Context: an optimization exercise on an open-source flow, tuned for small area. The choices shown serve that exercise and are no tape-out recipe.
RTL that was checked went through simulation tests only; none was proved equivalent to the original.
Not every run is shown, and edits may drop behaviour that the tests do not exercise.
Only the layout flow was run in runs 3 and 14; the RTL was not checked for function there.
In runs 6, 8, 9 and 11 to 16 the design's own scripts or RTL, not TritonCTS, make the clock network.
The clock input has no modelled driver; a real chip could not lean on it and would need a root buffer or a full tree.

### flow/design.v
`timescale 1ns / 1ps
module pro_v_2_0(a,clk,rst,colomn,r,l,u,d
 );
localparam integer DISP_DIV = 30;        
localparam integer TICK_DIV = 5000;      
integer i;
integer j;
input clk;
input rst;
input l,r,u,d;
output reg [6:0] a;
output reg [4:0] colomn;
reg [6:0] b;
reg [6:0]  m [4:0];
reg [6:0]  m_next [4:0];
reg [3:0] motion;
reg [6:0] sample_var;
integer i_block2;
integer light;
integer curr_coordinate;
reg [2:0] x_cor [2:0];
reg [2:0] y_cor [2:0];
reg [2:0] rand_x;
reg [2:0] rand_y;
integer i_block3;
integer k;
integer l1;
integer l2;
integer l3;
integer food_xcor;
integer food_ycor;
integer food_index;
integer ate_food;
always @(*) begin
	case (food_index)
	0:  begin rand_x = 3'b001; rand_y = 3'b010; end
	1:  begin rand_x = 3'b001; rand_y = 3'b001; end
	2:  begin rand_x = 3'b100; rand_y = 3'b000; end
	3:  begin rand_x = 3'b011; rand_y = 3'b100; end
	4:  begin rand_x = 3'b110; rand_y = 3'b000; end
	5:  begin rand_x = 3'b001; rand_y = 3'b011; end
	6:  begin rand_x = 3'b011; rand_y = 3'b001; end
	7:  begin rand_x = 3'b100; rand_y = 3'b000; end
	8:  begin rand_x = 3'b010; rand_y = 3'b011; end
	9:  begin rand_x = 3'b011; rand_y = 3'b000; end
	10: begin rand_x = 3'b001; rand_y = 3'b010; end
	11: begin rand_x = 3'b100; rand_y = 3'b011; end
	12: begin rand_x = 3'b001; rand_y = 3'b100; end
	13: begin rand_x = 3'b001; rand_y = 3'b011; end
	14: begin rand_x = 3'b010; rand_y = 3'b011; end
	15: begin rand_x = 3'b101; rand_y = 3'b010; end
	16: begin rand_x = 3'b110; rand_y = 3'b010; end
	17: begin rand_x = 3'b101; rand_y = 3'b100; end
	18: begin rand_x = 3'b110; rand_y = 3'b100; end
	19: begin rand_x = 3'b010; rand_y = 3'b010; end
	20: begin rand_x = 3'b000; rand_y = 3'b001; end
	21: begin rand_x = 3'b010; rand_y = 3'b000; end
	22: begin rand_x = 3'b000; rand_y = 3'b001; end
	23: begin rand_x = 3'b010; rand_y = 3'b010; end
	24: begin rand_x = 3'b100; rand_y = 3'b000; end
	25: begin rand_x = 3'b101; rand_y = 3'b001; end
	26: begin rand_x = 3'b011; rand_y = 3'b100; end
	27: begin rand_x = 3'b110; rand_y = 3'b001; end
	28: begin rand_x = 3'b011; rand_y = 3'b010; end
	29: begin rand_x = 3'b101; rand_y = 3'b001; end
	30: begin rand_x = 3'b100; rand_y = 3'b011; end
	31: begin rand_x = 3'b110; rand_y = 3'b010; end
	32: begin rand_x = 3'b000; rand_y = 3'b100; end
	33: begin rand_x = 3'b000; rand_y = 3'b000; end
	34: begin rand_x = 3'b000; rand_y = 3'b011; end
	default: begin rand_x = 3'b000; rand_y = 3'b000; end
	endcase
end
always @(posedge clk)
	begin
	if (rst)
		begin
			i = 0;
			k = 0;
			a = 7'b0000000;
			colomn = 5'b11111;
		end
	else
		begin
		i=i+1;
		if (i==DISP_DIV)
			begin
				a=7'b0000000;
				colomn = 5'b11111;
				i=0;
				colomn[k] = 0;
				b = m[k];
				a = b;
				k = k+1;
				if (k==5)
					begin
						k=0;
					end
			end
		end
end
always@(posedge clk) begin
	if (rst)
		motion <= 4'b1000;
	else if(l==1)
		motion <= 4'b1000;
	else if(r==1)
		motion <= 4'b0100;
	else if(u==1)
		motion <= 4'b0010;
	else if(d==1)
		motion <= 4'b0001;
end
always@(posedge clk)
		begin
		if (rst)
			begin
				i_block2 = 0;
				ate_food = 1;
				food_xcor = 0;
				food_ycor = 0;
				for (l1=0;l1<5;l1=l1+1)
					m[l1] <= 7'b0000000;
				x_cor[0] <= 3'b001;
				x_cor[1] <= 3'b010;
				x_cor[2] <= 3'b011;
				y_cor[0] <= 3'b100;
				y_cor[1] <= 3'b100;
				y_cor[2] <= 3'b100;
			end
		else
		begin
		i_block2=i_block2+1;
			if(i_block2==TICK_DIV)
				begin
					i_block2=0;
					if(ate_food==1)
					begin
					ate_food=0;
					food_xcor = rand_x;
					food_ycor = rand_y;
					end
								for(curr_coordinate = 0;curr_coordinate < 2;curr_coordinate = curr_coordinate+1)
									begin
										x_cor[curr_coordinate] <= x_cor[curr_coordinate+1] ;
										y_cor[curr_coordinate] <= y_cor[curr_coordinate+1] ;
									end
								if(motion==4'b0100)
									begin
									x_cor[curr_coordinate] <= x_cor[curr_coordinate] + 1;
									if (x_cor[curr_coordinate]==6)
									begin
										x_cor[curr_coordinate] <= 0 ;
									end
									end
								if(motion==4'b1000)
									begin
									x_cor[curr_coordinate] <= x_cor[curr_coordinate] - 1;
										if (x_cor[curr_coordinate]==0)
										begin
											x_cor[curr_coordinate] <= 6 ;
										end
									end
								if(motion==4'b0010)
									begin
									y_cor[curr_coordinate] <= y_cor[curr_coordinate]-1 ;
										if (y_cor[curr_coordinate]==0)
										begin
											y_cor[curr_coordinate] <= 4 ;
										end
									end
								if(motion==4'b0001)
									begin
									y_cor[curr_coordinate] <= y_cor[curr_coordinate]+1 ;
										if (y_cor[curr_coordinate]==4)
										begin
											y_cor[curr_coordinate] <= 0 ;
										end
									end
								if(x_cor[curr_coordinate]==food_xcor && y_cor[curr_coordinate]==food_ycor)
								begin
									food_xcor = rand_x;
									food_ycor = rand_y;
								end
								for(l1=0;l1<5;l1=l1+1)
									begin
										sample_var = 7'b0000000;
										for(l2=0;l2<3;l2 = l2+1)
											begin
												l3 = y_cor[l2];
												if(l3==l1)
													begin
														light = x_cor[l2];
														sample_var[light] = 1;
													end
											end
									m_next[l1] = sample_var;
									end
									sample_var = m_next[food_ycor];
									sample_var[food_xcor] = 1;
									m_next[food_ycor] = sample_var;
									for (l1=0;l1<5;l1=l1+1)
										m[l1] <= m_next[l1];
						end
					end
		end
always@(posedge clk) begin
	if (rst)
		begin
		i_block3 = 0;
		food_index <= 0;
		end
	else
	begin
	i_block3=i_block3+1;
	if(i_block3==TICK_DIV)
	begin
	i_block3=0;
	if(food_index+1==34)
		food_index <= 0;
	else
		food_index <= food_index+1;
	end
	end
	end
endmodule
### flow/run.sh
#!/bin/bash
# synth_recipe.tcl (not shown) runs the flow's synth.tcl, then flattens the netlist and writes it again
# the make line also repeats each setting of config.mk as NAME=value (left out here)
make -C /OpenROAD-flow-scripts/flow DESIGN_CONFIG=/design/flow/config.mk WORK_HOME=/design/flow/orfs CLKGATE_MAP_FILE= SYNTH_SCRIPT=/design/flow/synth_recipe.tcl finish
### flow/config.mk
export PLATFORM = sky130hd
export DESIGN_NAME = pro_v_2_0
export DESIGN_NICKNAME = pro_v_2_0
export VERILOG_FILES = /design/flow/design.v
export SDC_FILE = /design/flow/constraint.sdc
export NUM_CORES = 4
export LEC_CHECK = 0
export CAP_MARGIN = 20
export CORE_MARGIN = 2
export CORE_UTILIZATION = 40
export SLEW_MARGIN = 20
### flow/constraint.sdc
create_clock -name core_clock -period 10.0 [get_ports {clk}]
set_input_delay 2.0000 -clock core_clock [delete_from_list [all_inputs] [get_ports {clk}]]
set_output_delay 2.0000 -clock core_clock [all_outputs]
set_load 0.01 [all_outputs]
Run 1, final layout:
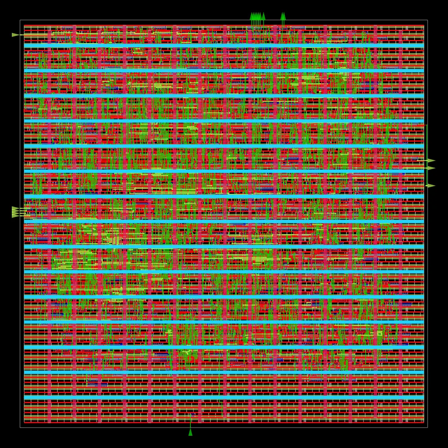
Total Wirelength: 50.5 mm
Non-Filler Cell Area, Final: 0.0206 mm2
Site Rows: 79

Run 1, placement by cell class:
(2 px per um)
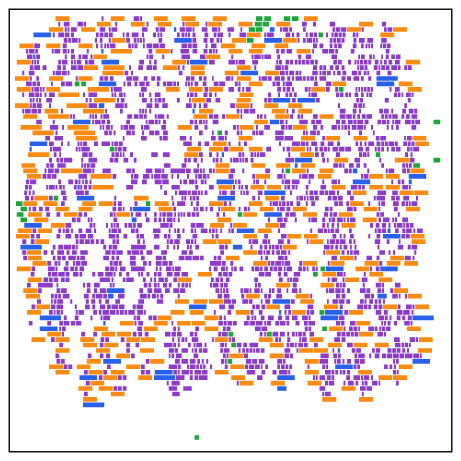
flops -> orange  # cells 300, share of their area 31%
other buffers and delay cells -> green  # cells 36, share of their area 1.6%
all other logic -> purple  # cells 2005, share of their area 61%
clock drivers and dummy loads -> blue  # cells 66, share of their area 6.5%
share of the core filled with cells in the final layout: 0.443
fraction of area in registers: 0.301
area of the placeable core: 0.0465 mm2

==> flow_summary.rst, run 1 <==
.. list-table::
   :header-rows: 1

   * - Metric
     - Value
   * - Number of multi-input combinational cells
     - 1936
   * - Final GP Congestion
     - 0.948
   * - Area growth syn-to-layout
     - 9.72%
   * - DRC violation count after routing
     - 0
   * - Clock Pin Slew Worst Setup and Hold Paths
     - 0.06 ns
   * - Finished Layout Cells
     - 3014
   * - Placed cell count
     - 2947
   * - Capturing point of the worst reg2reg path
     - m[0][5]
   * - Minimum setup slack among reg-to-reg paths
     - 2.51 ns
   * - Netlist Area Pre-Place
     - 0.0188 mm2
   * - Start point of the worst hold path
     - m[2][1]
   * - Count of different cell masters after synthesis
     - 88
   * - Number of synthesized flops with an enable pin
     - 18
   * - Met2 usage
     - 0.329
   * - Worst R2R Path Depth
     - 21
   * - Flip-flop count of the largest register after layout
     - 35
   * - Worst endpoint data arrival time
     - 7.95 ns
   * - Number of levels the H-tree was split into
     - 2
   * - GR met1 Demand/Resource
     - 0.289
   * - Insertion delay to the later sink of the worst-skew pair
     - 0.56 ns
   * - CTS hold repair buffers
     - 0
   * - Launching element of the worst setup path
     - food_xcor[9]
   * - Status
     - timing/DRC/antenna clean
   * - Final hold slack
     - 0.447 ns
   * - Metal2 WL
     - 22.6 mm
   * - Clock skew
     - 0.0197 ns
   * - Share of cells above drive strength 1
     - 0.0565
   * - Fraction of cell area in non-clock buffers
     - 0.0151
   * - Area fraction in compound gates after synthesis
     - 0.188
   * - Clk sinks
     - 300
   * - Residual antenna-violating net count after detailed routing
     - 0
   * - First-iteration detailed-routing DRC count
     - 1694
   * - Number of sequential storage elements
     - 300
   * - Period minus WS final
     - 7.49 ns
   * - Post-DP Area
     - 0.0193 mm2
Run 1, where the registers sit:
(2 px per um) Other sequential cells in the stronger gray, the rest of the logic in the fainter gray.
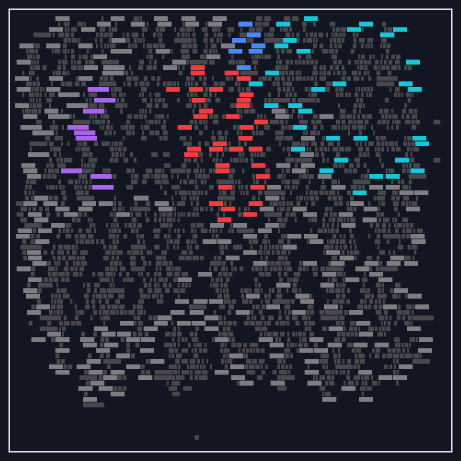
k -> cyan  # placed flops 32, where north-east
a -> blue  # placed flops 7, where north
m -> red  # placed flops 35
x_cor -> purple  # placed flops 9, where north-west
register area: 0.00619 mm2

Run 1, the metal 4 layer:
(1.5 px per um)
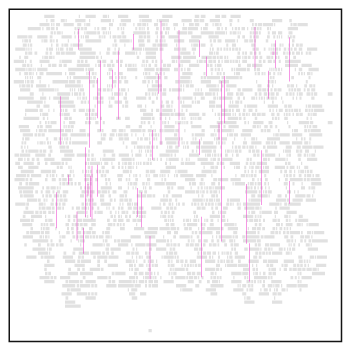
share of all routed wire = 2.3%
main direction = vertical
longest straight run = 107 um
wire length on this layer = 1140 um
nets with wire on the layer = 30
count of vias placed by the detailed router: 17700

Run 1, clock wires, drivers and flops:
(2 px per um)
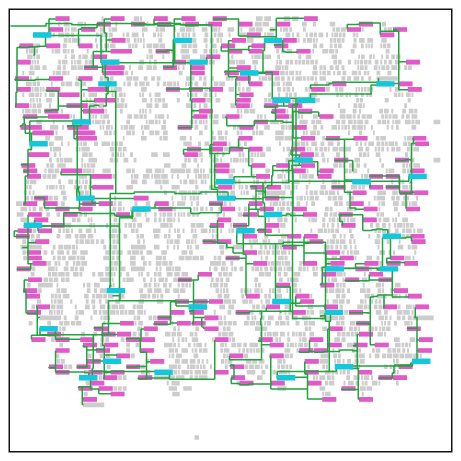

--- run 2 (diff from run 1) ---
==> flow/design.v (replaced) <==
`timescale 1ns / 1ps
module pro_v_2_0(a,clk,rst,colomn,r,l,u,d);
input clk;
input rst;
input l,r,u,d;
output [6:0] a;
output [4:0] colomn;
localparam [1:0] DL = 2'b00, DR = 2'b01, DU = 2'b10, DD = 2'b11;
reg [4:0] i;
reg [2:0] lr;
reg [6:0] q;
reg [1:0] motion, sd;
reg [5:0] mp;           
reg [1:0] d0, d1, d2;
reg [5:0] food;         
reg [5:0] fi;
function [5:0] mv;
	input [5:0] p;
	input [1:0] dd;
	input neg;
	reg [2:0] x, y;
	reg plus;
	begin
		x = p[5:3]; y = p[2:0];
		plus = dd[0] ^ neg;
		if (!dd[1])
			x = plus ? ((x == 3'd6) ? 3'd0 : x + 3'd1) : ((x == 3'd0) ? 3'd6 : x - 3'd1);
		else
			y = plus ? ((y == 3'd4) ? 3'd0 : y + 3'd1) : ((y == 3'd0) ? 3'd4 : y - 3'd1);
		mv = {x, y};
	end
endfunction
reg [5:0] tab;
always @(*) begin
	case (fi)
	0:  tab = {3'd1, 3'd2};
	1:  tab = {3'd1, 3'd1};
	2:  tab = {3'd4, 3'd0};
	3:  tab = {3'd3, 3'd4};
	4:  tab = {3'd6, 3'd0};
	5:  tab = {3'd1, 3'd3};
	6:  tab = {3'd3, 3'd1};
	7:  tab = {3'd4, 3'd0};
	8:  tab = {3'd2, 3'd3};
	9:  tab = {3'd3, 3'd0};
	10: tab = {3'd1, 3'd2};
	11: tab = {3'd4, 3'd3};
	12: tab = {3'd1, 3'd4};
	13: tab = {3'd1, 3'd3};
	14: tab = {3'd2, 3'd3};
	15: tab = {3'd5, 3'd2};
	16: tab = {3'd6, 3'd2};
	17: tab = {3'd5, 3'd4};
	18: tab = {3'd6, 3'd4};
	19: tab = {3'd2, 3'd2};
	20: tab = {3'd0, 3'd1};
	21: tab = {3'd2, 3'd0};
	22: tab = {3'd0, 3'd1};
	23: tab = {3'd2, 3'd2};
	24: tab = {3'd4, 3'd0};
	25: tab = {3'd5, 3'd1};
	26: tab = {3'd3, 3'd4};
	27: tab = {3'd6, 3'd1};
	28: tab = {3'd3, 3'd2};
	29: tab = {3'd5, 3'd1};
	30: tab = {3'd4, 3'd3};
	31: tab = {3'd6, 3'd2};
	32: tab = {3'd0, 3'd4};
	33: tab = {3'd0, 3'd0};
	default: tab = 6'bxxxxxx;
	endcase
end
wire first = food[2] & food[1];
wire refresh = (i == 5'd29);
wire q33 = (q == 7'd33), q66 = (q == 7'd66), q0 = (q == 7'd0);
wire w1 = (lr == 3'd0) & q33;
wire w2 = (lr == 3'd2) & q66;
wire w3 = (lr == 3'd4) & q0;
wire apply = refresh & (w1 | w2 | w3);
wire hold = (w1 & (i >= 5'd20)) | (w2 & (i >= 5'd10)) | w3;
wire [5:0] head = mv(mp, d0, 1'b0);
wire [5:0] tail = mv(mp, d1, 1'b1);
wire [5:0] ptail = mv(tail, d2, 1'b1);
wire eat = first | (head == food);
always @(posedge clk) begin
	if (rst) begin
		i <= 5'd0;
		lr <= 3'd7;
		q <= 7'd0;
		motion <= DL;
		mp <= {3'd2, 3'd4};
		d0 <= DR;
		d1 <= DR;
		food[2:1] <= 2'b11;
		fi <= 6'd0;
	end else begin
		i <= refresh ? 5'd0 : i + 5'd1;
		if (refresh) begin
			lr <= (lr == 3'd4 || lr == 3'd7) ? 3'd0 : lr + 3'd1;
			if (lr == 3'd3)
				q <= (q == 7'd99) ? 7'd0 : q + 7'd1;
		end
		if (l) motion <= DL;
		else if (r) motion <= DR;
		else if (u) motion <= DU;
		else if (d) motion <= DD;
		if (apply) begin
			mp <= head;
			d0 <= sd;
			d1 <= d0;
			if (eat) food[2:1] <= tab[2:1];
			fi <= (fi == 6'd33) ? 6'd0 : fi + 6'd1;
		end
	end
end
always @(posedge clk) begin
	if (!hold)
		sd <= motion;
	if (apply) begin
		d2 <= d1;
		if (eat) begin
			food[5:3] <= tab[5:3];
			food[0] <= tab[0];
		end
	end
end
wire show = ~lr[2] | ~(lr[1] | lr[0]);    
wire on = show & ~first;
reg [6:0] row;
always @(*) begin
	row = 7'd0;
	if (ptail[2:0] == lr) row[ptail[5:3]] = 1'b1;
	if (tail[2:0] == lr) row[tail[5:3]] = 1'b1;
	if (mp[2:0] == lr) row[mp[5:3]] = 1'b1;
	if (food[2:0] == lr) row[food[5:3]] = 1'b1;
end
assign a = on ? row : 7'd0;
assign colomn = ~({4'd0, show} << lr);
endmodule
--- a/flow/config.mk
+++ b/flow/config.mk
@@ -7,5 +7,6 @@
 export LEC_CHECK = 0
+export ABC_AREA = 1
 export CAP_MARGIN = 20
 export CORE_MARGIN = 2
-export CORE_UTILIZATION = 40
+export CORE_UTILIZATION = 60
 export SLEW_MARGIN = 20
Run 2, clock wires, drivers and flops:
(6 px per um)
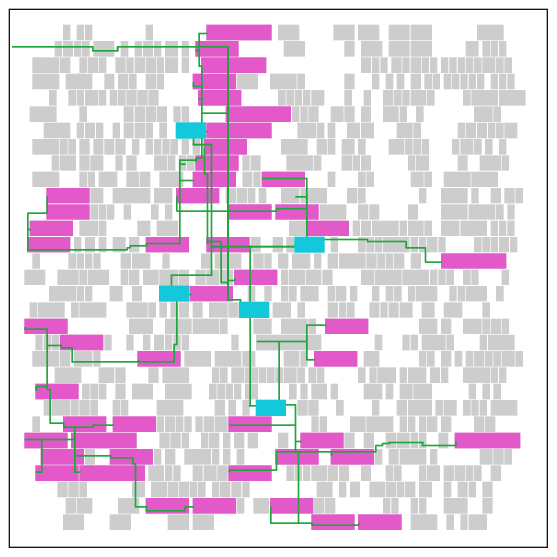
cells driving clock nets -> cyan  # count 5
flip-flops -> magenta  # count 49
clock wires -> green  # length 615 um
routed clock nets = 6
clock skew: 0.00730 ns
insertion delay to the later sink of the worst-skew pair: 0.31 ns

==> flow_summary.rst, run 2 <==
.. list-table::
   :header-rows: 1

   * - Metric
     - Value
   * - Placed cell count
     - 762
   * - Count of different cell masters after synthesis
     - 42
   * - Area fraction in compound gates after synthesis
     - 0.134
   * - Hold path depth
     - 0
   * - Residual antenna-violating net count after detailed routing
     - 0
   * - CTS hold repair buffers
     - 0
   * - Mux cell area share after synthesis
     - 0
   * - Gates resized, CTS repair
     - 0
   * - Final GP Congestion
     - 0.895
   * - Post-Synthesis Mean Instance Area
     - 6.65 um2
   * - Non-Filler Cell Area, Final
     - 0.00469 mm2
   * - Flip-flop count of the largest register after layout
     - 7
   * - Site Rows
     - 31
   * - Finished Layout Cells
     - 770
   * - Start point of the worst hold path
     - tab[4]
   * - Root Buffer
     - clkbuf_8
   * - Number of synthesized flops with an enable pin
     - 8
   * - Die Width
     - 89.4 um
   * - Number of levels the H-tree was split into
     - 2
   * - Worst R2R Path Depth
     - 16
   * - GR met1 Demand/Resource
     - 0.324
   * - Clk sinks
     - 49
   * - Final hold slack
     - 0.411 ns
   * - Fraction of cell area in non-clock buffers
     - 0.0363
   * - Worst endpoint data arrival time
     - 4.14 ns
   * - DRC violation count after routing
     - 0
   * - Post-DP Area
     - 0.00458 mm2
   * - Clock Pin Slew Worst Setup and Hold Paths
     - 0.09 ns
   * - Capturing point of the worst reg2reg path
     - tab[1]
   * - Period minus WS final
     - 6.14 ns
   * - First-iteration detailed-routing DRC count
     - 260
   * - Minimum setup slack among reg-to-reg paths
     - 6.56 ns
   * - Launching element of the worst setup path
     - mp[3]
   * - Share of synthesized cell area in full adder, half adder and majority cells
     - 0.131
   * - Status
     - timing/DRC/antenna clean
   * - Area growth syn-to-layout
     - 7.17%
   * - Share of cells above drive strength 1
     - 0.106
   * - Number of nets in the final layout
     - 722
   * - Synthesized-area fraction occupied by xor and xnor cells
     - 0.0300
   * - Count of vias placed by the detailed router
     - 4093
   * - Number of multi-input combinational cells
     - 500
   * - Register area
     - 0.00106 mm2
   * - Height of the chip
     - 89.4 um
   * - Number of sequential storage elements
     - 49
Run 2, where the registers sit:
(6 px per um) Other sequential cells in the stronger gray, the rest of the logic in the fainter gray.
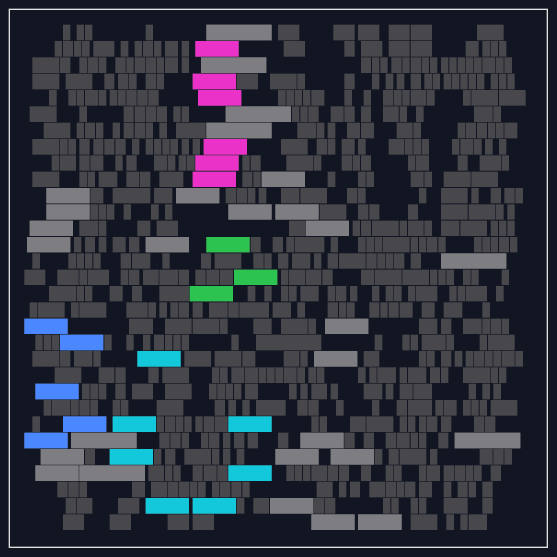
lr -> green  # placed flops 3
tab -> magenta  # placed flops 6, where north
q -> cyan  # placed flops 7
i -> blue  # placed flops 5
not colored = 28
fraction of area in registers: 0.226

Run 2, placement by cell class:
(6 px per um)
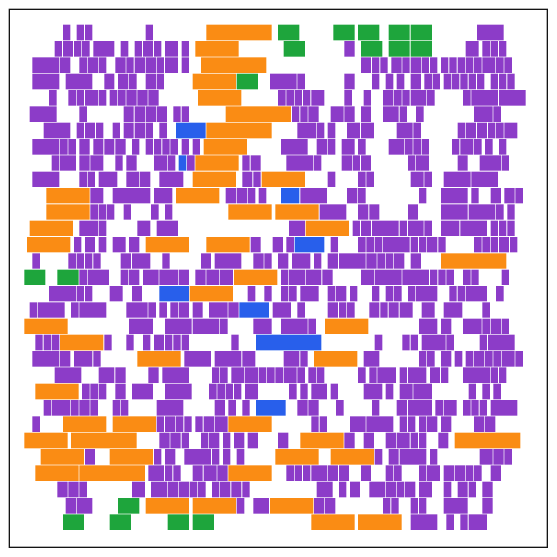

## Run 3: files that changed since run 2, shown whole
removed: flow/run.sh
==> flow/design.v <==
`timescale 1ns / 1ps
module pro_v_2_0(a,clk,rst,colomn,r,l,u,d);
input clk;
input rst;
input l,r,u,d;
output [6:0] a;
output [4:0] colomn;
reg [4:0] i;
reg [2:0] lr;
reg [6:0] q;
reg [1:0] motion, sd;
reg [2:0] mx, my;
reg [1:0] d0, d1, d2;
reg [2:0] fx, fy;
reg [5:0] fi;
function [2:0] mvx;
	input [2:0] x;
	input [1:0] dd;
	input neg;
	begin
		if (!dd[1]) mvx = x;
		else if (dd[0] ^ neg) mvx = {x[1], x[0], x[2] ^ x[1]};
		else mvx = {x[0] ^ x[2], x[2], x[1]};
	end
endfunction
function [2:0] mvy;
	input [2:0] y;
	input [1:0] dd;
	input neg;
	begin
		if (dd[1]) mvy = y;
		else if (dd[0] ^ neg) mvy = {y[1], y[0], ~(y[2] | y[1])};
		else mvy = {~(y[1] | y[0]), y[2], y[1]};
	end
endfunction
reg [5:0] tab;
always @(*) begin
	case (fi)
	6'd0: tab = {3'b010, 3'b000};
	6'd1: tab = {3'b010, 3'b100};
	6'd2: tab = {3'b111, 3'b110};
	6'd3: tab = {3'b011, 3'b011};
	6'd4: tab = {3'b100, 3'b110};
	6'd5: tab = {3'b010, 3'b001};
	6'd6: tab = {3'b011, 3'b100};
	6'd7: tab = {3'b111, 3'b110};
	6'd8: tab = {3'b101, 3'b001};
	6'd9: tab = {3'b011, 3'b110};
	6'd10: tab = {3'b010, 3'b000};
	6'd11: tab = {3'b111, 3'b001};
	6'd12: tab = {3'b010, 3'b011};
	6'd13: tab = {3'b010, 3'b001};
	6'd14: tab = {3'b101, 3'b001};
	6'd15: tab = {3'b110, 3'b000};
	6'd16: tab = {3'b100, 3'b000};
	6'd17: tab = {3'b110, 3'b011};
	6'd18: tab = {3'b100, 3'b011};
	6'd19: tab = {3'b101, 3'b000};
	6'd20: tab = {3'b001, 3'b100};
	6'd21: tab = {3'b101, 3'b110};
	6'd22: tab = {3'b001, 3'b100};
	6'd23: tab = {3'b101, 3'b000};
	6'd24: tab = {3'b111, 3'b110};
	6'd25: tab = {3'b110, 3'b100};
	6'd26: tab = {3'b011, 3'b011};
	6'd27: tab = {3'b100, 3'b100};
	6'd28: tab = {3'b011, 3'b000};
	6'd29: tab = {3'b110, 3'b100};
	6'd30: tab = {3'b111, 3'b001};
	6'd31: tab = {3'b100, 3'b000};
	6'd32: tab = {3'b001, 3'b011};
	6'd33: tab = {3'b001, 3'b110};
	default: tab = 6'bxxxxxx;
	endcase
end
wire first = fy[2] & fy[0];
wire refresh = (i == 5'd29);
wire w1 = (lr == 3'b110) & (q == 7'd33);
wire w2 = (lr == 3'b000) & (q == 7'd66);
wire w3 = (lr == 3'b011) & (q == 7'd0);
wire apply = refresh & (w1 | w2 | w3);
wire hold = (w1 & (i >= 5'd20)) | (w2 & (i >= 5'd10)) | w3;
wire [2:0] hx = mvx(mx, d0, 1'b0);
wire [2:0] hy = mvy(my, d0, 1'b0);
wire [2:0] tx = mvx(mx, d1, 1'b1);
wire [2:0] ty = mvy(my, d1, 1'b1);
wire [2:0] px = mvx(tx, d2, 1'b1);
wire [2:0] py = mvy(ty, d2, 1'b1);
wire eat = first | ({hx, hy} == {fx, fy});
always @(posedge clk) begin
	if (rst) begin
		i <= 5'd0;
		lr <= 3'b111;
		q <= 7'd0;
		motion <= 2'b10;
		mx <= 3'b101;
		my <= 3'b011;
		d0 <= 2'b11;
		d1 <= 2'b11;
		d2 <= 2'b11;
		fy <= 3'b101;
		fi <= 6'd0;
	end else begin
		i <= refresh ? 5'd0 : i + 5'd1;
		if (refresh) begin
			lr <= {lr[1], lr[0], ~(lr[2] | lr[1])};
			if (lr == 3'b001)
				q <= (q == 7'd99) ? 7'd0 : q + 7'd1;
		end
		if (l) motion <= 2'b10;
		else if (r) motion <= 2'b11;
		else if (u) motion <= 2'b00;
		else if (d) motion <= 2'b01;
		if (apply) begin
			mx <= hx;
			my <= hy;
			d0 <= sd;
			d1 <= d0;
			d2 <= d1;
			if (eat) fy <= tab[2:0];
			fi <= (fi == 6'd33) ? 6'd0 : fi + 6'd1;
		end
	end
end
always @(posedge clk) begin
	if (!hold)
		sd <= motion;
	if (apply & eat)
		fx <= tab[5:3];
end
wire [2:0] lre = lr | {3{first}};
wire mt = (ty == lre), mp_ = (py == lre), mm = (my == lre), mf = (fy == lre);
assign a = {
		(tx == 3'b100) & mt | (px == 3'b100) & mp_ | (mx == 3'b100) & mm | (fx == 3'b100) & mf,
		(tx == 3'b110) & mt | (px == 3'b110) & mp_ | (mx == 3'b110) & mm | (fx == 3'b110) & mf,
		(tx == 3'b111) & mt | (px == 3'b111) & mp_ | (mx == 3'b111) & mm | (fx == 3'b111) & mf,
		(tx == 3'b011) & mt | (px == 3'b011) & mp_ | (mx == 3'b011) & mm | (fx == 3'b011) & mf,
		(tx == 3'b101) & mt | (px == 3'b101) & mp_ | (mx == 3'b101) & mm | (fx == 3'b101) & mf,
		(tx == 3'b010) & mt | (px == 3'b010) & mp_ | (mx == 3'b010) & mm | (fx == 3'b010) & mf,
		(tx == 3'b001) & mt | (px == 3'b001) & mp_ | (mx == 3'b001) & mm | (fx == 3'b001) & mf
	};
assign colomn = {lr != 3'b011, lr != 3'b001, lr != 3'b000, lr != 3'b100, lr != 3'b110};
endmodule
==> flow/flow/run.sh <==
#!/bin/bash
# Own layout flow: ORFS through standard.sh, with
#  - synthesis mapped for area (synth.tcl: ABC script area.abc, no adder extraction);
#    registers come from the same passes as the standard synthesis;
#  - port buffers of the smallest buffer cell;
#  - a clock tree without dummy loads.
set -euo pipefail
W=$(pwd)
F=$W/flow
export MY_ABC_SCRIPT=$F/area.abc
bash standard.sh SYNTH_SCRIPT=$F/synth.tcl synth > $W/synth.log 2>&1
bash standard.sh SYNTH_SCRIPT=$F/synth.tcl \
  "BUFFER_PORTS_ARGS=-buffer_cell sky130_fd_sc_hd__buf_1" \
  "CTS_ARGS=-sink_clustering_enable -repair_clock_nets -dont_use_dummy_load -buf_list sky130_fd_sc_hd__clkbuf_8" \
  finish > $W/layout.log 2>&1
==> flow/flow/area.abc <==
strash
dch -f
map -a
strash
dch -f
amap
==> flow/flow/synth.tcl <==
proc synth {args} { yosys synth -nofsm -noshare {*}$args }
# Technology mapping for area: replace the ABC script ORFS passes.
proc abc {args} {
  set i [lsearch -exact $args -script]
  if { $i >= 0 } { set args [lreplace $args $i [expr {$i + 1}] -script $::env(MY_ABC_SCRIPT)] }
  set i [lsearch -exact $args -constr]
  if { $i >= 0 } { set args [lreplace $args $i [expr {$i + 1}]] }
  set i [lsearch -exact $args -D]
  if { $i >= 0 } { set args [lreplace $args $i [expr {$i + 1}]] }
  yosys abc {*}$args
}
# No full-adder extraction: ABC maps that logic smaller.
set ::env(ADDER_MAP_FILE) ""
source $::env(SCRIPTS_DIR)/synth.tcl
# left out here: clear keep_hierarchy, flatten, clean up, hide names made inside functions, write 1_2_yosys.v
==> flow/standard.sh <==
#!/bin/bash
# synth_recipe.tcl (not shown) runs the flow's synth.tcl, then flattens the netlist and writes it again
# the make line also repeats each setting of config.mk as NAME=value (left out here)
make -C /OpenROAD-flow-scripts/flow DESIGN_CONFIG=/design/flow/config.mk WORK_HOME=/design/flow/orfs CLKGATE_MAP_FILE= SYNTH_SCRIPT=/design/flow/synth_recipe.tcl "${@:-finish}"
==> flow/config.mk <==
export PLATFORM = sky130hd
export DESIGN_NAME = pro_v_2_0
export DESIGN_NICKNAME = pro_v_2_0
export VERILOG_FILES = /design/flow/design.v
export SDC_FILE = /design/flow/constraint.sdc
export NUM_CORES = 4
export LEC_CHECK = 0
export CAP_MARGIN = 20
export CORE_MARGIN = 2
export CORE_UTILIZATION = 60
export SLEW_MARGIN = 20
Run 3, placement by cell class:
(6 px per um)
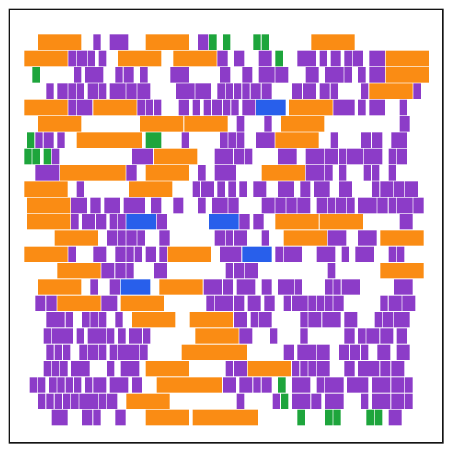
cells driving clock nets -> blue  # cells 5, share of their area 2.4%
all other logic -> purple  # cells 325, share of their area 60%
other buffers and delay cells -> green  # cells 18, share of their area 2.4%
flops -> orange  # cells 49, share of their area 35%
fraction of area in registers: 0.346
Site Rows: 24
Non-Filler Cell Area, Final: 0.00298 mm2

==> flow_summary.rst, run 3 <==
.. list-table::
   :header-rows: 1

   * - Metric
     - Value
   * - Nature of the critical path endpoint
     - output port
   * - Count of different cell masters after synthesis
     - 37
   * - Worst endpoint data arrival time
     - 3.49 ns
   * - Netlist Area Pre-Place
     - 0.00278 mm2
   * - Synthesized-area fraction occupied by xor and xnor cells
     - 0
   * - Placed cell count
     - 444
   * - Launching element of the worst setup path
     - mx[2]
   * - Area of the placeable core
     - 0.00441 mm2
   * - Non-clock inverter instance count of the final layout
     - 57
   * - Area fraction in compound gates after synthesis
     - 0.331
   * - First-iteration detailed-routing DRC count
     - 326
   * - Finished Layout Cells
     - 449
   * - Start point of the worst hold path
     - tab[3]
   * - Mux cell area share after synthesis
     - 0
   * - Clk sinks
     - 49
   * - Post-DP Area
     - 0.00291 mm2
   * - Residual antenna-violating net count after detailed routing
     - 0
   * - Final GP Congestion
     - 0.916
   * - Capturing point of the worst reg2reg path
     - tab[1]
   * - Die Width
     - 72.0 um
   * - Worst R2R Path Depth
     - 13
   * - Flip-flop count of the largest register after layout
     - 7
   * - Status
     - timing/DRC/antenna clean
   * - Count of vias placed by the detailed router
     - 2897
   * - Minimum setup slack among reg-to-reg paths
     - 5.46 ns
   * - Share of synthesized cell area in full adder, half adder and majority cells
     - 0
   * - Clock skew
     - 0.0249 ns
   * - Post-Synthesis Mean Instance Area
     - 7.42 um2
   * - Metal2 WL
     - 3.01 mm
   * - Share of cells above drive strength 1
     - 0.0151
   * - Number of levels the H-tree was split into
     - 2
   * - Fraction of cell area in non-clock buffers
     - 0.0239
   * - Hold path depth
     - 0
   * - Total Wirelength
     - 6.51 mm
   * - Final hold slack
     - 0.407 ns
   * - Area growth syn-to-layout
     - 7.39%
   * - Height of the chip
     - 72.0 um
   * - Gates resized, CTS repair
     - 0
   * - Initial Utilization
     - 0.629
   * - Number of synthesized flops with an enable pin
     - 5
   * - Period minus WS final
     - 5.49 ns
Run 3, where the registers sit:
(8 px per um) Other sequential cells in the stronger gray, the rest of the logic in the fainter gray.
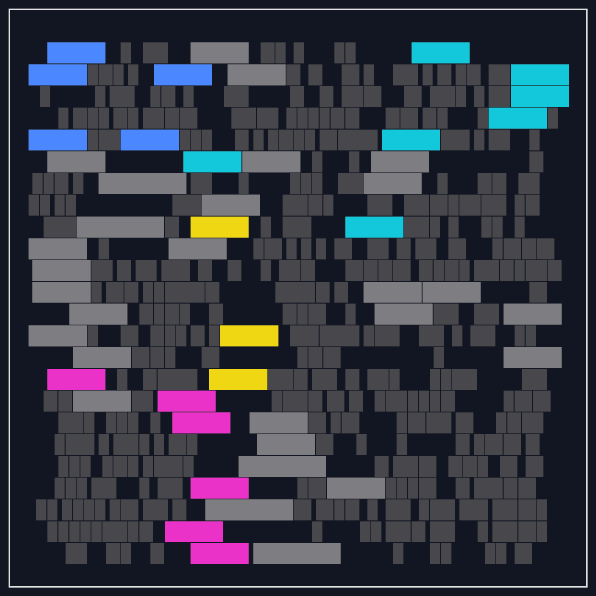
q -> cyan  # placed flops 7
i -> blue  # placed flops 5, where north-west
fy -> yellow  # placed flops 3
tab -> magenta  # placed flops 6
not colored = 28
share of the core filled with cells in the final layout: 0.675
register area: 0.00103 mm2

Run 3, clock wires, drivers and flops:
(6 px per um)
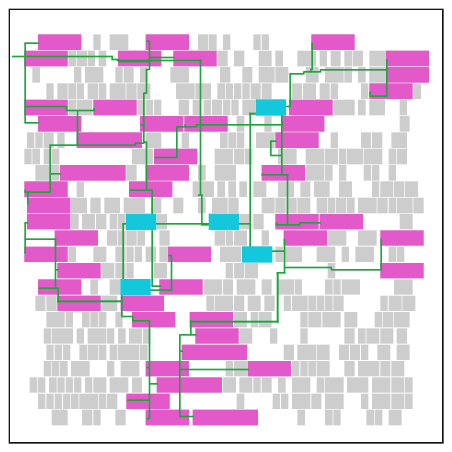

--- run 4 (diff from run 3) ---
--- a/flow/design.v
+++ b/flow/design.v
@@ -35,42 +35,4 @@
 endfunction
-reg [5:0] tab;
-always @(*) begin
-	case (fi)
-	6'd0: tab = {3'b010, 3'b000};
-	6'd1: tab = {3'b010, 3'b100};
-	6'd2: tab = {3'b111, 3'b110};
-	6'd3: tab = {3'b011, 3'b011};
-	6'd4: tab = {3'b100, 3'b110};
-	6'd5: tab = {3'b010, 3'b001};
-	6'd6: tab = {3'b011, 3'b100};
-	6'd7: tab = {3'b111, 3'b110};
-	6'd8: tab = {3'b101, 3'b001};
-	6'd9: tab = {3'b011, 3'b110};
-	6'd10: tab = {3'b010, 3'b000};
-	6'd11: tab = {3'b111, 3'b001};
-	6'd12: tab = {3'b010, 3'b011};
-	6'd13: tab = {3'b010, 3'b001};
-	6'd14: tab = {3'b101, 3'b001};
-	6'd15: tab = {3'b110, 3'b000};
-	6'd16: tab = {3'b100, 3'b000};
-	6'd17: tab = {3'b110, 3'b011};
-	6'd18: tab = {3'b100, 3'b011};
-	6'd19: tab = {3'b101, 3'b000};
-	6'd20: tab = {3'b001, 3'b100};
-	6'd21: tab = {3'b101, 3'b110};
-	6'd22: tab = {3'b001, 3'b100};
-	6'd23: tab = {3'b101, 3'b000};
-	6'd24: tab = {3'b111, 3'b110};
-	6'd25: tab = {3'b110, 3'b100};
-	6'd26: tab = {3'b011, 3'b011};
-	6'd27: tab = {3'b100, 3'b100};
-	6'd28: tab = {3'b011, 3'b000};
-	6'd29: tab = {3'b110, 3'b100};
-	6'd30: tab = {3'b111, 3'b001};
-	6'd31: tab = {3'b100, 3'b000};
-	6'd32: tab = {3'b001, 3'b011};
-	6'd33: tab = {3'b001, 3'b110};
-	default: tab = 6'bxxxxxx;
-	endcase
-end
+localparam [383:0] TABLE = 384'b000000000000000000000000000000000000000000000000000000000000000000000000000000000000000000000000000000000000000000000000000000000000000000000000000000000000000000000000000000000000001110001011100000111001110100011000100100011011110100111110101000001100101110001100101000100011110011100000110000101001010001010011111001010000011110101001111110011100010001100110011011111110010100010000;
+wire [5:0] tab = TABLE[fi * 6 +: 6];
 wire first = fy[2] & fy[0];
Run 4, clock wires, drivers and flops:
(6 px per um)
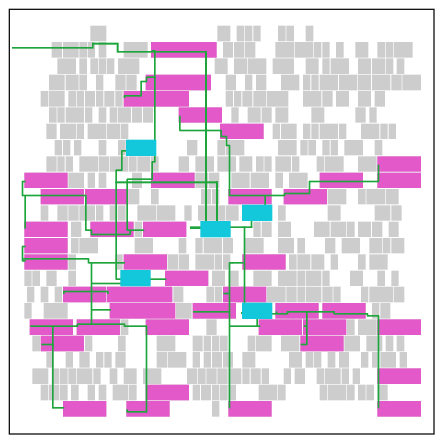
clock wires -> green  # length 470 um
flip-flops -> magenta  # count 43
cells driving clock nets -> cyan  # count 5
routed clock nets = 6
insertion delay to the later sink of the worst-skew pair: 0.29 ns

Run 4, placement by cell class:
(6 px per um)
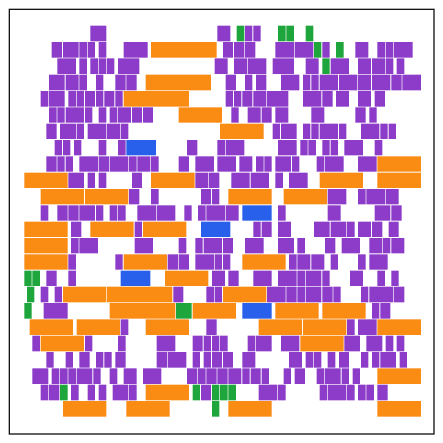
share of the core filled with cells in the final layout: 0.662
Non-Filler Cell Area, Final: 0.00286 mm2
fraction of area in registers: 0.318

==> flow_summary.rst, run 4 <==
.. list-table::
   :header-rows: 1

   * - Metric
     - Value
   * - Status
     - timing/DRC/antenna clean
   * - Start point of the worst hold path
     - motion[1]
   * - Number of multi-input combinational cells
     - 259
   * - Hold path depth
     - 0
   * - Die Width
     - 70.6 um
   * - Area growth syn-to-layout
     - 7.72%
   * - Share of synthesized cell area in full adder, half adder and majority cells
     - 0
   * - Fraction of cell area in non-clock buffers
     - 0.0249
   * - Total Wirelength
     - 6.81 mm
   * - Capturing point of the worst reg2reg path
     - fy[1]
   * - Number of nets in the final layout
     - 395
   * - DRC violation count after routing
     - 0
   * - Area fraction in compound gates after synthesis
     - 0.355
   * - Number of sequential storage elements
     - 43
   * - Site Rows
     - 24
   * - Register area
     - 911 um2
   * - Post-Synthesis Mean Instance Area
     - 7.30 um2
   * - Share of cells above drive strength 1
     - 0.0155
   * - Worst R2R Path Depth
     - 11
   * - Synthesized-area fraction occupied by xor and xnor cells
     - 0
   * - CTS hold repair buffers
     - 0
   * - Number of synthesized flops with an enable pin
     - 5
   * - GR met1 Demand/Resource
     - 0.394
   * - Clock Pin Slew Worst Setup and Hold Paths
     - 0.08 ns
   * - Number of levels the H-tree was split into
     - 2
   * - Period minus WS final
     - 5.49 ns
   * - Final GP Congestion
     - 0.942
   * - Height of the chip
     - 70.6 um
   * - Worst endpoint data arrival time
     - 3.49 ns
   * - Met2 usage
     - 0.454
   * - First-iteration detailed-routing DRC count
     - 262
   * - Post-DP Area
     - 0.00279 mm2
   * - Clk sinks
     - 43
   * - Clock skew
     - 0.0245 ns
   * - Metal2 WL
     - 3.27 mm
   * - Launching element of the worst setup path
     - mx[2]
   * - Area of the placeable core
     - 0.00432 mm2
   * - Residual antenna-violating net count after detailed routing
     - 0
   * - Placed cell count
     - 434
   * - Mux cell area share after synthesis
     - 0
Run 4, final layout:
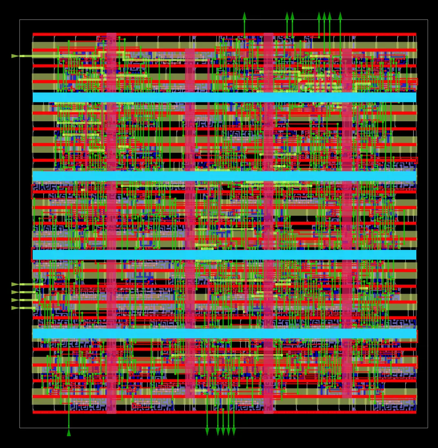

--- run 5 (diff from run 4) ---
==> flow/design.v (replaced) <==
`timescale 1ns / 1ps
module pro_v_2_0(a,clk,rst,colomn,r,l,u,d);
input clk;
input rst;
input l,r,u,d;
output [6:0] a;
output [4:0] colomn;
reg [4:0] i;
reg [2:0] lr;
reg [6:0] q;
reg [1:0] motion, sd;
reg [2:0] mx, my;
reg [1:0] d0, d1, d2;
reg [2:0] fx, fy;
reg [5:0] fi;
function [2:0] mvx;
	input [2:0] x;
	input [1:0] dd;
	input neg;
	begin
		if (!dd[1]) mvx = x;
		else if (dd[0] ^ neg) mvx = {x[1], x[0], x[2] ^ x[1]};
		else mvx = {x[0] ^ x[2], x[2], x[1]};
	end
endfunction
function [2:0] mvy;
	input [2:0] y;
	input [1:0] dd;
	input neg;
	begin
		if (dd[1]) mvy = y;
		else if (dd[0] ^ neg) mvy = {y[1], y[0], ~(y[2] | y[1])};
		else mvy = {~(y[1] | y[0]), y[2], y[1]};
	end
endfunction
localparam [203:0] TABLE = 204'b101110101011010000100001001100110000010100110011001100100110111000101100111110101100111000010011001011010000001000111001011001011011100001011000110110111001100110110100011001010110110011100110011100011000;
wire [5:0] tab = (fi < 6'd34) ? TABLE[fi * 6 +: 6] : 6'd0;
wire first = fy[2] & fy[0];
wire refresh = (i[4] & i[3] & ~i[2] & ~i[1] & i[0]);
wire apply = refresh & (
	(lr == 3'b110) & (~q[5] & ~q[4] & ~q[3] & ~q[2] & ~q[0]) |
	(lr == 3'b000) & (~q[5] & ~q[4] & ~q[3] & ~q[2] & ~q[1]) |
	(lr == 3'b011) & (~q[6] & ~q[4] & q[3] & ~q[2] & q[1] & ~q[0]));
wire hold = lr[0] ? lr[1] : (lr[1] ? (~i[0] | ~i[2]) : (i[0] | ~i[1] | ~i[4]));
wire [2:0] hx = mvx(mx, d0, 1'b0);
wire [2:0] hy = mvy(my, d0, 1'b0);
wire [2:0] tx = mvx(mx, d1, 1'b1);
wire [2:0] ty = mvy(my, d1, 1'b1);
wire [2:0] px = mvx(tx, d2, 1'b1);
wire [2:0] py = mvy(ty, d2, 1'b1);
wire eat = first | ({hx, hy} == {fx, fy});
always @(posedge clk) begin
	if (rst | refresh)
		i <= 5'b00101;
	else
		i <= {i[3:0], ~^{i[4], i[1]}};
	if (rst) begin
		lr <= 3'b111;
		q <= 7'b0101010;
		motion <= 2'b10;
		mx <= 3'b111;
		my <= 3'b011;
		d0 <= 2'b11;
		d1 <= 2'b11;
		d2 <= 2'b11;
		fy <= 3'b101;
		fi <= 6'd0;
	end else begin
		if (refresh) begin
			lr <= {lr[1], lr[0], ~(lr[2] | lr[1])};
			if (lr == 3'b001)
				q <= (q[6] & q[4] & q[2] & q[1] & q[0]) ? 7'b0101010 : {q[5:0], ~^{q[6], q[0]}};
		end
		if (l) motion <= 2'b10;
		else if (r) motion <= 2'b11;
		else if (u) motion <= 2'b00;
		else if (d) motion <= 2'b01;
		if (apply) begin
			mx <= hx;
			my <= hy;
			d0 <= sd;
			d1 <= d0;
			d2 <= d1;
			if (eat) fy <= tab[2:0];
			fi <= (fi == 6'd33) ? 6'd0 : fi + 6'd1;
		end
	end
end
always @(posedge clk) begin
	if (!hold)
		sd <= motion;
	if (apply & eat)
		fx <= tab[5:3];
end
wire [2:0] lre = lr | {3{first}};
wire mt = (ty == lre), mp = (py == lre), mm = (my == lre), mf = (fy == lre);
assign a = {
		(tx == 3'b010) & mt | (px == 3'b010) & mp | (mx == 3'b010) & mm | (fx == 3'b010) & mf,
		(tx == 3'b001) & mt | (px == 3'b001) & mp | (mx == 3'b001) & mm | (fx == 3'b001) & mf,
		(tx == 3'b100) & mt | (px == 3'b100) & mp | (mx == 3'b100) & mm | (fx == 3'b100) & mf,
		(tx == 3'b110) & mt | (px == 3'b110) & mp | (mx == 3'b110) & mm | (fx == 3'b110) & mf,
		(tx == 3'b111) & mt | (px == 3'b111) & mp | (mx == 3'b111) & mm | (fx == 3'b111) & mf,
		(tx == 3'b011) & mt | (px == 3'b011) & mp | (mx == 3'b011) & mm | (fx == 3'b011) & mf,
		(tx == 3'b101) & mt | (px == 3'b101) & mp | (mx == 3'b101) & mm | (fx == 3'b101) & mf
	};
assign colomn = {lr != 3'b011, lr != 3'b001, lr != 3'b000, lr != 3'b100, lr != 3'b110};
endmodule
--- a/flow/flow/run.sh
+++ b/flow/flow/run.sh
@@ -13,3 +13,3 @@
   "BUFFER_PORTS_ARGS=-buffer_cell sky130_fd_sc_hd__buf_1" \
-  "CTS_ARGS=-sink_clustering_enable -repair_clock_nets -dont_use_dummy_load -buf_list sky130_fd_sc_hd__clkbuf_8" \
+  "CTS_ARGS=-sink_clustering_enable -sink_clustering_size 64 -sink_clustering_max_diameter 1000 -repair_clock_nets -dont_use_dummy_load -buf_list sky130_fd_sc_hd__clkbuf_8 -root_buf sky130_fd_sc_hd__clkbuf_8" \
   finish > $W/layout.log 2>&1
Run 5, final layout:
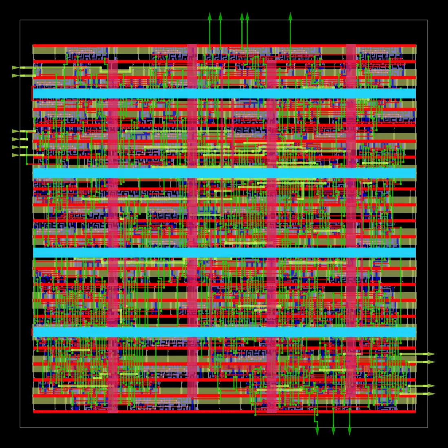
Site Rows: 23
height of the chip: 69.7 um
share of the core filled with cells in the final layout: 0.685
total I/O pin count: 18

Run 5, placement by cell class:
(6 px per um)
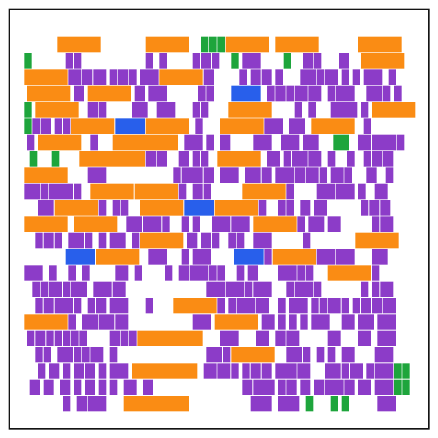
all other logic -> purple  # cells 307, share of their area 62%
cells driving clock nets -> blue  # cells 5, share of their area 2.5%
other buffers and delay cells -> green  # cells 18, share of their area 2.6%
flops -> orange  # cells 43, share of their area 33%
fraction of area in registers: 0.326
area of the placeable core: 0.00409 mm2
Non-Filler Cell Area, Final: 0.00280 mm2

==> flow_summary.rst, run 5 <==
.. list-table::
   :header-rows: 1

   * - Metric
     - Value
   * - DRC violation count after routing
     - 0
   * - Register area
     - 911 um2
   * - Period minus WS final
     - 5.55 ns
   * - Share of synthesized cell area in full adder, half adder and majority cells
     - 0
   * - Mux cell area share after synthesis
     - 0
   * - Netlist Area Pre-Place
     - 0.00259 mm2
   * - Number of synthesized flops with an enable pin
     - 5
   * - Status
     - timing/DRC/antenna clean
   * - Start point of the worst hold path
     - i[2]
   * - Final GP Congestion
     - 0.965
   * - Share of cells above drive strength 1
     - 0.0188
   * - Die Width
     - 69.7 um
   * - Finished Layout Cells
     - 423
   * - Worst endpoint data arrival time
     - 3.55 ns
   * - First-iteration detailed-routing DRC count
     - 323
   * - Area growth syn-to-layout
     - 8.07%
   * - Placed cell count
     - 418
   * - Hold path depth
     - 2
   * - Gates resized, CTS repair
     - 0
   * - Post-Synthesis Mean Instance Area
     - 7.40 um2
   * - Capturing point of the worst reg2reg path
     - fy[1]
   * - Clock Pin Slew Worst Setup and Hold Paths
     - 0.09 ns
   * - GR met1 Demand/Resource
     - 0.348
   * - Fraction of cell area in non-clock buffers
     - 0.0255
   * - Root Buffer
     - clkbuf_8
   * - CTS hold repair buffers
     - 0
   * - Clock skew
     - 0.0217 ns
Run 5, where the registers sit:
(8 px per um) Other sequential cells in the stronger gray, the rest of the logic in the fainter gray.
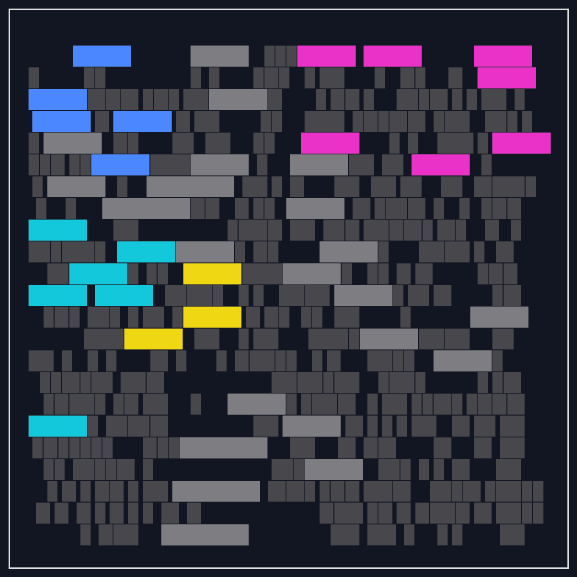

--- run 6 (diff from run 5) ---
==> flow/flow/run.sh (replaced) <==
#!/bin/bash
# Own layout flow: ORFS through standard.sh, with
#  - synthesis mapped for area (synth.tcl: ABC script area.abc, no adder extraction);
#    registers come from the same passes as the standard synthesis;
#  - port buffers of the smallest buffer cell;
#  - a one-buffer clock tree (cts.tcl) in place of ORFS's CTS.
set -euo pipefail
W=$(pwd)
F=$W/flow
export MY_ABC_SCRIPT=$F/area.abc
export MY_CLK_PORT=clk
export MY_CLK_BUF=${MY_CLK_BUF:-sky130_fd_sc_hd__clkbuf_8}
export MY_CLK_NBUF=${MY_CLK_NBUF:-3}
bash standard.sh SYNTH_SCRIPT=$F/synth.tcl synth > $W/synth.log 2>&1
bash standard.sh SYNTH_SCRIPT=$F/synth.tcl \
  "BUFFER_PORTS_ARGS=-buffer_cell sky130_fd_sc_hd__buf_1" \
  PRE_CTS_TCL=$F/cts.tcl \
  finish > $W/layout.log 2>&1
==> flow/flow/cts.tcl (new file) <==
# PRE_CTS hook: a flat clock tree. The clock port drives MY_CLK_NBUF clock
# buffers (MY_CLK_BUF); the registers, sorted by x, are split evenly between
# them, and each buffer sits at the centre of its registers. CTS itself is then
# skipped; the rest of ORFS's CTS step (placement legalisation, timing repair)
# runs as usual.
set block [ord::get_db_block]
set clk_net [$block findNet $::env(MY_CLK_PORT)]
set master [[ord::get_db] findMaster $::env(MY_CLK_BUF)]
set nbuf $::env(MY_CLK_NBUF)
set sinks {}
foreach it [$clk_net getITerms] {
  set loc [[$it getInst] getLocation]
  lappend sinks [list [lindex $loc 0] [lindex $loc 1] $it]
}
set sinks [lsort -integer -index 0 $sinks]
set n [llength $sinks]
for {set k 0} {$k < $nbuf} {incr k} {
  set buf [odb::dbInst_create $block $master clkbuf_flat_$k]
  set leaf [odb::dbNet_create $block clknet_flat_$k]
  $leaf setSigType CLOCK
  set lo [expr {$k * $n / $nbuf}]
  set hi [expr {($k + 1) * $n / $nbuf}]
  set sx 0; set sy 0
  foreach s [lrange $sinks $lo [expr {$hi - 1}]] {
    lassign $s x y it
    set sx [expr {$sx + $x}]; set sy [expr {$sy + $y}]
    $it disconnect
    $it connect $leaf
  }
  [$buf findITerm A] connect $clk_net
  [$buf findITerm X] connect $leaf
  $buf setLocation [expr {$sx / ($hi - $lo)}] [expr {$sy / ($hi - $lo)}]
  $buf setPlacementStatus PLACED
  puts "flat clock tree: buffer $k drives [expr {$hi - $lo}] sinks"
}
rename clock_tree_synthesis ""
proc clock_tree_synthesis {args} { puts "clock_tree_synthesis skipped" }
set_propagated_clock [all_clocks]
Run 6, where the registers sit:
(8 px per um) Other sequential cells in the stronger gray, the rest of the logic in the fainter gray.
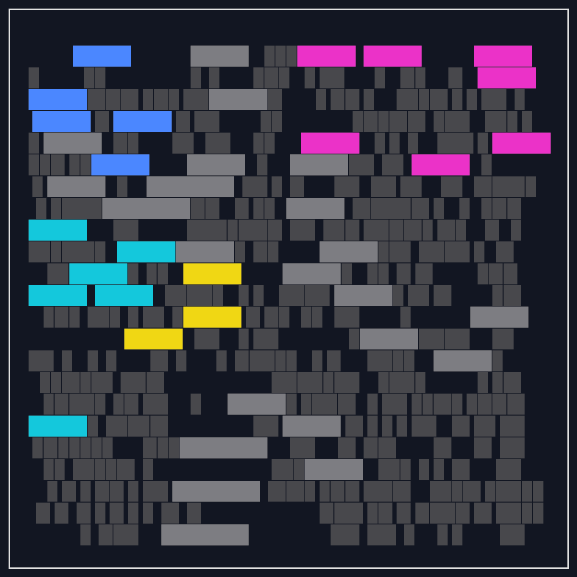
fraction of area in registers: 0.329
register area: 911 um2

Run 6, clock wires, drivers and flops:
(6 px per um)
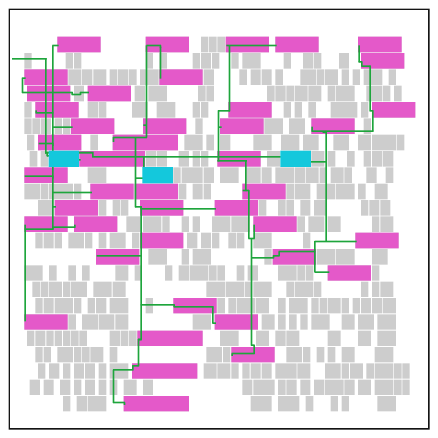
cells driving clock nets -> cyan  # count 3
flip-flops -> magenta  # count 43
clock wires -> green  # length 435 um
flops lie = all over the die
clock skew: 0.0170 ns
insertion delay to the later sink of the worst-skew pair: 0.16 ns

==> flow_summary.rst, run 6 <==
.. list-table::
   :header-rows: 1

   * - Metric
     - Value
   * - Site Rows
     - 23
   * - Number of synthesized flops with an enable pin
     - 5
   * - Worst R2R Path Depth
     - 10
   * - GR met1 Demand/Resource
     - 0.347
   * - Area fraction in compound gates after synthesis
     - 0.360
   * - Final GP Congestion
     - 0.965
   * - Clock Pin Slew Worst Setup and Hold Paths
     - 0.10 ns
   * - Most used DFF post-synth
     - dfxtp_1
   * - Hold path depth
     - 0
   * - Final hold slack
     - 0.443 ns
   * - Share of the core filled with cells in the final layout
     - 0.678
   * - Worst endpoint data arrival time
     - 3.42 ns
   * - Start point of the worst hold path
     - motion[0]
   * - Area growth syn-to-layout
     - 7.01%
   * - Non-clock inverter instance count of the final layout
     - 56
   * - Number of multi-input combinational cells
     - 251
   * - Residual antenna-violating net count after detailed routing
     - 0
   * - Number of nets in the final layout
     - 379
   * - Launching element of the worst setup path
     - mx[1]
   * - Non-Filler Cell Area, Final
     - 0.00277 mm2
   * - Finished Layout Cells
     - 421
   * - Share of synthesized cell area in full adder, half adder and majority cells
     - 0
   * - Flip-flop count of the largest register after layout
     - 7
   * - Mux cell area share after synthesis
     - 0
   * - First-iteration detailed-routing DRC count
     - 270
   * - Count of vias placed by the detailed router
     - 2778
   * - Synthesized-area fraction occupied by xor and xnor cells
     - 0
   * - Total Wirelength
     - 6.41 mm
   * - Nature of the critical path endpoint
     - output port
   * - Capturing point of the worst reg2reg path
     - fy[1]
   * - Post-DP Area
     - 0.00273 mm2
   * - Total I/O pin count
     - 18
   * - Met2 usage
     - 0.451
   * - Post-Synthesis Mean Instance Area
     - 7.40 um2
   * - Initial Utilization
     - 0.633
   * - Placed cell count
     - 418
   * - Number of sequential storage elements
     - 43
   * - Netlist Area Pre-Place
     - 0.00259 mm2
   * - Metal2 WL
     - 3.16 mm
   * - DRC violation count after routing
     - 0
   * - Area of the placeable core
     - 0.00409 mm2
   * - Status
     - timing/DRC/antenna clean
   * - Largest contributor to cell area by class
     - multi-input gates
   * - Synth Area in Simple Gates
     - 0.207
   * - CTS hold repair buffers
     - 0
   * - Gates resized, CTS repair
     - 0
   * - Die Width
     - 69.7 um
--- run 7 (diff from run 6) ---
--- a/flow/flow/run.sh
+++ b/flow/flow/run.sh
@@ -11,4 +11,4 @@
 export MY_CLK_PORT=clk
-export MY_CLK_BUF=${MY_CLK_BUF:-sky130_fd_sc_hd__clkbuf_8}
-export MY_CLK_NBUF=${MY_CLK_NBUF:-3}
+export MY_CLK_BUF=${MY_CLK_BUF:-sky130_fd_sc_hd__buf_12}
+export MY_CLK_NBUF=${MY_CLK_NBUF:-2}
 bash standard.sh SYNTH_SCRIPT=$F/synth.tcl synth > $W/synth.log 2>&1
--- a/flow/config.mk
+++ b/flow/config.mk
@@ -9,3 +9,3 @@
 export CORE_MARGIN = 2
-export CORE_UTILIZATION = 60
+export CORE_UTILIZATION = 80
 export SLEW_MARGIN = 20
==> flow_summary.rst, run 7 <==
.. list-table::
   :header-rows: 1

   * - Metric
     - Value
   * - Status
     - stopped before the end
   * - Stopping stage
     - global placement without I/O
   * - First Error
     - [ERROR GPL-0301] Utilization 100.439 % exceeds 100%.
   * - Number of synthesized flops with an enable pin
     - 5
   * - Top cell types by occurrence after synthesis
     - nor2_1, clkinv_1, dfxtp_1
   * - Synthesized-area fraction occupied by xor and xnor cells
     - 0
   * - Site Rows
     - 20
   * - Net count of the mapped netlist
     - 356
   * - Share of Yosys cell area claimed by the top area cell type
     - 0.294
   * - Height of the chip
     - 60.9 um
   * - Initial Utilization
     - 0.841
   * - Synth Area in Simple Gates
     - 0.207
   * - Netlist Area Pre-Place
     - 0.00259 mm2
   * - Synth warnings
     - 1
   * - Cell types with the largest area share after synthesis
     - dfxtp_1, nor2_1, o221ai_1
   * - Number of standard cells after synthesis
     - 350
   * - Post-Synthesis Mean Instance Area
     - 7.40 um2
   * - Largest family of logic cells by synthesized area
     - compound AO/OA/AOI/OAI gates
   * - Area fraction in compound gates after synthesis
     - 0.360
   * - Count of different cell masters after synthesis
     - 33
   * - Die Width
     - 60.9 um
   * - Most common cell in the netlist
     - nor2_1
   * - Most used DFF post-synth
     - dfxtp_1
   * - Cell type with the highest aggregate area in the netlist
     - dfxtp_1
   * - Share of synthesized cell area in full adder, half adder and majority cells
     - 0
   * - Register bit count reported by yosys
     - 43
   * - Fraction of the yosys area taken by sequential cells
     - 0.352
   * - Mux cell area share after synthesis
     - 0
   * - Share of synthesized flip-flops with an asynchronous set or reset
     - 0
--- run 8 (diff from run 7) ---
--- a/flow/config.mk
+++ b/flow/config.mk
@@ -8,4 +8,6 @@
 export CAP_MARGIN = 20
+export CELL_PAD_IN_SITES_DETAIL_PLACEMENT = 0
+export CELL_PAD_IN_SITES_GLOBAL_PLACEMENT = 0
 export CORE_MARGIN = 2
-export CORE_UTILIZATION = 80
+export CORE_UTILIZATION = 75
 export SLEW_MARGIN = 20
Run 8, placement by cell class:
(8 px per um)
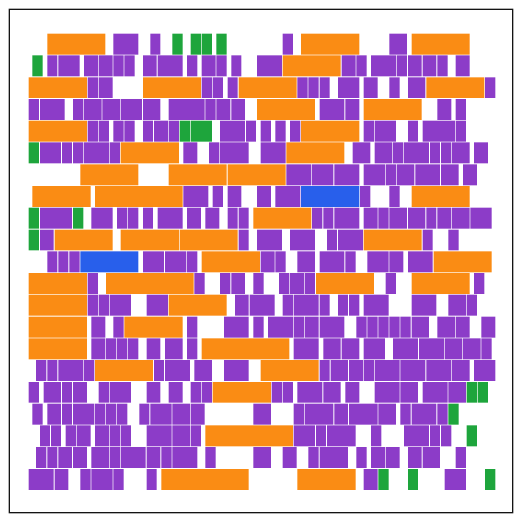
flops -> orange  # cells 43, share of their area 34%
all other logic -> purple  # cells 307, share of their area 62%
other buffers and delay cells -> green  # cells 18, share of their area 2.6%
cells driving clock nets -> blue  # cells 2, share of their area 1.5%
share of the core filled with cells in the final layout: 0.828
fraction of area in registers: 0.330

==> flow_summary.rst, run 8 <==
.. list-table::
   :header-rows: 1

   * - Metric
     - Value
   * - Number of standard cells after synthesis
     - 350
   * - First-iteration detailed-routing DRC count
     - 221
   * - Finished Layout Cells
     - 416
   * - Share of synthesized flip-flops with an asynchronous set or reset
     - 0
   * - Area fraction in compound gates after synthesis
     - 0.360
   * - Total I/O pin count
     - 18
   * - Metal2 WL
     - 3.37 mm
   * - CTS hold repair buffers
     - 0
   * - Count of vias placed by the detailed router
     - 2888
   * - Initial Utilization
     - 0.776
   * - Clock Pin Slew Worst Setup and Hold Paths
     - 0.09 ns
   * - Largest family of logic cells by synthesized area
     - compound AO/OA/AOI/OAI gates
   * - Largest contributor to cell area by class
     - multi-input gates
   * - Height of the chip
     - 62.8 um
   * - Mux cell area share after synthesis
     - 0
   * - Final GP Congestion
     - 0.864
   * - Nature of the critical path endpoint
     - output port
   * - GR met1 Demand/Resource
     - 0.429
   * - Area of the placeable core
     - 0.00334 mm2
   * - Synth warnings
     - 1
   * - Non-Filler Cell Area, Final
     - 0.00276 mm2
   * - Register area
     - 911 um2
   * - Clock skew
     - 0.00821 ns
   * - Status
     - timing/DRC/antenna clean
   * - Flip-flop count of the largest register after layout
     - 7
Run 8, where the registers sit:
(10 px per um) Other sequential cells in the stronger gray, the rest of the logic in the fainter gray.
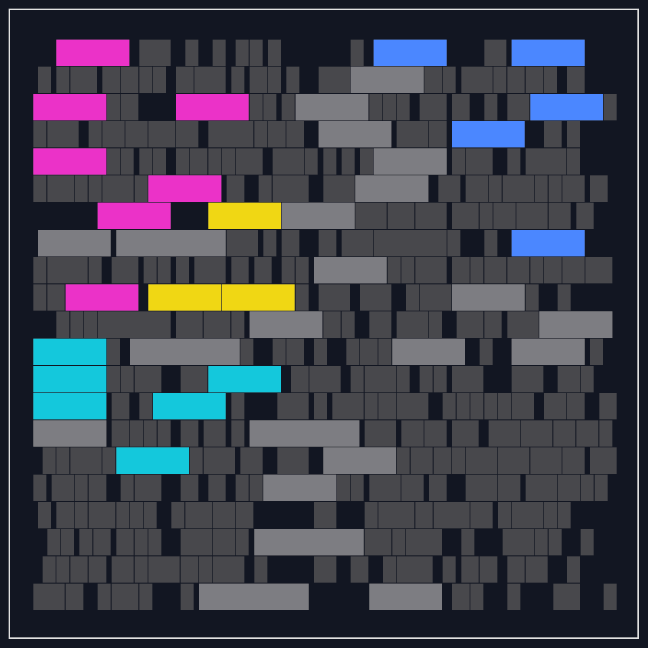
i -> blue  # placed flops 5, where north-east
q -> magenta  # placed flops 7, where north-west
fy -> yellow  # placed flops 3
fi -> cyan  # placed flops 6, where west
not colored = 22

Run 8, clock wires, drivers and flops:
(8 px per um)
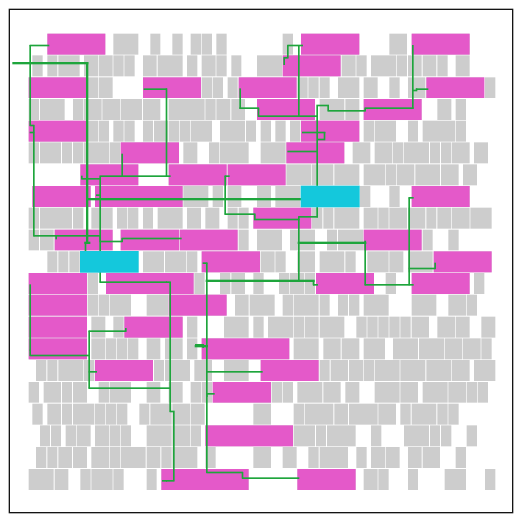

--- run 9 (diff from run 8) ---
--- a/flow/flow/run.sh
+++ b/flow/flow/run.sh
@@ -2,6 +2,8 @@
 # Own layout flow: ORFS through standard.sh, with
-#  - synthesis mapped for area (synth.tcl: ABC script area.abc, no adder extraction);
-#    registers come from the same passes as the standard synthesis;
+#  - synthesis mapped for area (synth.tcl: the smallest of several ABC scripts,
+#    *.abc, and no adder extraction); registers come from the same passes as the
+#    standard synthesis;
 #  - port buffers of the smallest buffer cell;
-#  - a one-buffer clock tree (cts.tcl) in place of ORFS's CTS.
+#  - a flat clock tree (cts.tcl: MY_CLK_NBUF buffers driven by the clock port)
+#    in place of ORFS's CTS.
 set -euo pipefail
@@ -9,3 +11,3 @@
 F=$W/flow
-export MY_ABC_SCRIPT=$F/area.abc
+export MY_ABC_SCRIPTS="$(ls $F/*.abc | tr '\n' ' ')"
 export MY_CLK_PORT=clk
==> flow/flow/d1.abc (new file) <==
strash
&get -n
&deepsyn -T 10 -S 17
&put
dch -f
amap
==> flow/flow/d2.abc (new file) <==
strash
&get -n
&deepsyn -T 10 -S 34
&put
dch -f
amap
==> flow/flow/d3.abc (new file) <==
strash
&get -n
&deepsyn -T 10 -S 51
&put
dch -f
amap
==> flow/flow/d4.abc (new file) <==
strash
&get -n
&deepsyn -T 10 -S 68
&put
dch -f
amap
==> flow/flow/s1.abc (new file) <==
strash
dch -f
map -a
strash
dch -f
amap
==> flow/flow/s4.abc (new file) <==
strash
&get -n
&deepsyn -T 3
&put
dch -f
amap
==> flow/flow/synth.tcl (replaced) <==
proc synth {args} { yosys synth -nofsm -noshare {*}$args }
# Technology mapping for area: ORFS's single ABC call is replaced by several
# ABC scripts for area, and the smallest mapping is kept.
proc abc {args} {
  set lib ""
  set i [lsearch -exact $args -liberty]
  if { $i >= 0 } { set lib [lindex $args [expr {$i + 1}]] }
  foreach opt {-script -constr -D} {
    set i [lsearch -exact $args $opt]
    if { $i >= 0 } { set args [lreplace $args $i [expr {$i + 1}]] }
  }
  yosys design -save my_pre_abc
  set best ""
  set best_area 1e18
  foreach script $::env(MY_ABC_SCRIPTS) {
    yosys design -load my_pre_abc
    yosys abc -script $script {*}$args
    set report [tee -q -s result.string stat -liberty $lib]
    if { [regexp {Chip area for module [^:]*: ([0-9.]+)} $report -> area] } {
      puts "ABC script $script: area $area"
      if { $area < $best_area } {
        set best_area $area
        set best $script
        yosys design -save my_best_abc
      }
    }
  }
  puts "ABC script kept: $best (area $best_area)"
  yosys design -load my_best_abc
}
# No full-adder extraction: ABC maps that logic smaller.
set ::env(ADDER_MAP_FILE) ""
source $::env(SCRIPTS_DIR)/synth.tcl
# left out here: clear keep_hierarchy, flatten, clean up, hide names made inside functions, write 1_2_yosys.v
--- a/flow/config.mk
+++ b/flow/config.mk
@@ -7,3 +7,3 @@
 export LEC_CHECK = 0
-export CAP_MARGIN = 20
+export CAP_MARGIN = 0
 export CELL_PAD_IN_SITES_DETAIL_PLACEMENT = 0
@@ -12,2 +12,2 @@
 export CORE_UTILIZATION = 75
-export SLEW_MARGIN = 20
+export SLEW_MARGIN = 0
removed: flow/flow/area.abc
Run 9, clock wires, drivers and flops:
(8 px per um)
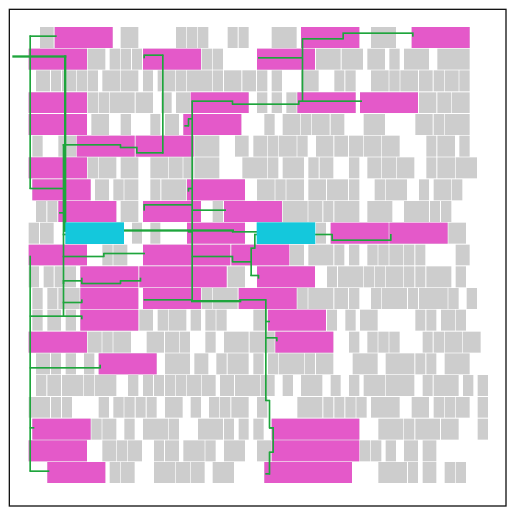
cells driving clock nets -> cyan  # count 2
flip-flops -> magenta  # count 43
clock wires -> green  # length 362 um
routed clock nets = 3
insertion delay to the later sink of the worst-skew pair: 0.12 ns
clock skew: 0.00589 ns

==> flow_summary.rst, run 9 <==
.. list-table::
   :header-rows: 1

   * - Metric
     - Value
   * - Net count of the mapped netlist
     - 354
   * - Nature of the critical path endpoint
     - output port
   * - Clock Pin Slew Worst Setup and Hold Paths
     - 0.08 ns
   * - Flip-flop count of the largest register after layout
     - 7
   * - Cell types with the largest area share after synthesis
     - dfxtp_1, nor2_1, clkinv_1
   * - Total I/O pin count
     - 18
   * - Final hold slack
     - 0.433 ns
   * - Register area
     - 911 um2
   * - Share of cells above drive strength 1
     - 0.00545
   * - Minimum setup slack among reg-to-reg paths
     - 6.95 ns
   * - Area fraction in compound gates after synthesis
     - 0.345
   * - Share of synthesized cell area in full adder, half adder and majority cells
     - 0
   * - Number of sequential storage elements
     - 43
   * - Number of nets in the final layout
     - 375
   * - Total Wirelength
     - 5.91 mm
   * - Finished Layout Cells
     - 413
   * - DRC violation count after routing
     - 0
   * - Non-clock inverter instance count of the final layout
     - 57
   * - Initial Utilization
     - 0.766
   * - Number of standard cells after synthesis
     - 348
   * - Synth warnings
     - 1
   * - CTS hold repair buffers
     - 0
   * - Share of synthesized flip-flops with an asynchronous set or reset
     - 0
   * - Synth Area in Simple Gates
     - 0.207
   * - Count of different cell masters after synthesis
     - 37
   * - Status
     - timing/DRC/antenna clean
   * - Launching element of the worst setup path
     - mx[2]
   * - Number of multi-input combinational cells
     - 248
   * - Most common cell in the netlist
     - nor2_1
   * - Worst endpoint data arrival time
     - 3.24 ns
   * - Netlist Area Pre-Place
     - 0.00251 mm2
   * - Count of vias placed by the detailed router
     - 2654
   * - Gates resized, CTS repair
     - 0
   * - First-iteration detailed-routing DRC count
     - 259
   * - Post-Synthesis Mean Instance Area
     - 7.23 um2
   * - Most used DFF post-synth
     - dfxtp_1
   * - Hold path depth
     - 0
   * - Largest contributor to cell area by class
     - multi-input gates
   * - Post-DP Area
     - 0.00264 mm2
   * - Area growth syn-to-layout
     - 6.42%
   * - Height of the chip
     - 61.9 um
Run 9, placement by cell class:
(8 px per um)
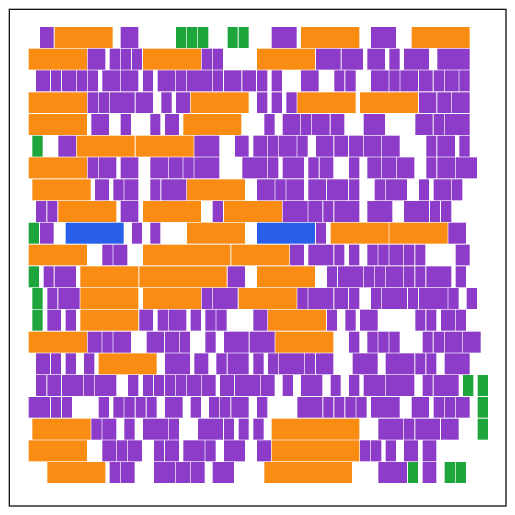
share of the core filled with cells in the final layout: 0.815
fraction of area in registers: 0.340
Non-Filler Cell Area, Final: 0.00268 mm2
area of the placeable core: 0.00328 mm2

--- run 10 (diff from run 9) ---
--- a/flow/flow/run.sh
+++ b/flow/flow/run.sh
@@ -13,4 +13,5 @@
 export MY_CLK_PORT=clk
-export MY_CLK_BUF=${MY_CLK_BUF:-sky130_fd_sc_hd__buf_12}
-export MY_CLK_NBUF=${MY_CLK_NBUF:-2}
+export MY_CLK_PRE=${MY_CLK_PRE-sky130_fd_sc_hd__clkinv_2}
+export MY_CLK_BUF=${MY_CLK_BUF:-sky130_fd_sc_hd__clkinv_16}
+export MY_CLK_NBUF=${MY_CLK_NBUF:-1}
 bash standard.sh SYNTH_SCRIPT=$F/synth.tcl synth > $W/synth.log 2>&1
--- a/flow/flow/cts.tcl
+++ b/flow/flow/cts.tcl
@@ -2,5 +2,13 @@
 # buffers (MY_CLK_BUF); the registers, sorted by x, are split evenly between
-# them, and each buffer sits at the centre of its registers. CTS itself is then
+# them, and each buffer sits at the centre of its registers. With MY_CLK_PRE
+# set, the clock port drives one cell of that type, which drives the buffers
+# (an inverter pair when both are inverters). CTS itself is then
 # skipped; the rest of ORFS's CTS step (placement legalisation, timing repair)
 # runs as usual.
+proc out_iterm {inst} {
+  foreach it [$inst getITerms] {
+    if { [$it isOutputSignal] } { return $it }
+  }
+  error "no output on [$inst getName]"
+}
 set block [ord::get_db_block]
@@ -15,2 +23,8 @@
 set sinks [lsort -integer -index 0 $sinks]
+set root_net $clk_net
+if { [info exists ::env(MY_CLK_PRE)] && $::env(MY_CLK_PRE) ne "" } {
+  set pre [odb::dbInst_create $block [[ord::get_db] findMaster $::env(MY_CLK_PRE)] clkbuf_flat_pre]
+  set root_net [odb::dbNet_create $block clknet_flat_pre]
+  $root_net setSigType CLOCK
+}
 set n [llength $sinks]
@@ -29,4 +43,4 @@
   }
-  [$buf findITerm A] connect $clk_net
-  [$buf findITerm X] connect $leaf
+  [$buf findITerm A] connect $root_net
+  [out_iterm $buf] connect $leaf
   $buf setLocation [expr {$sx / ($hi - $lo)}] [expr {$sy / ($hi - $lo)}]
@@ -35,2 +49,10 @@
 }
+if { $root_net ne $clk_net } {
+  [$pre findITerm A] connect $clk_net
+  [out_iterm $pre] connect $root_net
+  set b0 [$block findInst clkbuf_flat_0]
+  set loc [$b0 getLocation]
+  $pre setLocation [lindex $loc 0] [lindex $loc 1]
+  $pre setPlacementStatus PLACED
+}
 rename clock_tree_synthesis ""
==> flow_summary.rst, run 10 <==
.. list-table::
   :header-rows: 1

   * - Metric
     - Value
   * - HPWL after DPL
     - 4.53 mm
   * - Number of standard cells after synthesis
     - 348
   * - Share of Yosys cell area claimed by the top area cell type
     - 0.302
   * - Share of synthesized cell area in full adder, half adder and majority cells
     - 0
   * - Die Width
     - 61.9 um
   * - Synth warnings
     - 1
   * - Share of synthesized flip-flops with an asynchronous set or reset
     - 0
   * - Area fraction in compound gates after synthesis
     - 0.345
   * - Stopping stage
     - clock tree synthesis
   * - Register bit count reported by yosys
     - 43
   * - Post-DP Area
     - 0.00264 mm2
   * - Net count of the mapped netlist
     - 354
   * - Netlist Area Pre-Place
     - 0.00251 mm2
   * - Cell types with the largest area share after synthesis
     - dfxtp_1, nor2_1, clkinv_1
   * - Final GP Congestion
     - 0.929
   * - Cell type with the highest aggregate area in the netlist
     - dfxtp_1
   * - Most common cell in the netlist
     - nor2_1
   * - Height of the chip
     - 61.9 um
   * - Synthesized-area fraction occupied by xor and xnor cells
     - 0
   * - Most used DFF post-synth
     - dfxtp_1
   * - Top cell types by occurrence after synthesis
     - nor2_1, clkinv_1, dfxtp_1
   * - Fraction of the yosys area taken by sequential cells
     - 0.362
   * - Number of synthesized flops with an enable pin
     - 5
   * - Status
     - stopped before the end
   * - Count of different cell masters after synthesis
     - 37
   * - Largest family of logic cells by synthesized area
     - compound AO/OA/AOI/OAI gates
   * - Initial Utilization
     - 0.766
   * - Post-Synthesis Mean Instance Area
     - 7.23 um2
   * - First Error
     - [ERROR DPL-0038] Utilization greater than 100%, impossible to legalize
   * - Synth Area in Simple Gates
     - 0.207
   * - Site Rows
     - 21
   * - Placed cell count
     - 411
--- run 11 (diff from run 10) ---
--- a/flow/flow/cts.tcl
+++ b/flow/flow/cts.tcl
@@ -57,2 +57,5 @@
 }
+# ORFS would clone clock inverters next to each register.
+rename repair_clock_inverters ""
+proc repair_clock_inverters {args} { puts "repair_clock_inverters skipped" }
 rename clock_tree_synthesis ""
Run 11, clock wires, drivers and flops:
(8 px per um)
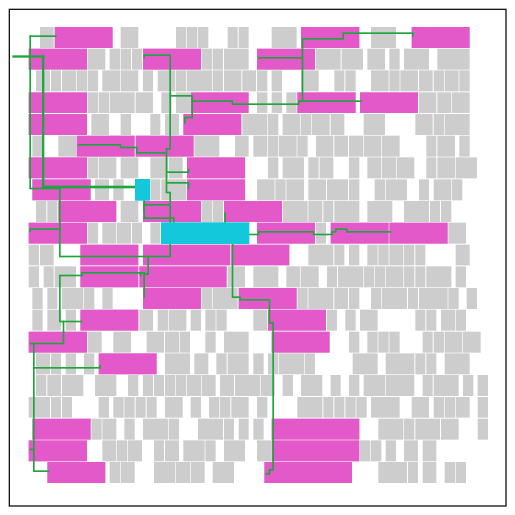
clock skew: 0.00318 ns

==> flow_summary.rst, run 11 <==
.. list-table::
   :header-rows: 1

   * - Metric
     - Value
   * - Largest contributor to cell area by class
     - multi-input gates
   * - Cell type with the highest aggregate area in the netlist
     - dfxtp_1
   * - Number of standard cells after synthesis
     - 348
   * - Worst endpoint data arrival time
     - 3.39 ns
   * - Area of the placeable core
     - 0.00328 mm2
   * - Launching element of the worst setup path
     - mx[2]
   * - Netlist Area Pre-Place
     - 0.00251 mm2
   * - Share of synthesized flip-flops with an asynchronous set or reset
     - 0
   * - HPWL after DPL
     - 4.53 mm
   * - Number of multi-input combinational cells
     - 248
   * - Nature of the critical path endpoint
     - output port
   * - Share of cells above drive strength 1
     - 0.00545
   * - Status
     - timing/DRC/antenna clean
   * - Fraction of the yosys area taken by sequential cells
     - 0.362
   * - Met2 usage
     - 0.586
   * - Gates resized, CTS repair
     - 0
   * - Residual antenna-violating net count after detailed routing
     - 0
   * - Count of different cell masters after synthesis
     - 37
   * - Largest family of logic cells by synthesized area
     - compound AO/OA/AOI/OAI gates
   * - Total I/O pin count
     - 18
   * - Finished Layout Cells
     - 413
   * - Synth warnings
     - 1
   * - Top cell types by occurrence after synthesis
     - nor2_1, clkinv_1, dfxtp_1
   * - Non-Filler Cell Area, Final
     - 0.00267 mm2
   * - Capturing point of the worst reg2reg path
     - fy[0]
   * - Site Rows
     - 21
Run 11, where the registers sit:
(10 px per um) Other sequential cells in the stronger gray, the rest of the logic in the fainter gray.
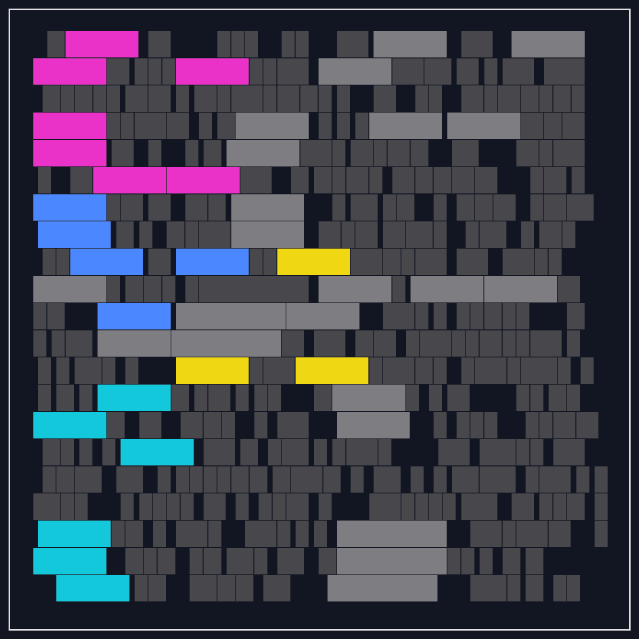
fy -> yellow  # placed flops 3
q -> magenta  # placed flops 7, where north-west
fi -> cyan  # placed flops 6, where south-west
i -> blue  # placed flops 5, where west
fraction of area in registers: 0.341
share of the core filled with cells in the final layout: 0.813

Run 11, placement by cell class:
(8 px per um)
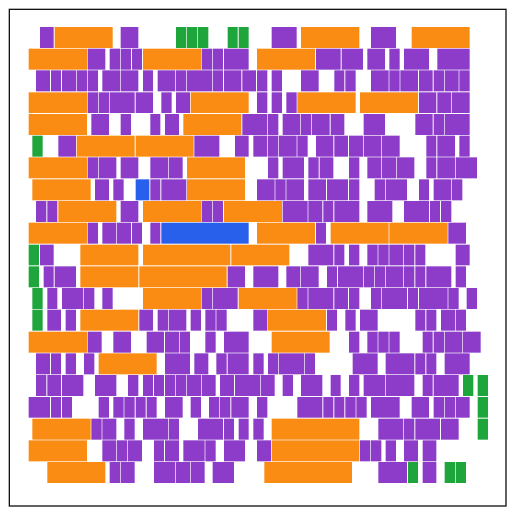

--- run 12 (diff from run 11) ---
--- a/flow/flow/run.sh
+++ b/flow/flow/run.sh
@@ -14,3 +14,3 @@
 export MY_CLK_PRE=${MY_CLK_PRE-sky130_fd_sc_hd__clkinv_2}
-export MY_CLK_BUF=${MY_CLK_BUF:-sky130_fd_sc_hd__clkinv_16}
+export MY_CLK_BUF=${MY_CLK_BUF:-sky130_fd_sc_hd__inv_16}
 export MY_CLK_NBUF=${MY_CLK_NBUF:-1}
Run 12, placement by cell class:
(8 px per um)
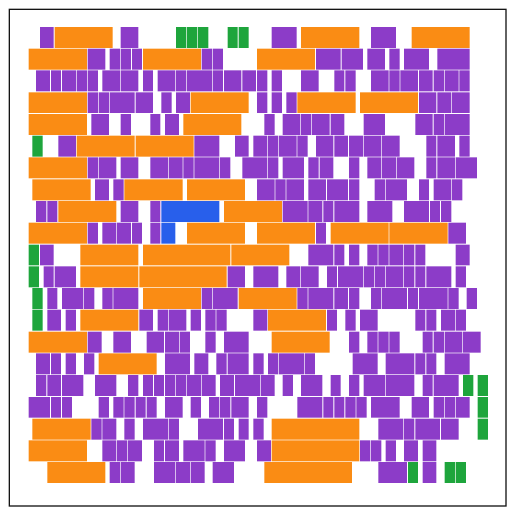
flops -> orange  # cells 43, share of their area 35%
all other logic -> purple  # cells 305, share of their area 62%
cells driving clock nets -> blue  # cells 2, share of their area 0.96%
other buffers and delay cells -> green  # cells 17, share of their area 2.5%
share of the core filled with cells in the final layout: 0.810
Non-Filler Cell Area, Final: 0.00266 mm2
Site Rows: 21
fraction of area in registers: 0.342

Run 12, where the registers sit:
(10 px per um) Other sequential cells in the stronger gray, the rest of the logic in the fainter gray.
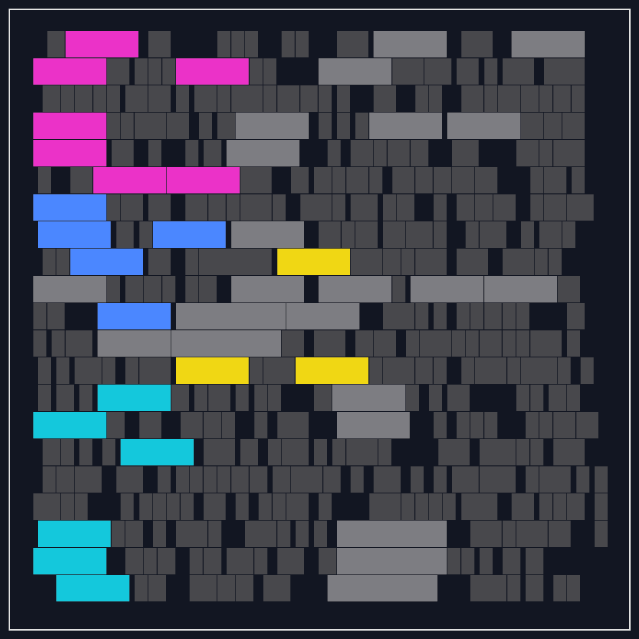
i -> blue  # placed flops 5
fi -> cyan  # placed flops 6, where south-west
q -> magenta  # placed flops 7, where north-west
fy -> yellow  # placed flops 3
not colored = 22

==> flow_summary.rst, run 12 <==
.. list-table::
   :header-rows: 1

   * - Metric
     - Value
   * - Status
     - timing/DRC/antenna clean
   * - Number of multi-input combinational cells
     - 248
   * - Met2 usage
     - 0.573
   * - Fraction of the yosys area taken by sequential cells
     - 0.362
   * - HPWL after DPL
     - 4.53 mm
   * - Number of nets in the final layout
     - 375
   * - Number of synthesized flops with an enable pin
     - 5
   * - Start point of the worst hold path
     - motion[1]
   * - Post-Synthesis Mean Instance Area
     - 7.23 um2
   * - DRC violation count after routing
     - 0
   * - Cell type with the highest aggregate area in the netlist
     - dfxtp_1
   * - Synth warnings
     - 1
   * - Finished Layout Cells
     - 413
   * - Number of standard cells after synthesis
     - 348
   * - Netlist Area Pre-Place
     - 0.00251 mm2
   * - Number of sequential storage elements
     - 43
   * - Share of Yosys cell area claimed by the top area cell type
     - 0.302
   * - Top cell types by occurrence after synthesis
     - nor2_1, clkinv_1, dfxtp_1
   * - Register bit count reported by yosys
     - 43
   * - Mux cell area share after synthesis
     - 0
   * - Minimum setup slack among reg-to-reg paths
     - 7.00 ns
   * - Total Wirelength
     - 5.89 mm
   * - Clock Pin Slew Worst Setup and Hold Paths
     - 0.12 ns
   * - Clock skew
     - 0.00886 ns
   * - Die Width
     - 61.9 um
   * - Share of cells above drive strength 1
     - 0.00545
   * - Insertion delay to the later sink of the worst-skew pair
     - 0.26 ns
   * - Area growth syn-to-layout
     - 5.82%
   * - Initial Utilization
     - 0.766
   * - Residual antenna-violating net count after detailed routing
     - 0
   * - Height of the chip
     - 61.9 um
   * - First-iteration detailed-routing DRC count
     - 219
   * - Non-clock inverter instance count of the final layout
     - 59
   * - GR met1 Demand/Resource
     - 0.383
   * - Total I/O pin count
     - 18
   * - Hold path depth
     - 0
   * - Final GP Congestion
     - 0.929
   * - Metal2 WL
     - 2.97 mm
   * - Net count of the mapped netlist
     - 354
   * - Gates resized, CTS repair
     - 0
   * - Count of different cell masters after synthesis
     - 37
   * - Placed cell count
     - 411
   * - Count of vias placed by the detailed router
     - 2640
   * - Period minus WS final
     - 5.39 ns
   * - Flip-flop count of the largest register after layout
     - 7
   * - Register area
     - 911 um2
   * - Most common cell in the netlist
     - nor2_1
   * - Synthesized-area fraction occupied by xor and xnor cells
     - 0
   * - Launching element of the worst setup path
     - mx[2]
   * - Area of the placeable core
     - 0.00328 mm2
   * - Share of synthesized flip-flops with an asynchronous set or reset
     - 0
   * - Share of synthesized cell area in full adder, half adder and majority cells
     - 0
   * - Synth Area in Simple Gates
     - 0.207
   * - CTS hold repair buffers
     - 0
   * - Final hold slack
     - 0.448 ns
Run 12, final layout:
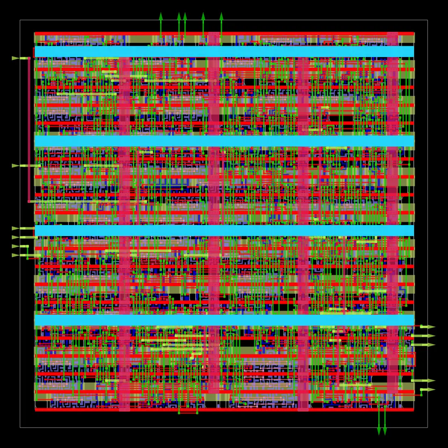

--- run 13 (diff from run 12) ---
--- a/flow/flow/run.sh
+++ b/flow/flow/run.sh
@@ -14,3 +14,3 @@
 export MY_CLK_PRE=${MY_CLK_PRE-sky130_fd_sc_hd__clkinv_2}
-export MY_CLK_BUF=${MY_CLK_BUF:-sky130_fd_sc_hd__inv_16}
+export MY_CLK_BUF=${MY_CLK_BUF:-sky130_fd_sc_hd__clkinv_16}
 export MY_CLK_NBUF=${MY_CLK_NBUF:-1}
==> flow/flow/e1.abc (new file) <==
strash
&get -n
&deepsyn -T 15 -S 11
&put
dch -f
amap
==> flow/flow/e2.abc (new file) <==
strash
&get -n
&deepsyn -T 15 -S 22
&put
dch -f
amap
==> flow/flow/e3.abc (new file) <==
strash
&get -n
&deepsyn -T 15 -S 33
&put
dch -f
amap
==> flow/flow/e4.abc (new file) <==
strash
&get -n
&deepsyn -T 15 -S 44
&put
dch -f
amap
==> flow/flow/e5.abc (new file) <==
strash
&get -n
&deepsyn -T 15 -S 55
&put
dch -f
amap
==> flow/flow/e6.abc (new file) <==
strash
&get -n
&deepsyn -T 15 -S 66
&put
dch -f
amap
==> flow/flow/e7.abc (new file) <==
strash
&get -n
&deepsyn -T 15 -S 77
&put
dch -f
amap
==> flow/flow/e8.abc (new file) <==
strash
&get -n
&deepsyn -T 15 -S 88
&put
dch -f
amap
Run 13, final layout:
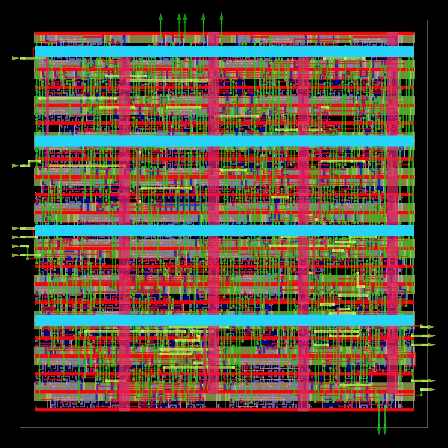
die area: 0.00383 mm2
Total Wirelength: 5.86 mm
Die Width: 61.9 um
Non-Filler Cell Area, Final: 0.00267 mm2

Run 13, the metal 4 layer:
(6 px per um)
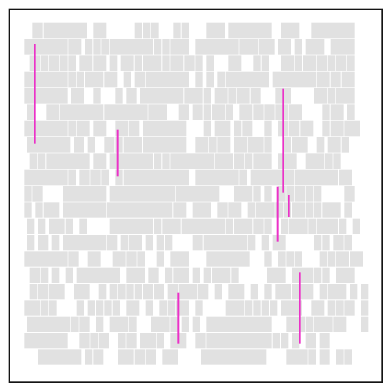
count of vias placed by the detailed router: 2649

==> flow_summary.rst, run 13 <==
.. list-table::
   :header-rows: 1

   * - Metric
     - Value
   * - Start point of the worst hold path
     - motion[1]
   * - Worst endpoint data arrival time
     - 3.39 ns
   * - Number of nets in the final layout
     - 375
   * - Gates resized, CTS repair
     - 0
   * - Count of different cell masters after synthesis
     - 37
   * - Synth Area in Simple Gates
     - 0.207
   * - Insertion delay to the later sink of the worst-skew pair
     - 0.26 ns
   * - Post-Synthesis Mean Instance Area
     - 7.23 um2
   * - Hold path depth
     - 0
   * - Most common cell in the netlist
     - nor2_1
   * - Share of the core filled with cells in the final layout
     - 0.813
   * - Top cell types by occurrence after synthesis
     - nor2_1, clkinv_1, dfxtp_1
   * - Finished Layout Cells
     - 413
   * - First-iteration detailed-routing DRC count
     - 237
   * - Final GP Congestion
     - 0.929
   * - Worst R2R Path Depth
     - 9
   * - Share of synthesized flip-flops with an asynchronous set or reset
     - 0
   * - Site Rows
     - 21
   * - Fraction of the yosys area taken by sequential cells
     - 0.362
   * - Flip-flop count of the largest register after layout
     - 7
   * - Most used DFF post-synth
     - dfxtp_1
   * - Area of the placeable core
     - 0.00328 mm2
   * - Share of Yosys cell area claimed by the top area cell type
     - 0.302
   * - Share of synthesized cell area in full adder, half adder and majority cells
     - 0
   * - Number of sequential storage elements
     - 43
   * - Metal2 WL
     - 2.97 mm
   * - Synth warnings
     - 1
   * - Clock Pin Slew Worst Setup and Hold Paths
     - 0.10 ns
   * - Minimum setup slack among reg-to-reg paths
     - 6.98 ns
   * - Mux cell area share after synthesis
     - 0
   * - Register bit count reported by yosys
     - 43
   * - Status
     - timing/DRC/antenna clean
   * - Fraction of area in registers
     - 0.341
   * - CTS hold repair buffers
     - 0
--- run 14 (diff from run 13) ---
--- a/flow/design.v
+++ b/flow/design.v
@@ -35,4 +35,4 @@
 endfunction
-localparam [203:0] TABLE = 204'b101110101011010000100001001100110000010100110011001100100110111000101100111110101100111000010011001011010000001000111001011001011011100001011000110110111001100110110100011001010110110011100110011100011000;
-wire [5:0] tab = (fi < 6'd34) ? TABLE[fi * 6 +: 6] : 6'd0;
+localparam [383:0] TABLE = 384'b101110101011101110101011101110101011101110101011101110101011101110101011101110101011101110101011101110101011101110101011101110101011101110101011101110101011101110101011101110101011101110101011010000100001001100110000010100110011001100100110111000101100111110101100111000010011001011010000001000111001011001011011100001011000110110111001100110110100011001010110110011100110011100011000;
+wire [5:0] tab = TABLE[fi * 6 +: 6];
 wire first = fy[2] & fy[0];
@@ -70,3 +70,3 @@
 			lr <= {lr[1], lr[0], ~(lr[2] | lr[1])};
-			if (lr == 3'b001)
+			if ((lr == 3'b001))
 				q <= (q[6] & q[4] & q[2] & q[1] & q[0]) ? 7'b0101010 : {q[5:0], ~^{q[6], q[0]}};
@@ -84,3 +84,3 @@
 			if (eat) fy <= tab[2:0];
-			fi <= (fi == 6'd33) ? 6'd0 : fi + 6'd1;
+			fi <= (fi[5] & fi[0]) ? 6'd0 : fi + 6'd1;    
 		end
@@ -105,3 +105,3 @@
 	};
-assign colomn = {lr != 3'b011, lr != 3'b001, lr != 3'b000, lr != 3'b100, lr != 3'b110};
+assign colomn = {~(lr == 3'b011), ~(lr == 3'b001), ~(lr == 3'b000), ~(lr == 3'b100), ~(lr == 3'b110)};
 endmodule
Run 14, the metal 4 layer:
(6 px per um)
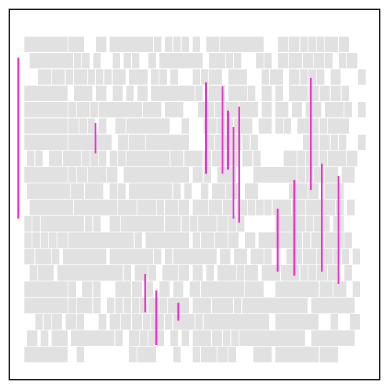
longest straight run = 26.5 um
main direction = vertical
share of all routed wire = 3.2%
count of vias placed by the detailed router: 2774
Total Wirelength: 6.31 mm

==> flow_summary.rst, run 14 <==
.. list-table::
   :header-rows: 1

   * - Metric
     - Value
   * - Status
     - timing/DRC/antenna clean
   * - Clock skew
     - 0.00539 ns
   * - Fraction of the yosys area taken by sequential cells
     - 0.367
   * - Nature of the critical path endpoint
     - output port
   * - Share of synthesized cell area in full adder, half adder and majority cells
     - 0
   * - Height of the chip
     - 61.5 um
   * - Net count of the mapped netlist
     - 350
   * - Hold path depth
     - 0
   * - Netlist Area Pre-Place
     - 0.00248 mm2
   * - Met2 usage
     - 0.588
   * - Final hold slack
     - 0.439 ns
   * - Share of Yosys cell area claimed by the top area cell type
     - 0.307
   * - Number of synthesized flops with an enable pin
     - 5
   * - Residual antenna-violating net count after detailed routing
     - 0
   * - Die Width
     - 61.5 um
   * - HPWL after DPL
     - 4.78 mm
   * - Total I/O pin count
     - 18
   * - Number of standard cells after synthesis
     - 344
   * - DRC violation count after routing
     - 0
   * - Synth warnings
     - 1
   * - Number of nets in the final layout
     - 372
   * - Capturing point of the worst reg2reg path
     - fi[5]
   * - Area fraction in compound gates after synthesis
     - 0.340
   * - Post-Synthesis Mean Instance Area
     - 7.21 um2
   * - Share of synthesized flip-flops with an asynchronous set or reset
     - 0
   * - Synthesized-area fraction occupied by xor and xnor cells
     - 0
   * - Period minus WS final
     - 5.31 ns
   * - Top cell types by occurrence after synthesis
     - nor2_1, clkinv_1, dfxtp_1
   * - Number of sequential storage elements
     - 43
   * - Flip-flop count of the largest register after layout
     - 7
   * - Metal2 WL
     - 3.05 mm
   * - Worst endpoint data arrival time
     - 3.31 ns
   * - Final GP Congestion
     - 1.04
Run 14, where the registers sit:
(10 px per um) Other sequential cells in the stronger gray, the rest of the logic in the fainter gray.
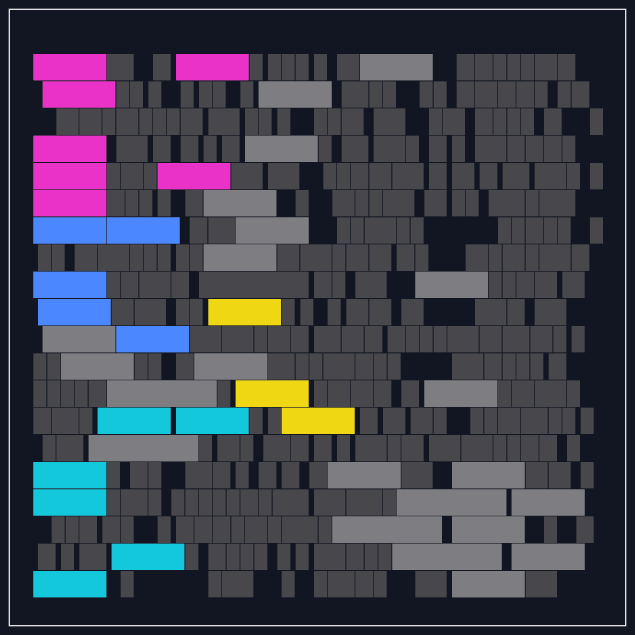
i -> blue  # placed flops 5, where west
fy -> yellow  # placed flops 3
fi -> cyan  # placed flops 6, where south-west
q -> magenta  # placed flops 7, where north-west
fraction of area in registers: 0.345
share of the core filled with cells in the final layout: 0.851

Run 14, clock wires, drivers and flops:
(8 px per um)
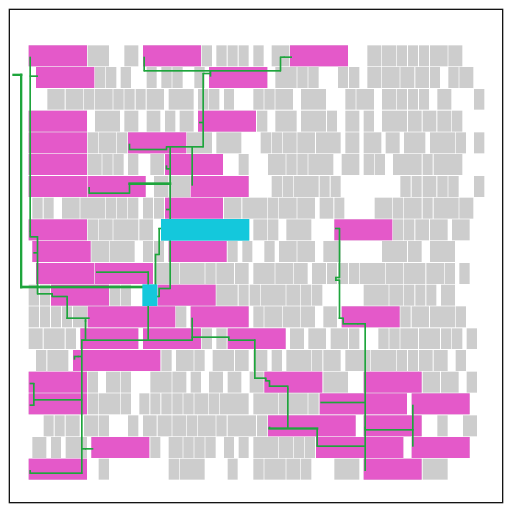

--- run 15 (diff from run 14) ---
--- a/flow/design.v
+++ b/flow/design.v
@@ -40,5 +40,5 @@
 wire apply = refresh & (
-	(lr == 3'b110) & (~q[5] & ~q[4] & ~q[3] & ~q[2] & ~q[0]) |
-	(lr == 3'b000) & (~q[5] & ~q[4] & ~q[3] & ~q[2] & ~q[1]) |
-	(lr == 3'b011) & (~q[6] & ~q[4] & q[3] & ~q[2] & q[1] & ~q[0]));
+	(lr[1] & ~lr[0]) & (~q[5] & ~q[4] & ~q[3] & ~q[2] & ~q[0]) |
+	(~lr[2] & ~lr[0]) & (~q[5] & ~q[4] & ~q[3] & ~q[2] & ~q[1]) |
+	(~lr[2] & lr[1]) & (~q[6] & ~q[4] & q[3] & ~q[2] & q[1] & ~q[0]));
 wire hold = lr[0] ? lr[1] : (lr[1] ? (~i[0] | ~i[2]) : (i[0] | ~i[1] | ~i[4]));
@@ -70,3 +70,3 @@
 			lr <= {lr[1], lr[0], ~(lr[2] | lr[1])};
-			if ((lr == 3'b001))
+			if ((~lr[1] & lr[0]))
 				q <= (q[6] & q[4] & q[2] & q[1] & q[0]) ? 7'b0101010 : {q[5:0], ~^{q[6], q[0]}};
@@ -97,11 +97,11 @@
 assign a = {
-		(tx == 3'b010) & mt | (px == 3'b010) & mp | (mx == 3'b010) & mm | (fx == 3'b010) & mf,
-		(tx == 3'b001) & mt | (px == 3'b001) & mp | (mx == 3'b001) & mm | (fx == 3'b001) & mf,
-		(tx == 3'b100) & mt | (px == 3'b100) & mp | (mx == 3'b100) & mm | (fx == 3'b100) & mf,
-		(tx == 3'b110) & mt | (px == 3'b110) & mp | (mx == 3'b110) & mm | (fx == 3'b110) & mf,
-		(tx == 3'b111) & mt | (px == 3'b111) & mp | (mx == 3'b111) & mm | (fx == 3'b111) & mf,
-		(tx == 3'b011) & mt | (px == 3'b011) & mp | (mx == 3'b011) & mm | (fx == 3'b011) & mf,
-		(tx == 3'b101) & mt | (px == 3'b101) & mp | (mx == 3'b101) & mm | (fx == 3'b101) & mf
+		(~tx[2] & ~tx[0]) & mt | (~px[2] & ~px[0]) & mp | (~mx[2] & ~mx[0]) & mm | (~fx[2] & ~fx[0]) & mf,
+		(~tx[2] & ~tx[1]) & mt | (~px[2] & ~px[1]) & mp | (~mx[2] & ~mx[1]) & mm | (~fx[2] & ~fx[1]) & mf,
+		(~tx[1] & ~tx[0]) & mt | (~px[1] & ~px[0]) & mp | (~mx[1] & ~mx[0]) & mm | (~fx[1] & ~fx[0]) & mf,
+		(tx[2] & tx[1] & ~tx[0]) & mt | (px[2] & px[1] & ~px[0]) & mp | (mx[2] & mx[1] & ~mx[0]) & mm | (fx[2] & fx[1] & ~fx[0]) & mf,
+		(tx[2] & tx[1] & tx[0]) & mt | (px[2] & px[1] & px[0]) & mp | (mx[2] & mx[1] & mx[0]) & mm | (fx[2] & fx[1] & fx[0]) & mf,
+		(~tx[2] & tx[1] & tx[0]) & mt | (~px[2] & px[1] & px[0]) & mp | (~mx[2] & mx[1] & mx[0]) & mm | (~fx[2] & fx[1] & fx[0]) & mf,
+		(tx[2] & ~tx[1] & tx[0]) & mt | (px[2] & ~px[1] & px[0]) & mp | (mx[2] & ~mx[1] & mx[0]) & mm | (fx[2] & ~fx[1] & fx[0]) & mf
 	};
-assign colomn = {~(lr == 3'b011), ~(lr == 3'b001), ~(lr == 3'b000), ~(lr == 3'b100), ~(lr == 3'b110)};
+assign colomn = {~(~lr[2] & lr[1]), ~(~lr[1] & lr[0]), ~(~lr[2] & ~lr[0]), ~(lr[2] & ~lr[1]), ~(lr[1] & ~lr[0])};
 endmodule
Run 15, clock wires, drivers and flops:
(8 px per um)
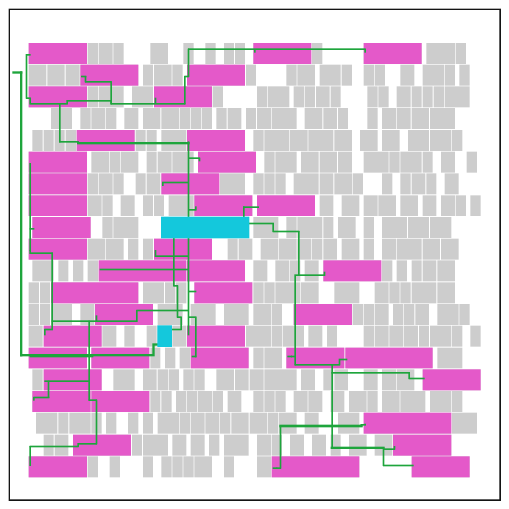
clock wires -> green  # length 399 um
cells driving clock nets -> cyan  # count 2
flip-flops -> magenta  # count 43
routed clock nets = 3
clock skew: 0.00312 ns
insertion delay to the later sink of the worst-skew pair: 0.27 ns

==> flow_summary.rst, run 15 <==
.. list-table::
   :header-rows: 1

   * - Metric
     - Value
   * - Gates resized, CTS repair
     - 0
   * - Mux cell area share after synthesis
     - 0
   * - Start point of the worst hold path
     - motion[0]
   * - GR met1 Demand/Resource
     - 0.423
   * - Largest contributor to cell area by class
     - multi-input gates
   * - First-iteration detailed-routing DRC count
     - 265
   * - Period minus WS final
     - 5.38 ns
   * - HPWL after DPL
     - 4.73 mm
   * - Nature of the critical path endpoint
     - output port
   * - Number of sequential storage elements
     - 43
   * - Net count of the mapped netlist
     - 343
   * - Largest family of logic cells by synthesized area
     - compound AO/OA/AOI/OAI gates
   * - Register area
     - 911 um2
   * - Clock Pin Slew Worst Setup and Hold Paths
     - 0.10 ns
   * - Share of the core filled with cells in the final layout
     - 0.847
   * - Area fraction in compound gates after synthesis
     - 0.343
   * - Most common cell in the netlist
     - clkinv_1
   * - Capturing point of the worst reg2reg path
     - fi[5]
   * - Count of different cell masters after synthesis
     - 33
   * - Number of synthesized flops with an enable pin
     - 5
   * - Netlist Area Pre-Place
     - 0.00245 mm2
   * - Synthesized-area fraction occupied by xor and xnor cells
     - 0
   * - Cell types with the largest area share after synthesis
     - dfxtp_1, clkinv_1, nor2_1
   * - Non-clock inverter instance count of the final layout
     - 57
   * - Number of nets in the final layout
     - 364
   * - Initial Utilization
     - 0.797
   * - Flip-flop count of the largest register after layout
     - 7
   * - Share of synthesized cell area in full adder, half adder and majority cells
     - 0
   * - Cell type with the highest aggregate area in the netlist
     - dfxtp_1
   * - Count of vias placed by the detailed router
     - 2690
   * - Status
     - timing/DRC/antenna clean
   * - Placed cell count
     - 398
   * - Metal2 WL
     - 3.09 mm
   * - Non-Filler Cell Area, Final
     - 0.00261 mm2
Run 15, final layout:
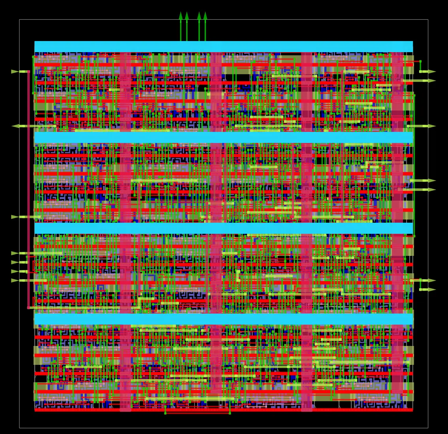
Die Width: 61.2 um
Total Wirelength: 6.26 mm
Site Rows: 20
height of the chip: 61.2 um

--- run 16 (diff from run 15) ---
--- a/flow/flow/run.sh
+++ b/flow/flow/run.sh
@@ -2,5 +2,5 @@
 # Own layout flow: ORFS through standard.sh, with
-#  - synthesis mapped for area (synth.tcl: the smallest of several ABC scripts,
-#    *.abc, and no adder extraction); registers come from the same passes as the
-#    standard synthesis;
+#  - synthesis mapped for area (synth.tcl: the smallest of several ABC scripts
+#    written below, and no adder extraction); registers come from the same
+#    passes as the standard synthesis;
 #  - port buffers of the smallest buffer cell;
@@ -11,3 +11,8 @@
 F=$W/flow
-export MY_ABC_SCRIPTS="$(ls $F/*.abc | tr '\n' ' ')"
+mkdir -p $W/abc
+printf 'strash\ndch -f\nmap -a\nstrash\ndch -f\namap\n' > $W/abc/map.abc
+for s in $(seq 1 32); do
+  printf 'strash\n&get -n\n&deepsyn -T 10 -S %d\n&put\ndch -f\namap\n' $((s * 3)) > $W/abc/deep$s.abc
+done
+export MY_ABC_SCRIPTS="$(ls $W/abc/*.abc | tr '\n' ' ')"
 export MY_CLK_PORT=clk
removed: flow/flow/d1.abc
removed: flow/flow/d2.abc
removed: flow/flow/d3.abc
removed: flow/flow/d4.abc
removed: flow/flow/e1.abc
removed: flow/flow/e2.abc
removed: flow/flow/e3.abc
removed: flow/flow/e4.abc
removed: flow/flow/e5.abc
removed: flow/flow/e6.abc
removed: flow/flow/e7.abc
removed: flow/flow/e8.abc
removed: flow/flow/s1.abc
removed: flow/flow/s4.abc
Run 16, placement by cell class:
(8 px per um)
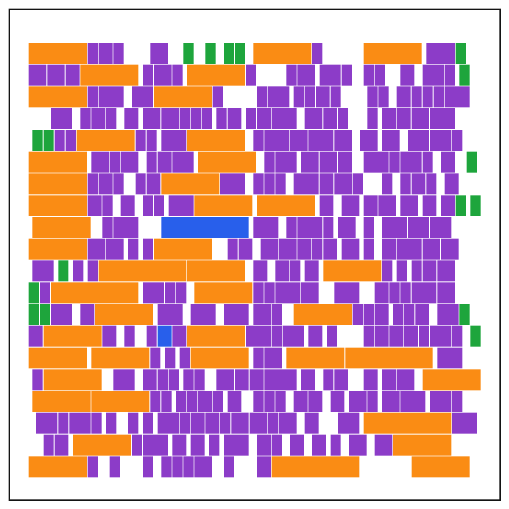
fraction of area in registers: 0.349
share of the core filled with cells in the final layout: 0.847
area of the placeable core: 0.00308 mm2
Non-Filler Cell Area, Final: 0.00261 mm2

Run 16, where the registers sit:
(10 px per um) Other sequential cells in the stronger gray, the rest of the logic in the fainter gray.
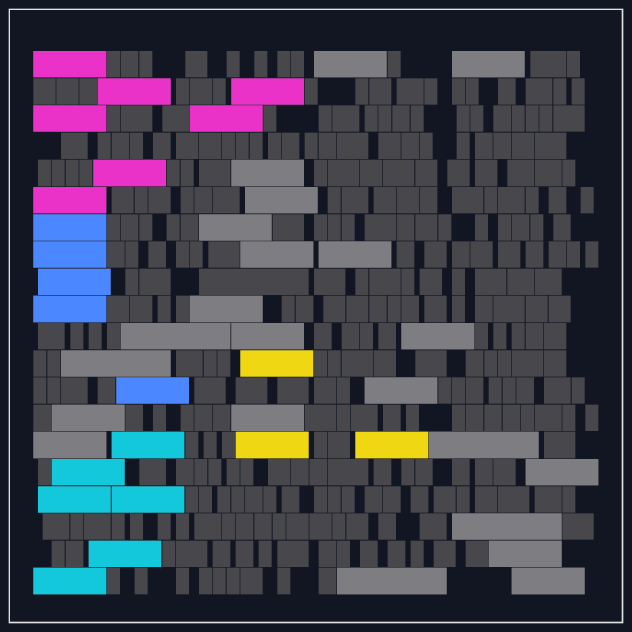
i -> blue  # placed flops 5, where west
q -> magenta  # placed flops 7, where north-west
fy -> yellow  # placed flops 3
fi -> cyan  # placed flops 6, where south-west
not colored = 22

==> flow_summary.rst, run 16 <==
.. list-table::
   :header-rows: 1

   * - Metric
     - Value
   * - Nature of the critical path endpoint
     - output port
   * - Top cell types by occurrence after synthesis
     - clkinv_1, nor2_1, dfxtp_1
   * - Most common cell in the netlist
     - clkinv_1
   * - Netlist Area Pre-Place
     - 0.00245 mm2
   * - Worst R2R Path Depth
     - 13
   * - Non-clock inverter instance count of the final layout
     - 57
   * - Flip-flop count of the largest register after layout
     - 7
   * - Synth warnings
     - 1
   * - Total I/O pin count
     - 18
   * - Share of synthesized flip-flops with an asynchronous set or reset
     - 0
   * - First-iteration detailed-routing DRC count
     - 265
   * - Status
     - timing/DRC/antenna clean
   * - CTS hold repair buffers
     - 0
   * - Synthesized-area fraction occupied by xor and xnor cells
     - 0
   * - Site Rows
     - 20
   * - Gates resized, CTS repair
     - 0
   * - Share of Yosys cell area claimed by the top area cell type
     - 0.310
   * - Period minus WS final
     - 5.38 ns
   * - Die area
     - 0.00374 mm2
   * - Fraction of the yosys area taken by sequential cells
     - 0.371
   * - Number of sequential storage elements
     - 43
   * - GR met1 Demand/Resource
     - 0.423
   * - Metal2 WL
     - 3.09 mm
   * - Count of vias placed by the detailed router
     - 2690
   * - Number of nets in the final layout
     - 364
   * - Die Width
     - 61.2 um
   * - Clock skew
     - 0.00312 ns
   * - Minimum setup slack among reg-to-reg paths
     - 6.55 ns
   * - Clock Pin Slew Worst Setup and Hold Paths
     - 0.10 ns

port drivers added, routing unchanged:
The results above use ideal ports. As a check the final layouts listed here were re-extracted and re-timed, cells and wires unchanged. Step 1: set_driving_cell puts a clkbuf_16 on clk and a buf_2 on each other input, an assumption about the parent block. Step 2 moves the port delays by t, midway between the first and last clock arrival at a register: inputs arrive t later, outputs are due t later. That takes back most of the time a late clock gives input paths. a / b / c = ideal / step 1 / step 2; a / b = the first two.
run | t, ns | setup WS [ns] | worst setup path at the end | latest minus earliest clock arrival (ns)
run 1 | 0.604 | 2.512 / 2.512 / 2.512 | register to register | 0.020 / 0.020
run 2 | 0.334 | 3.859 / 3.827 / 4.161 | register to output | 0.008 / 0.008
run 3 | 0.316 | 4.508 / 4.480 / 4.795 | register to output | 0.024 / 0.025
run 4 | 0.309 | 4.509 / 4.479 / 4.789 | register to output | 0.025 / 0.025
run 5 | 0.315 | 4.454 / 4.425 / 4.740 | register to output | 0.022 / 0.022
run 6 | 0.190 | 4.578 / 4.538 / 4.728 | register to output | 0.017 / 0.018
run 8 | 0.173 | 4.586 / 4.537 / 4.710 | register to output | 0.008 / 0.008
run 9 | 0.165 | 4.765 / 4.719 / 4.884 | register to output | 0.006 / 0.006
run 11 | 0.280 | 4.615 / 4.590 / 4.870 | register to output | 0.003 / 0.003
run 12 | 0.284 | 4.614 / 4.589 / 4.874 | register to output | 0.009 / 0.009
run 13 | 0.280 | 4.615 / 4.590 / 4.870 | register to output | 0.003 / 0.003
run 14 | 0.281 | 4.689 / 4.664 / 4.945 | register to output | 0.006 / 0.006
run 15 | 0.293 | 4.616 / 4.588 / 4.881 | register to output | 0.003 / 0.003
run 16 | 0.293 | 4.616 / 4.588 / 4.881 | register to output | 0.003 / 0.003
After both steps setup and hold are still met in every run listed.
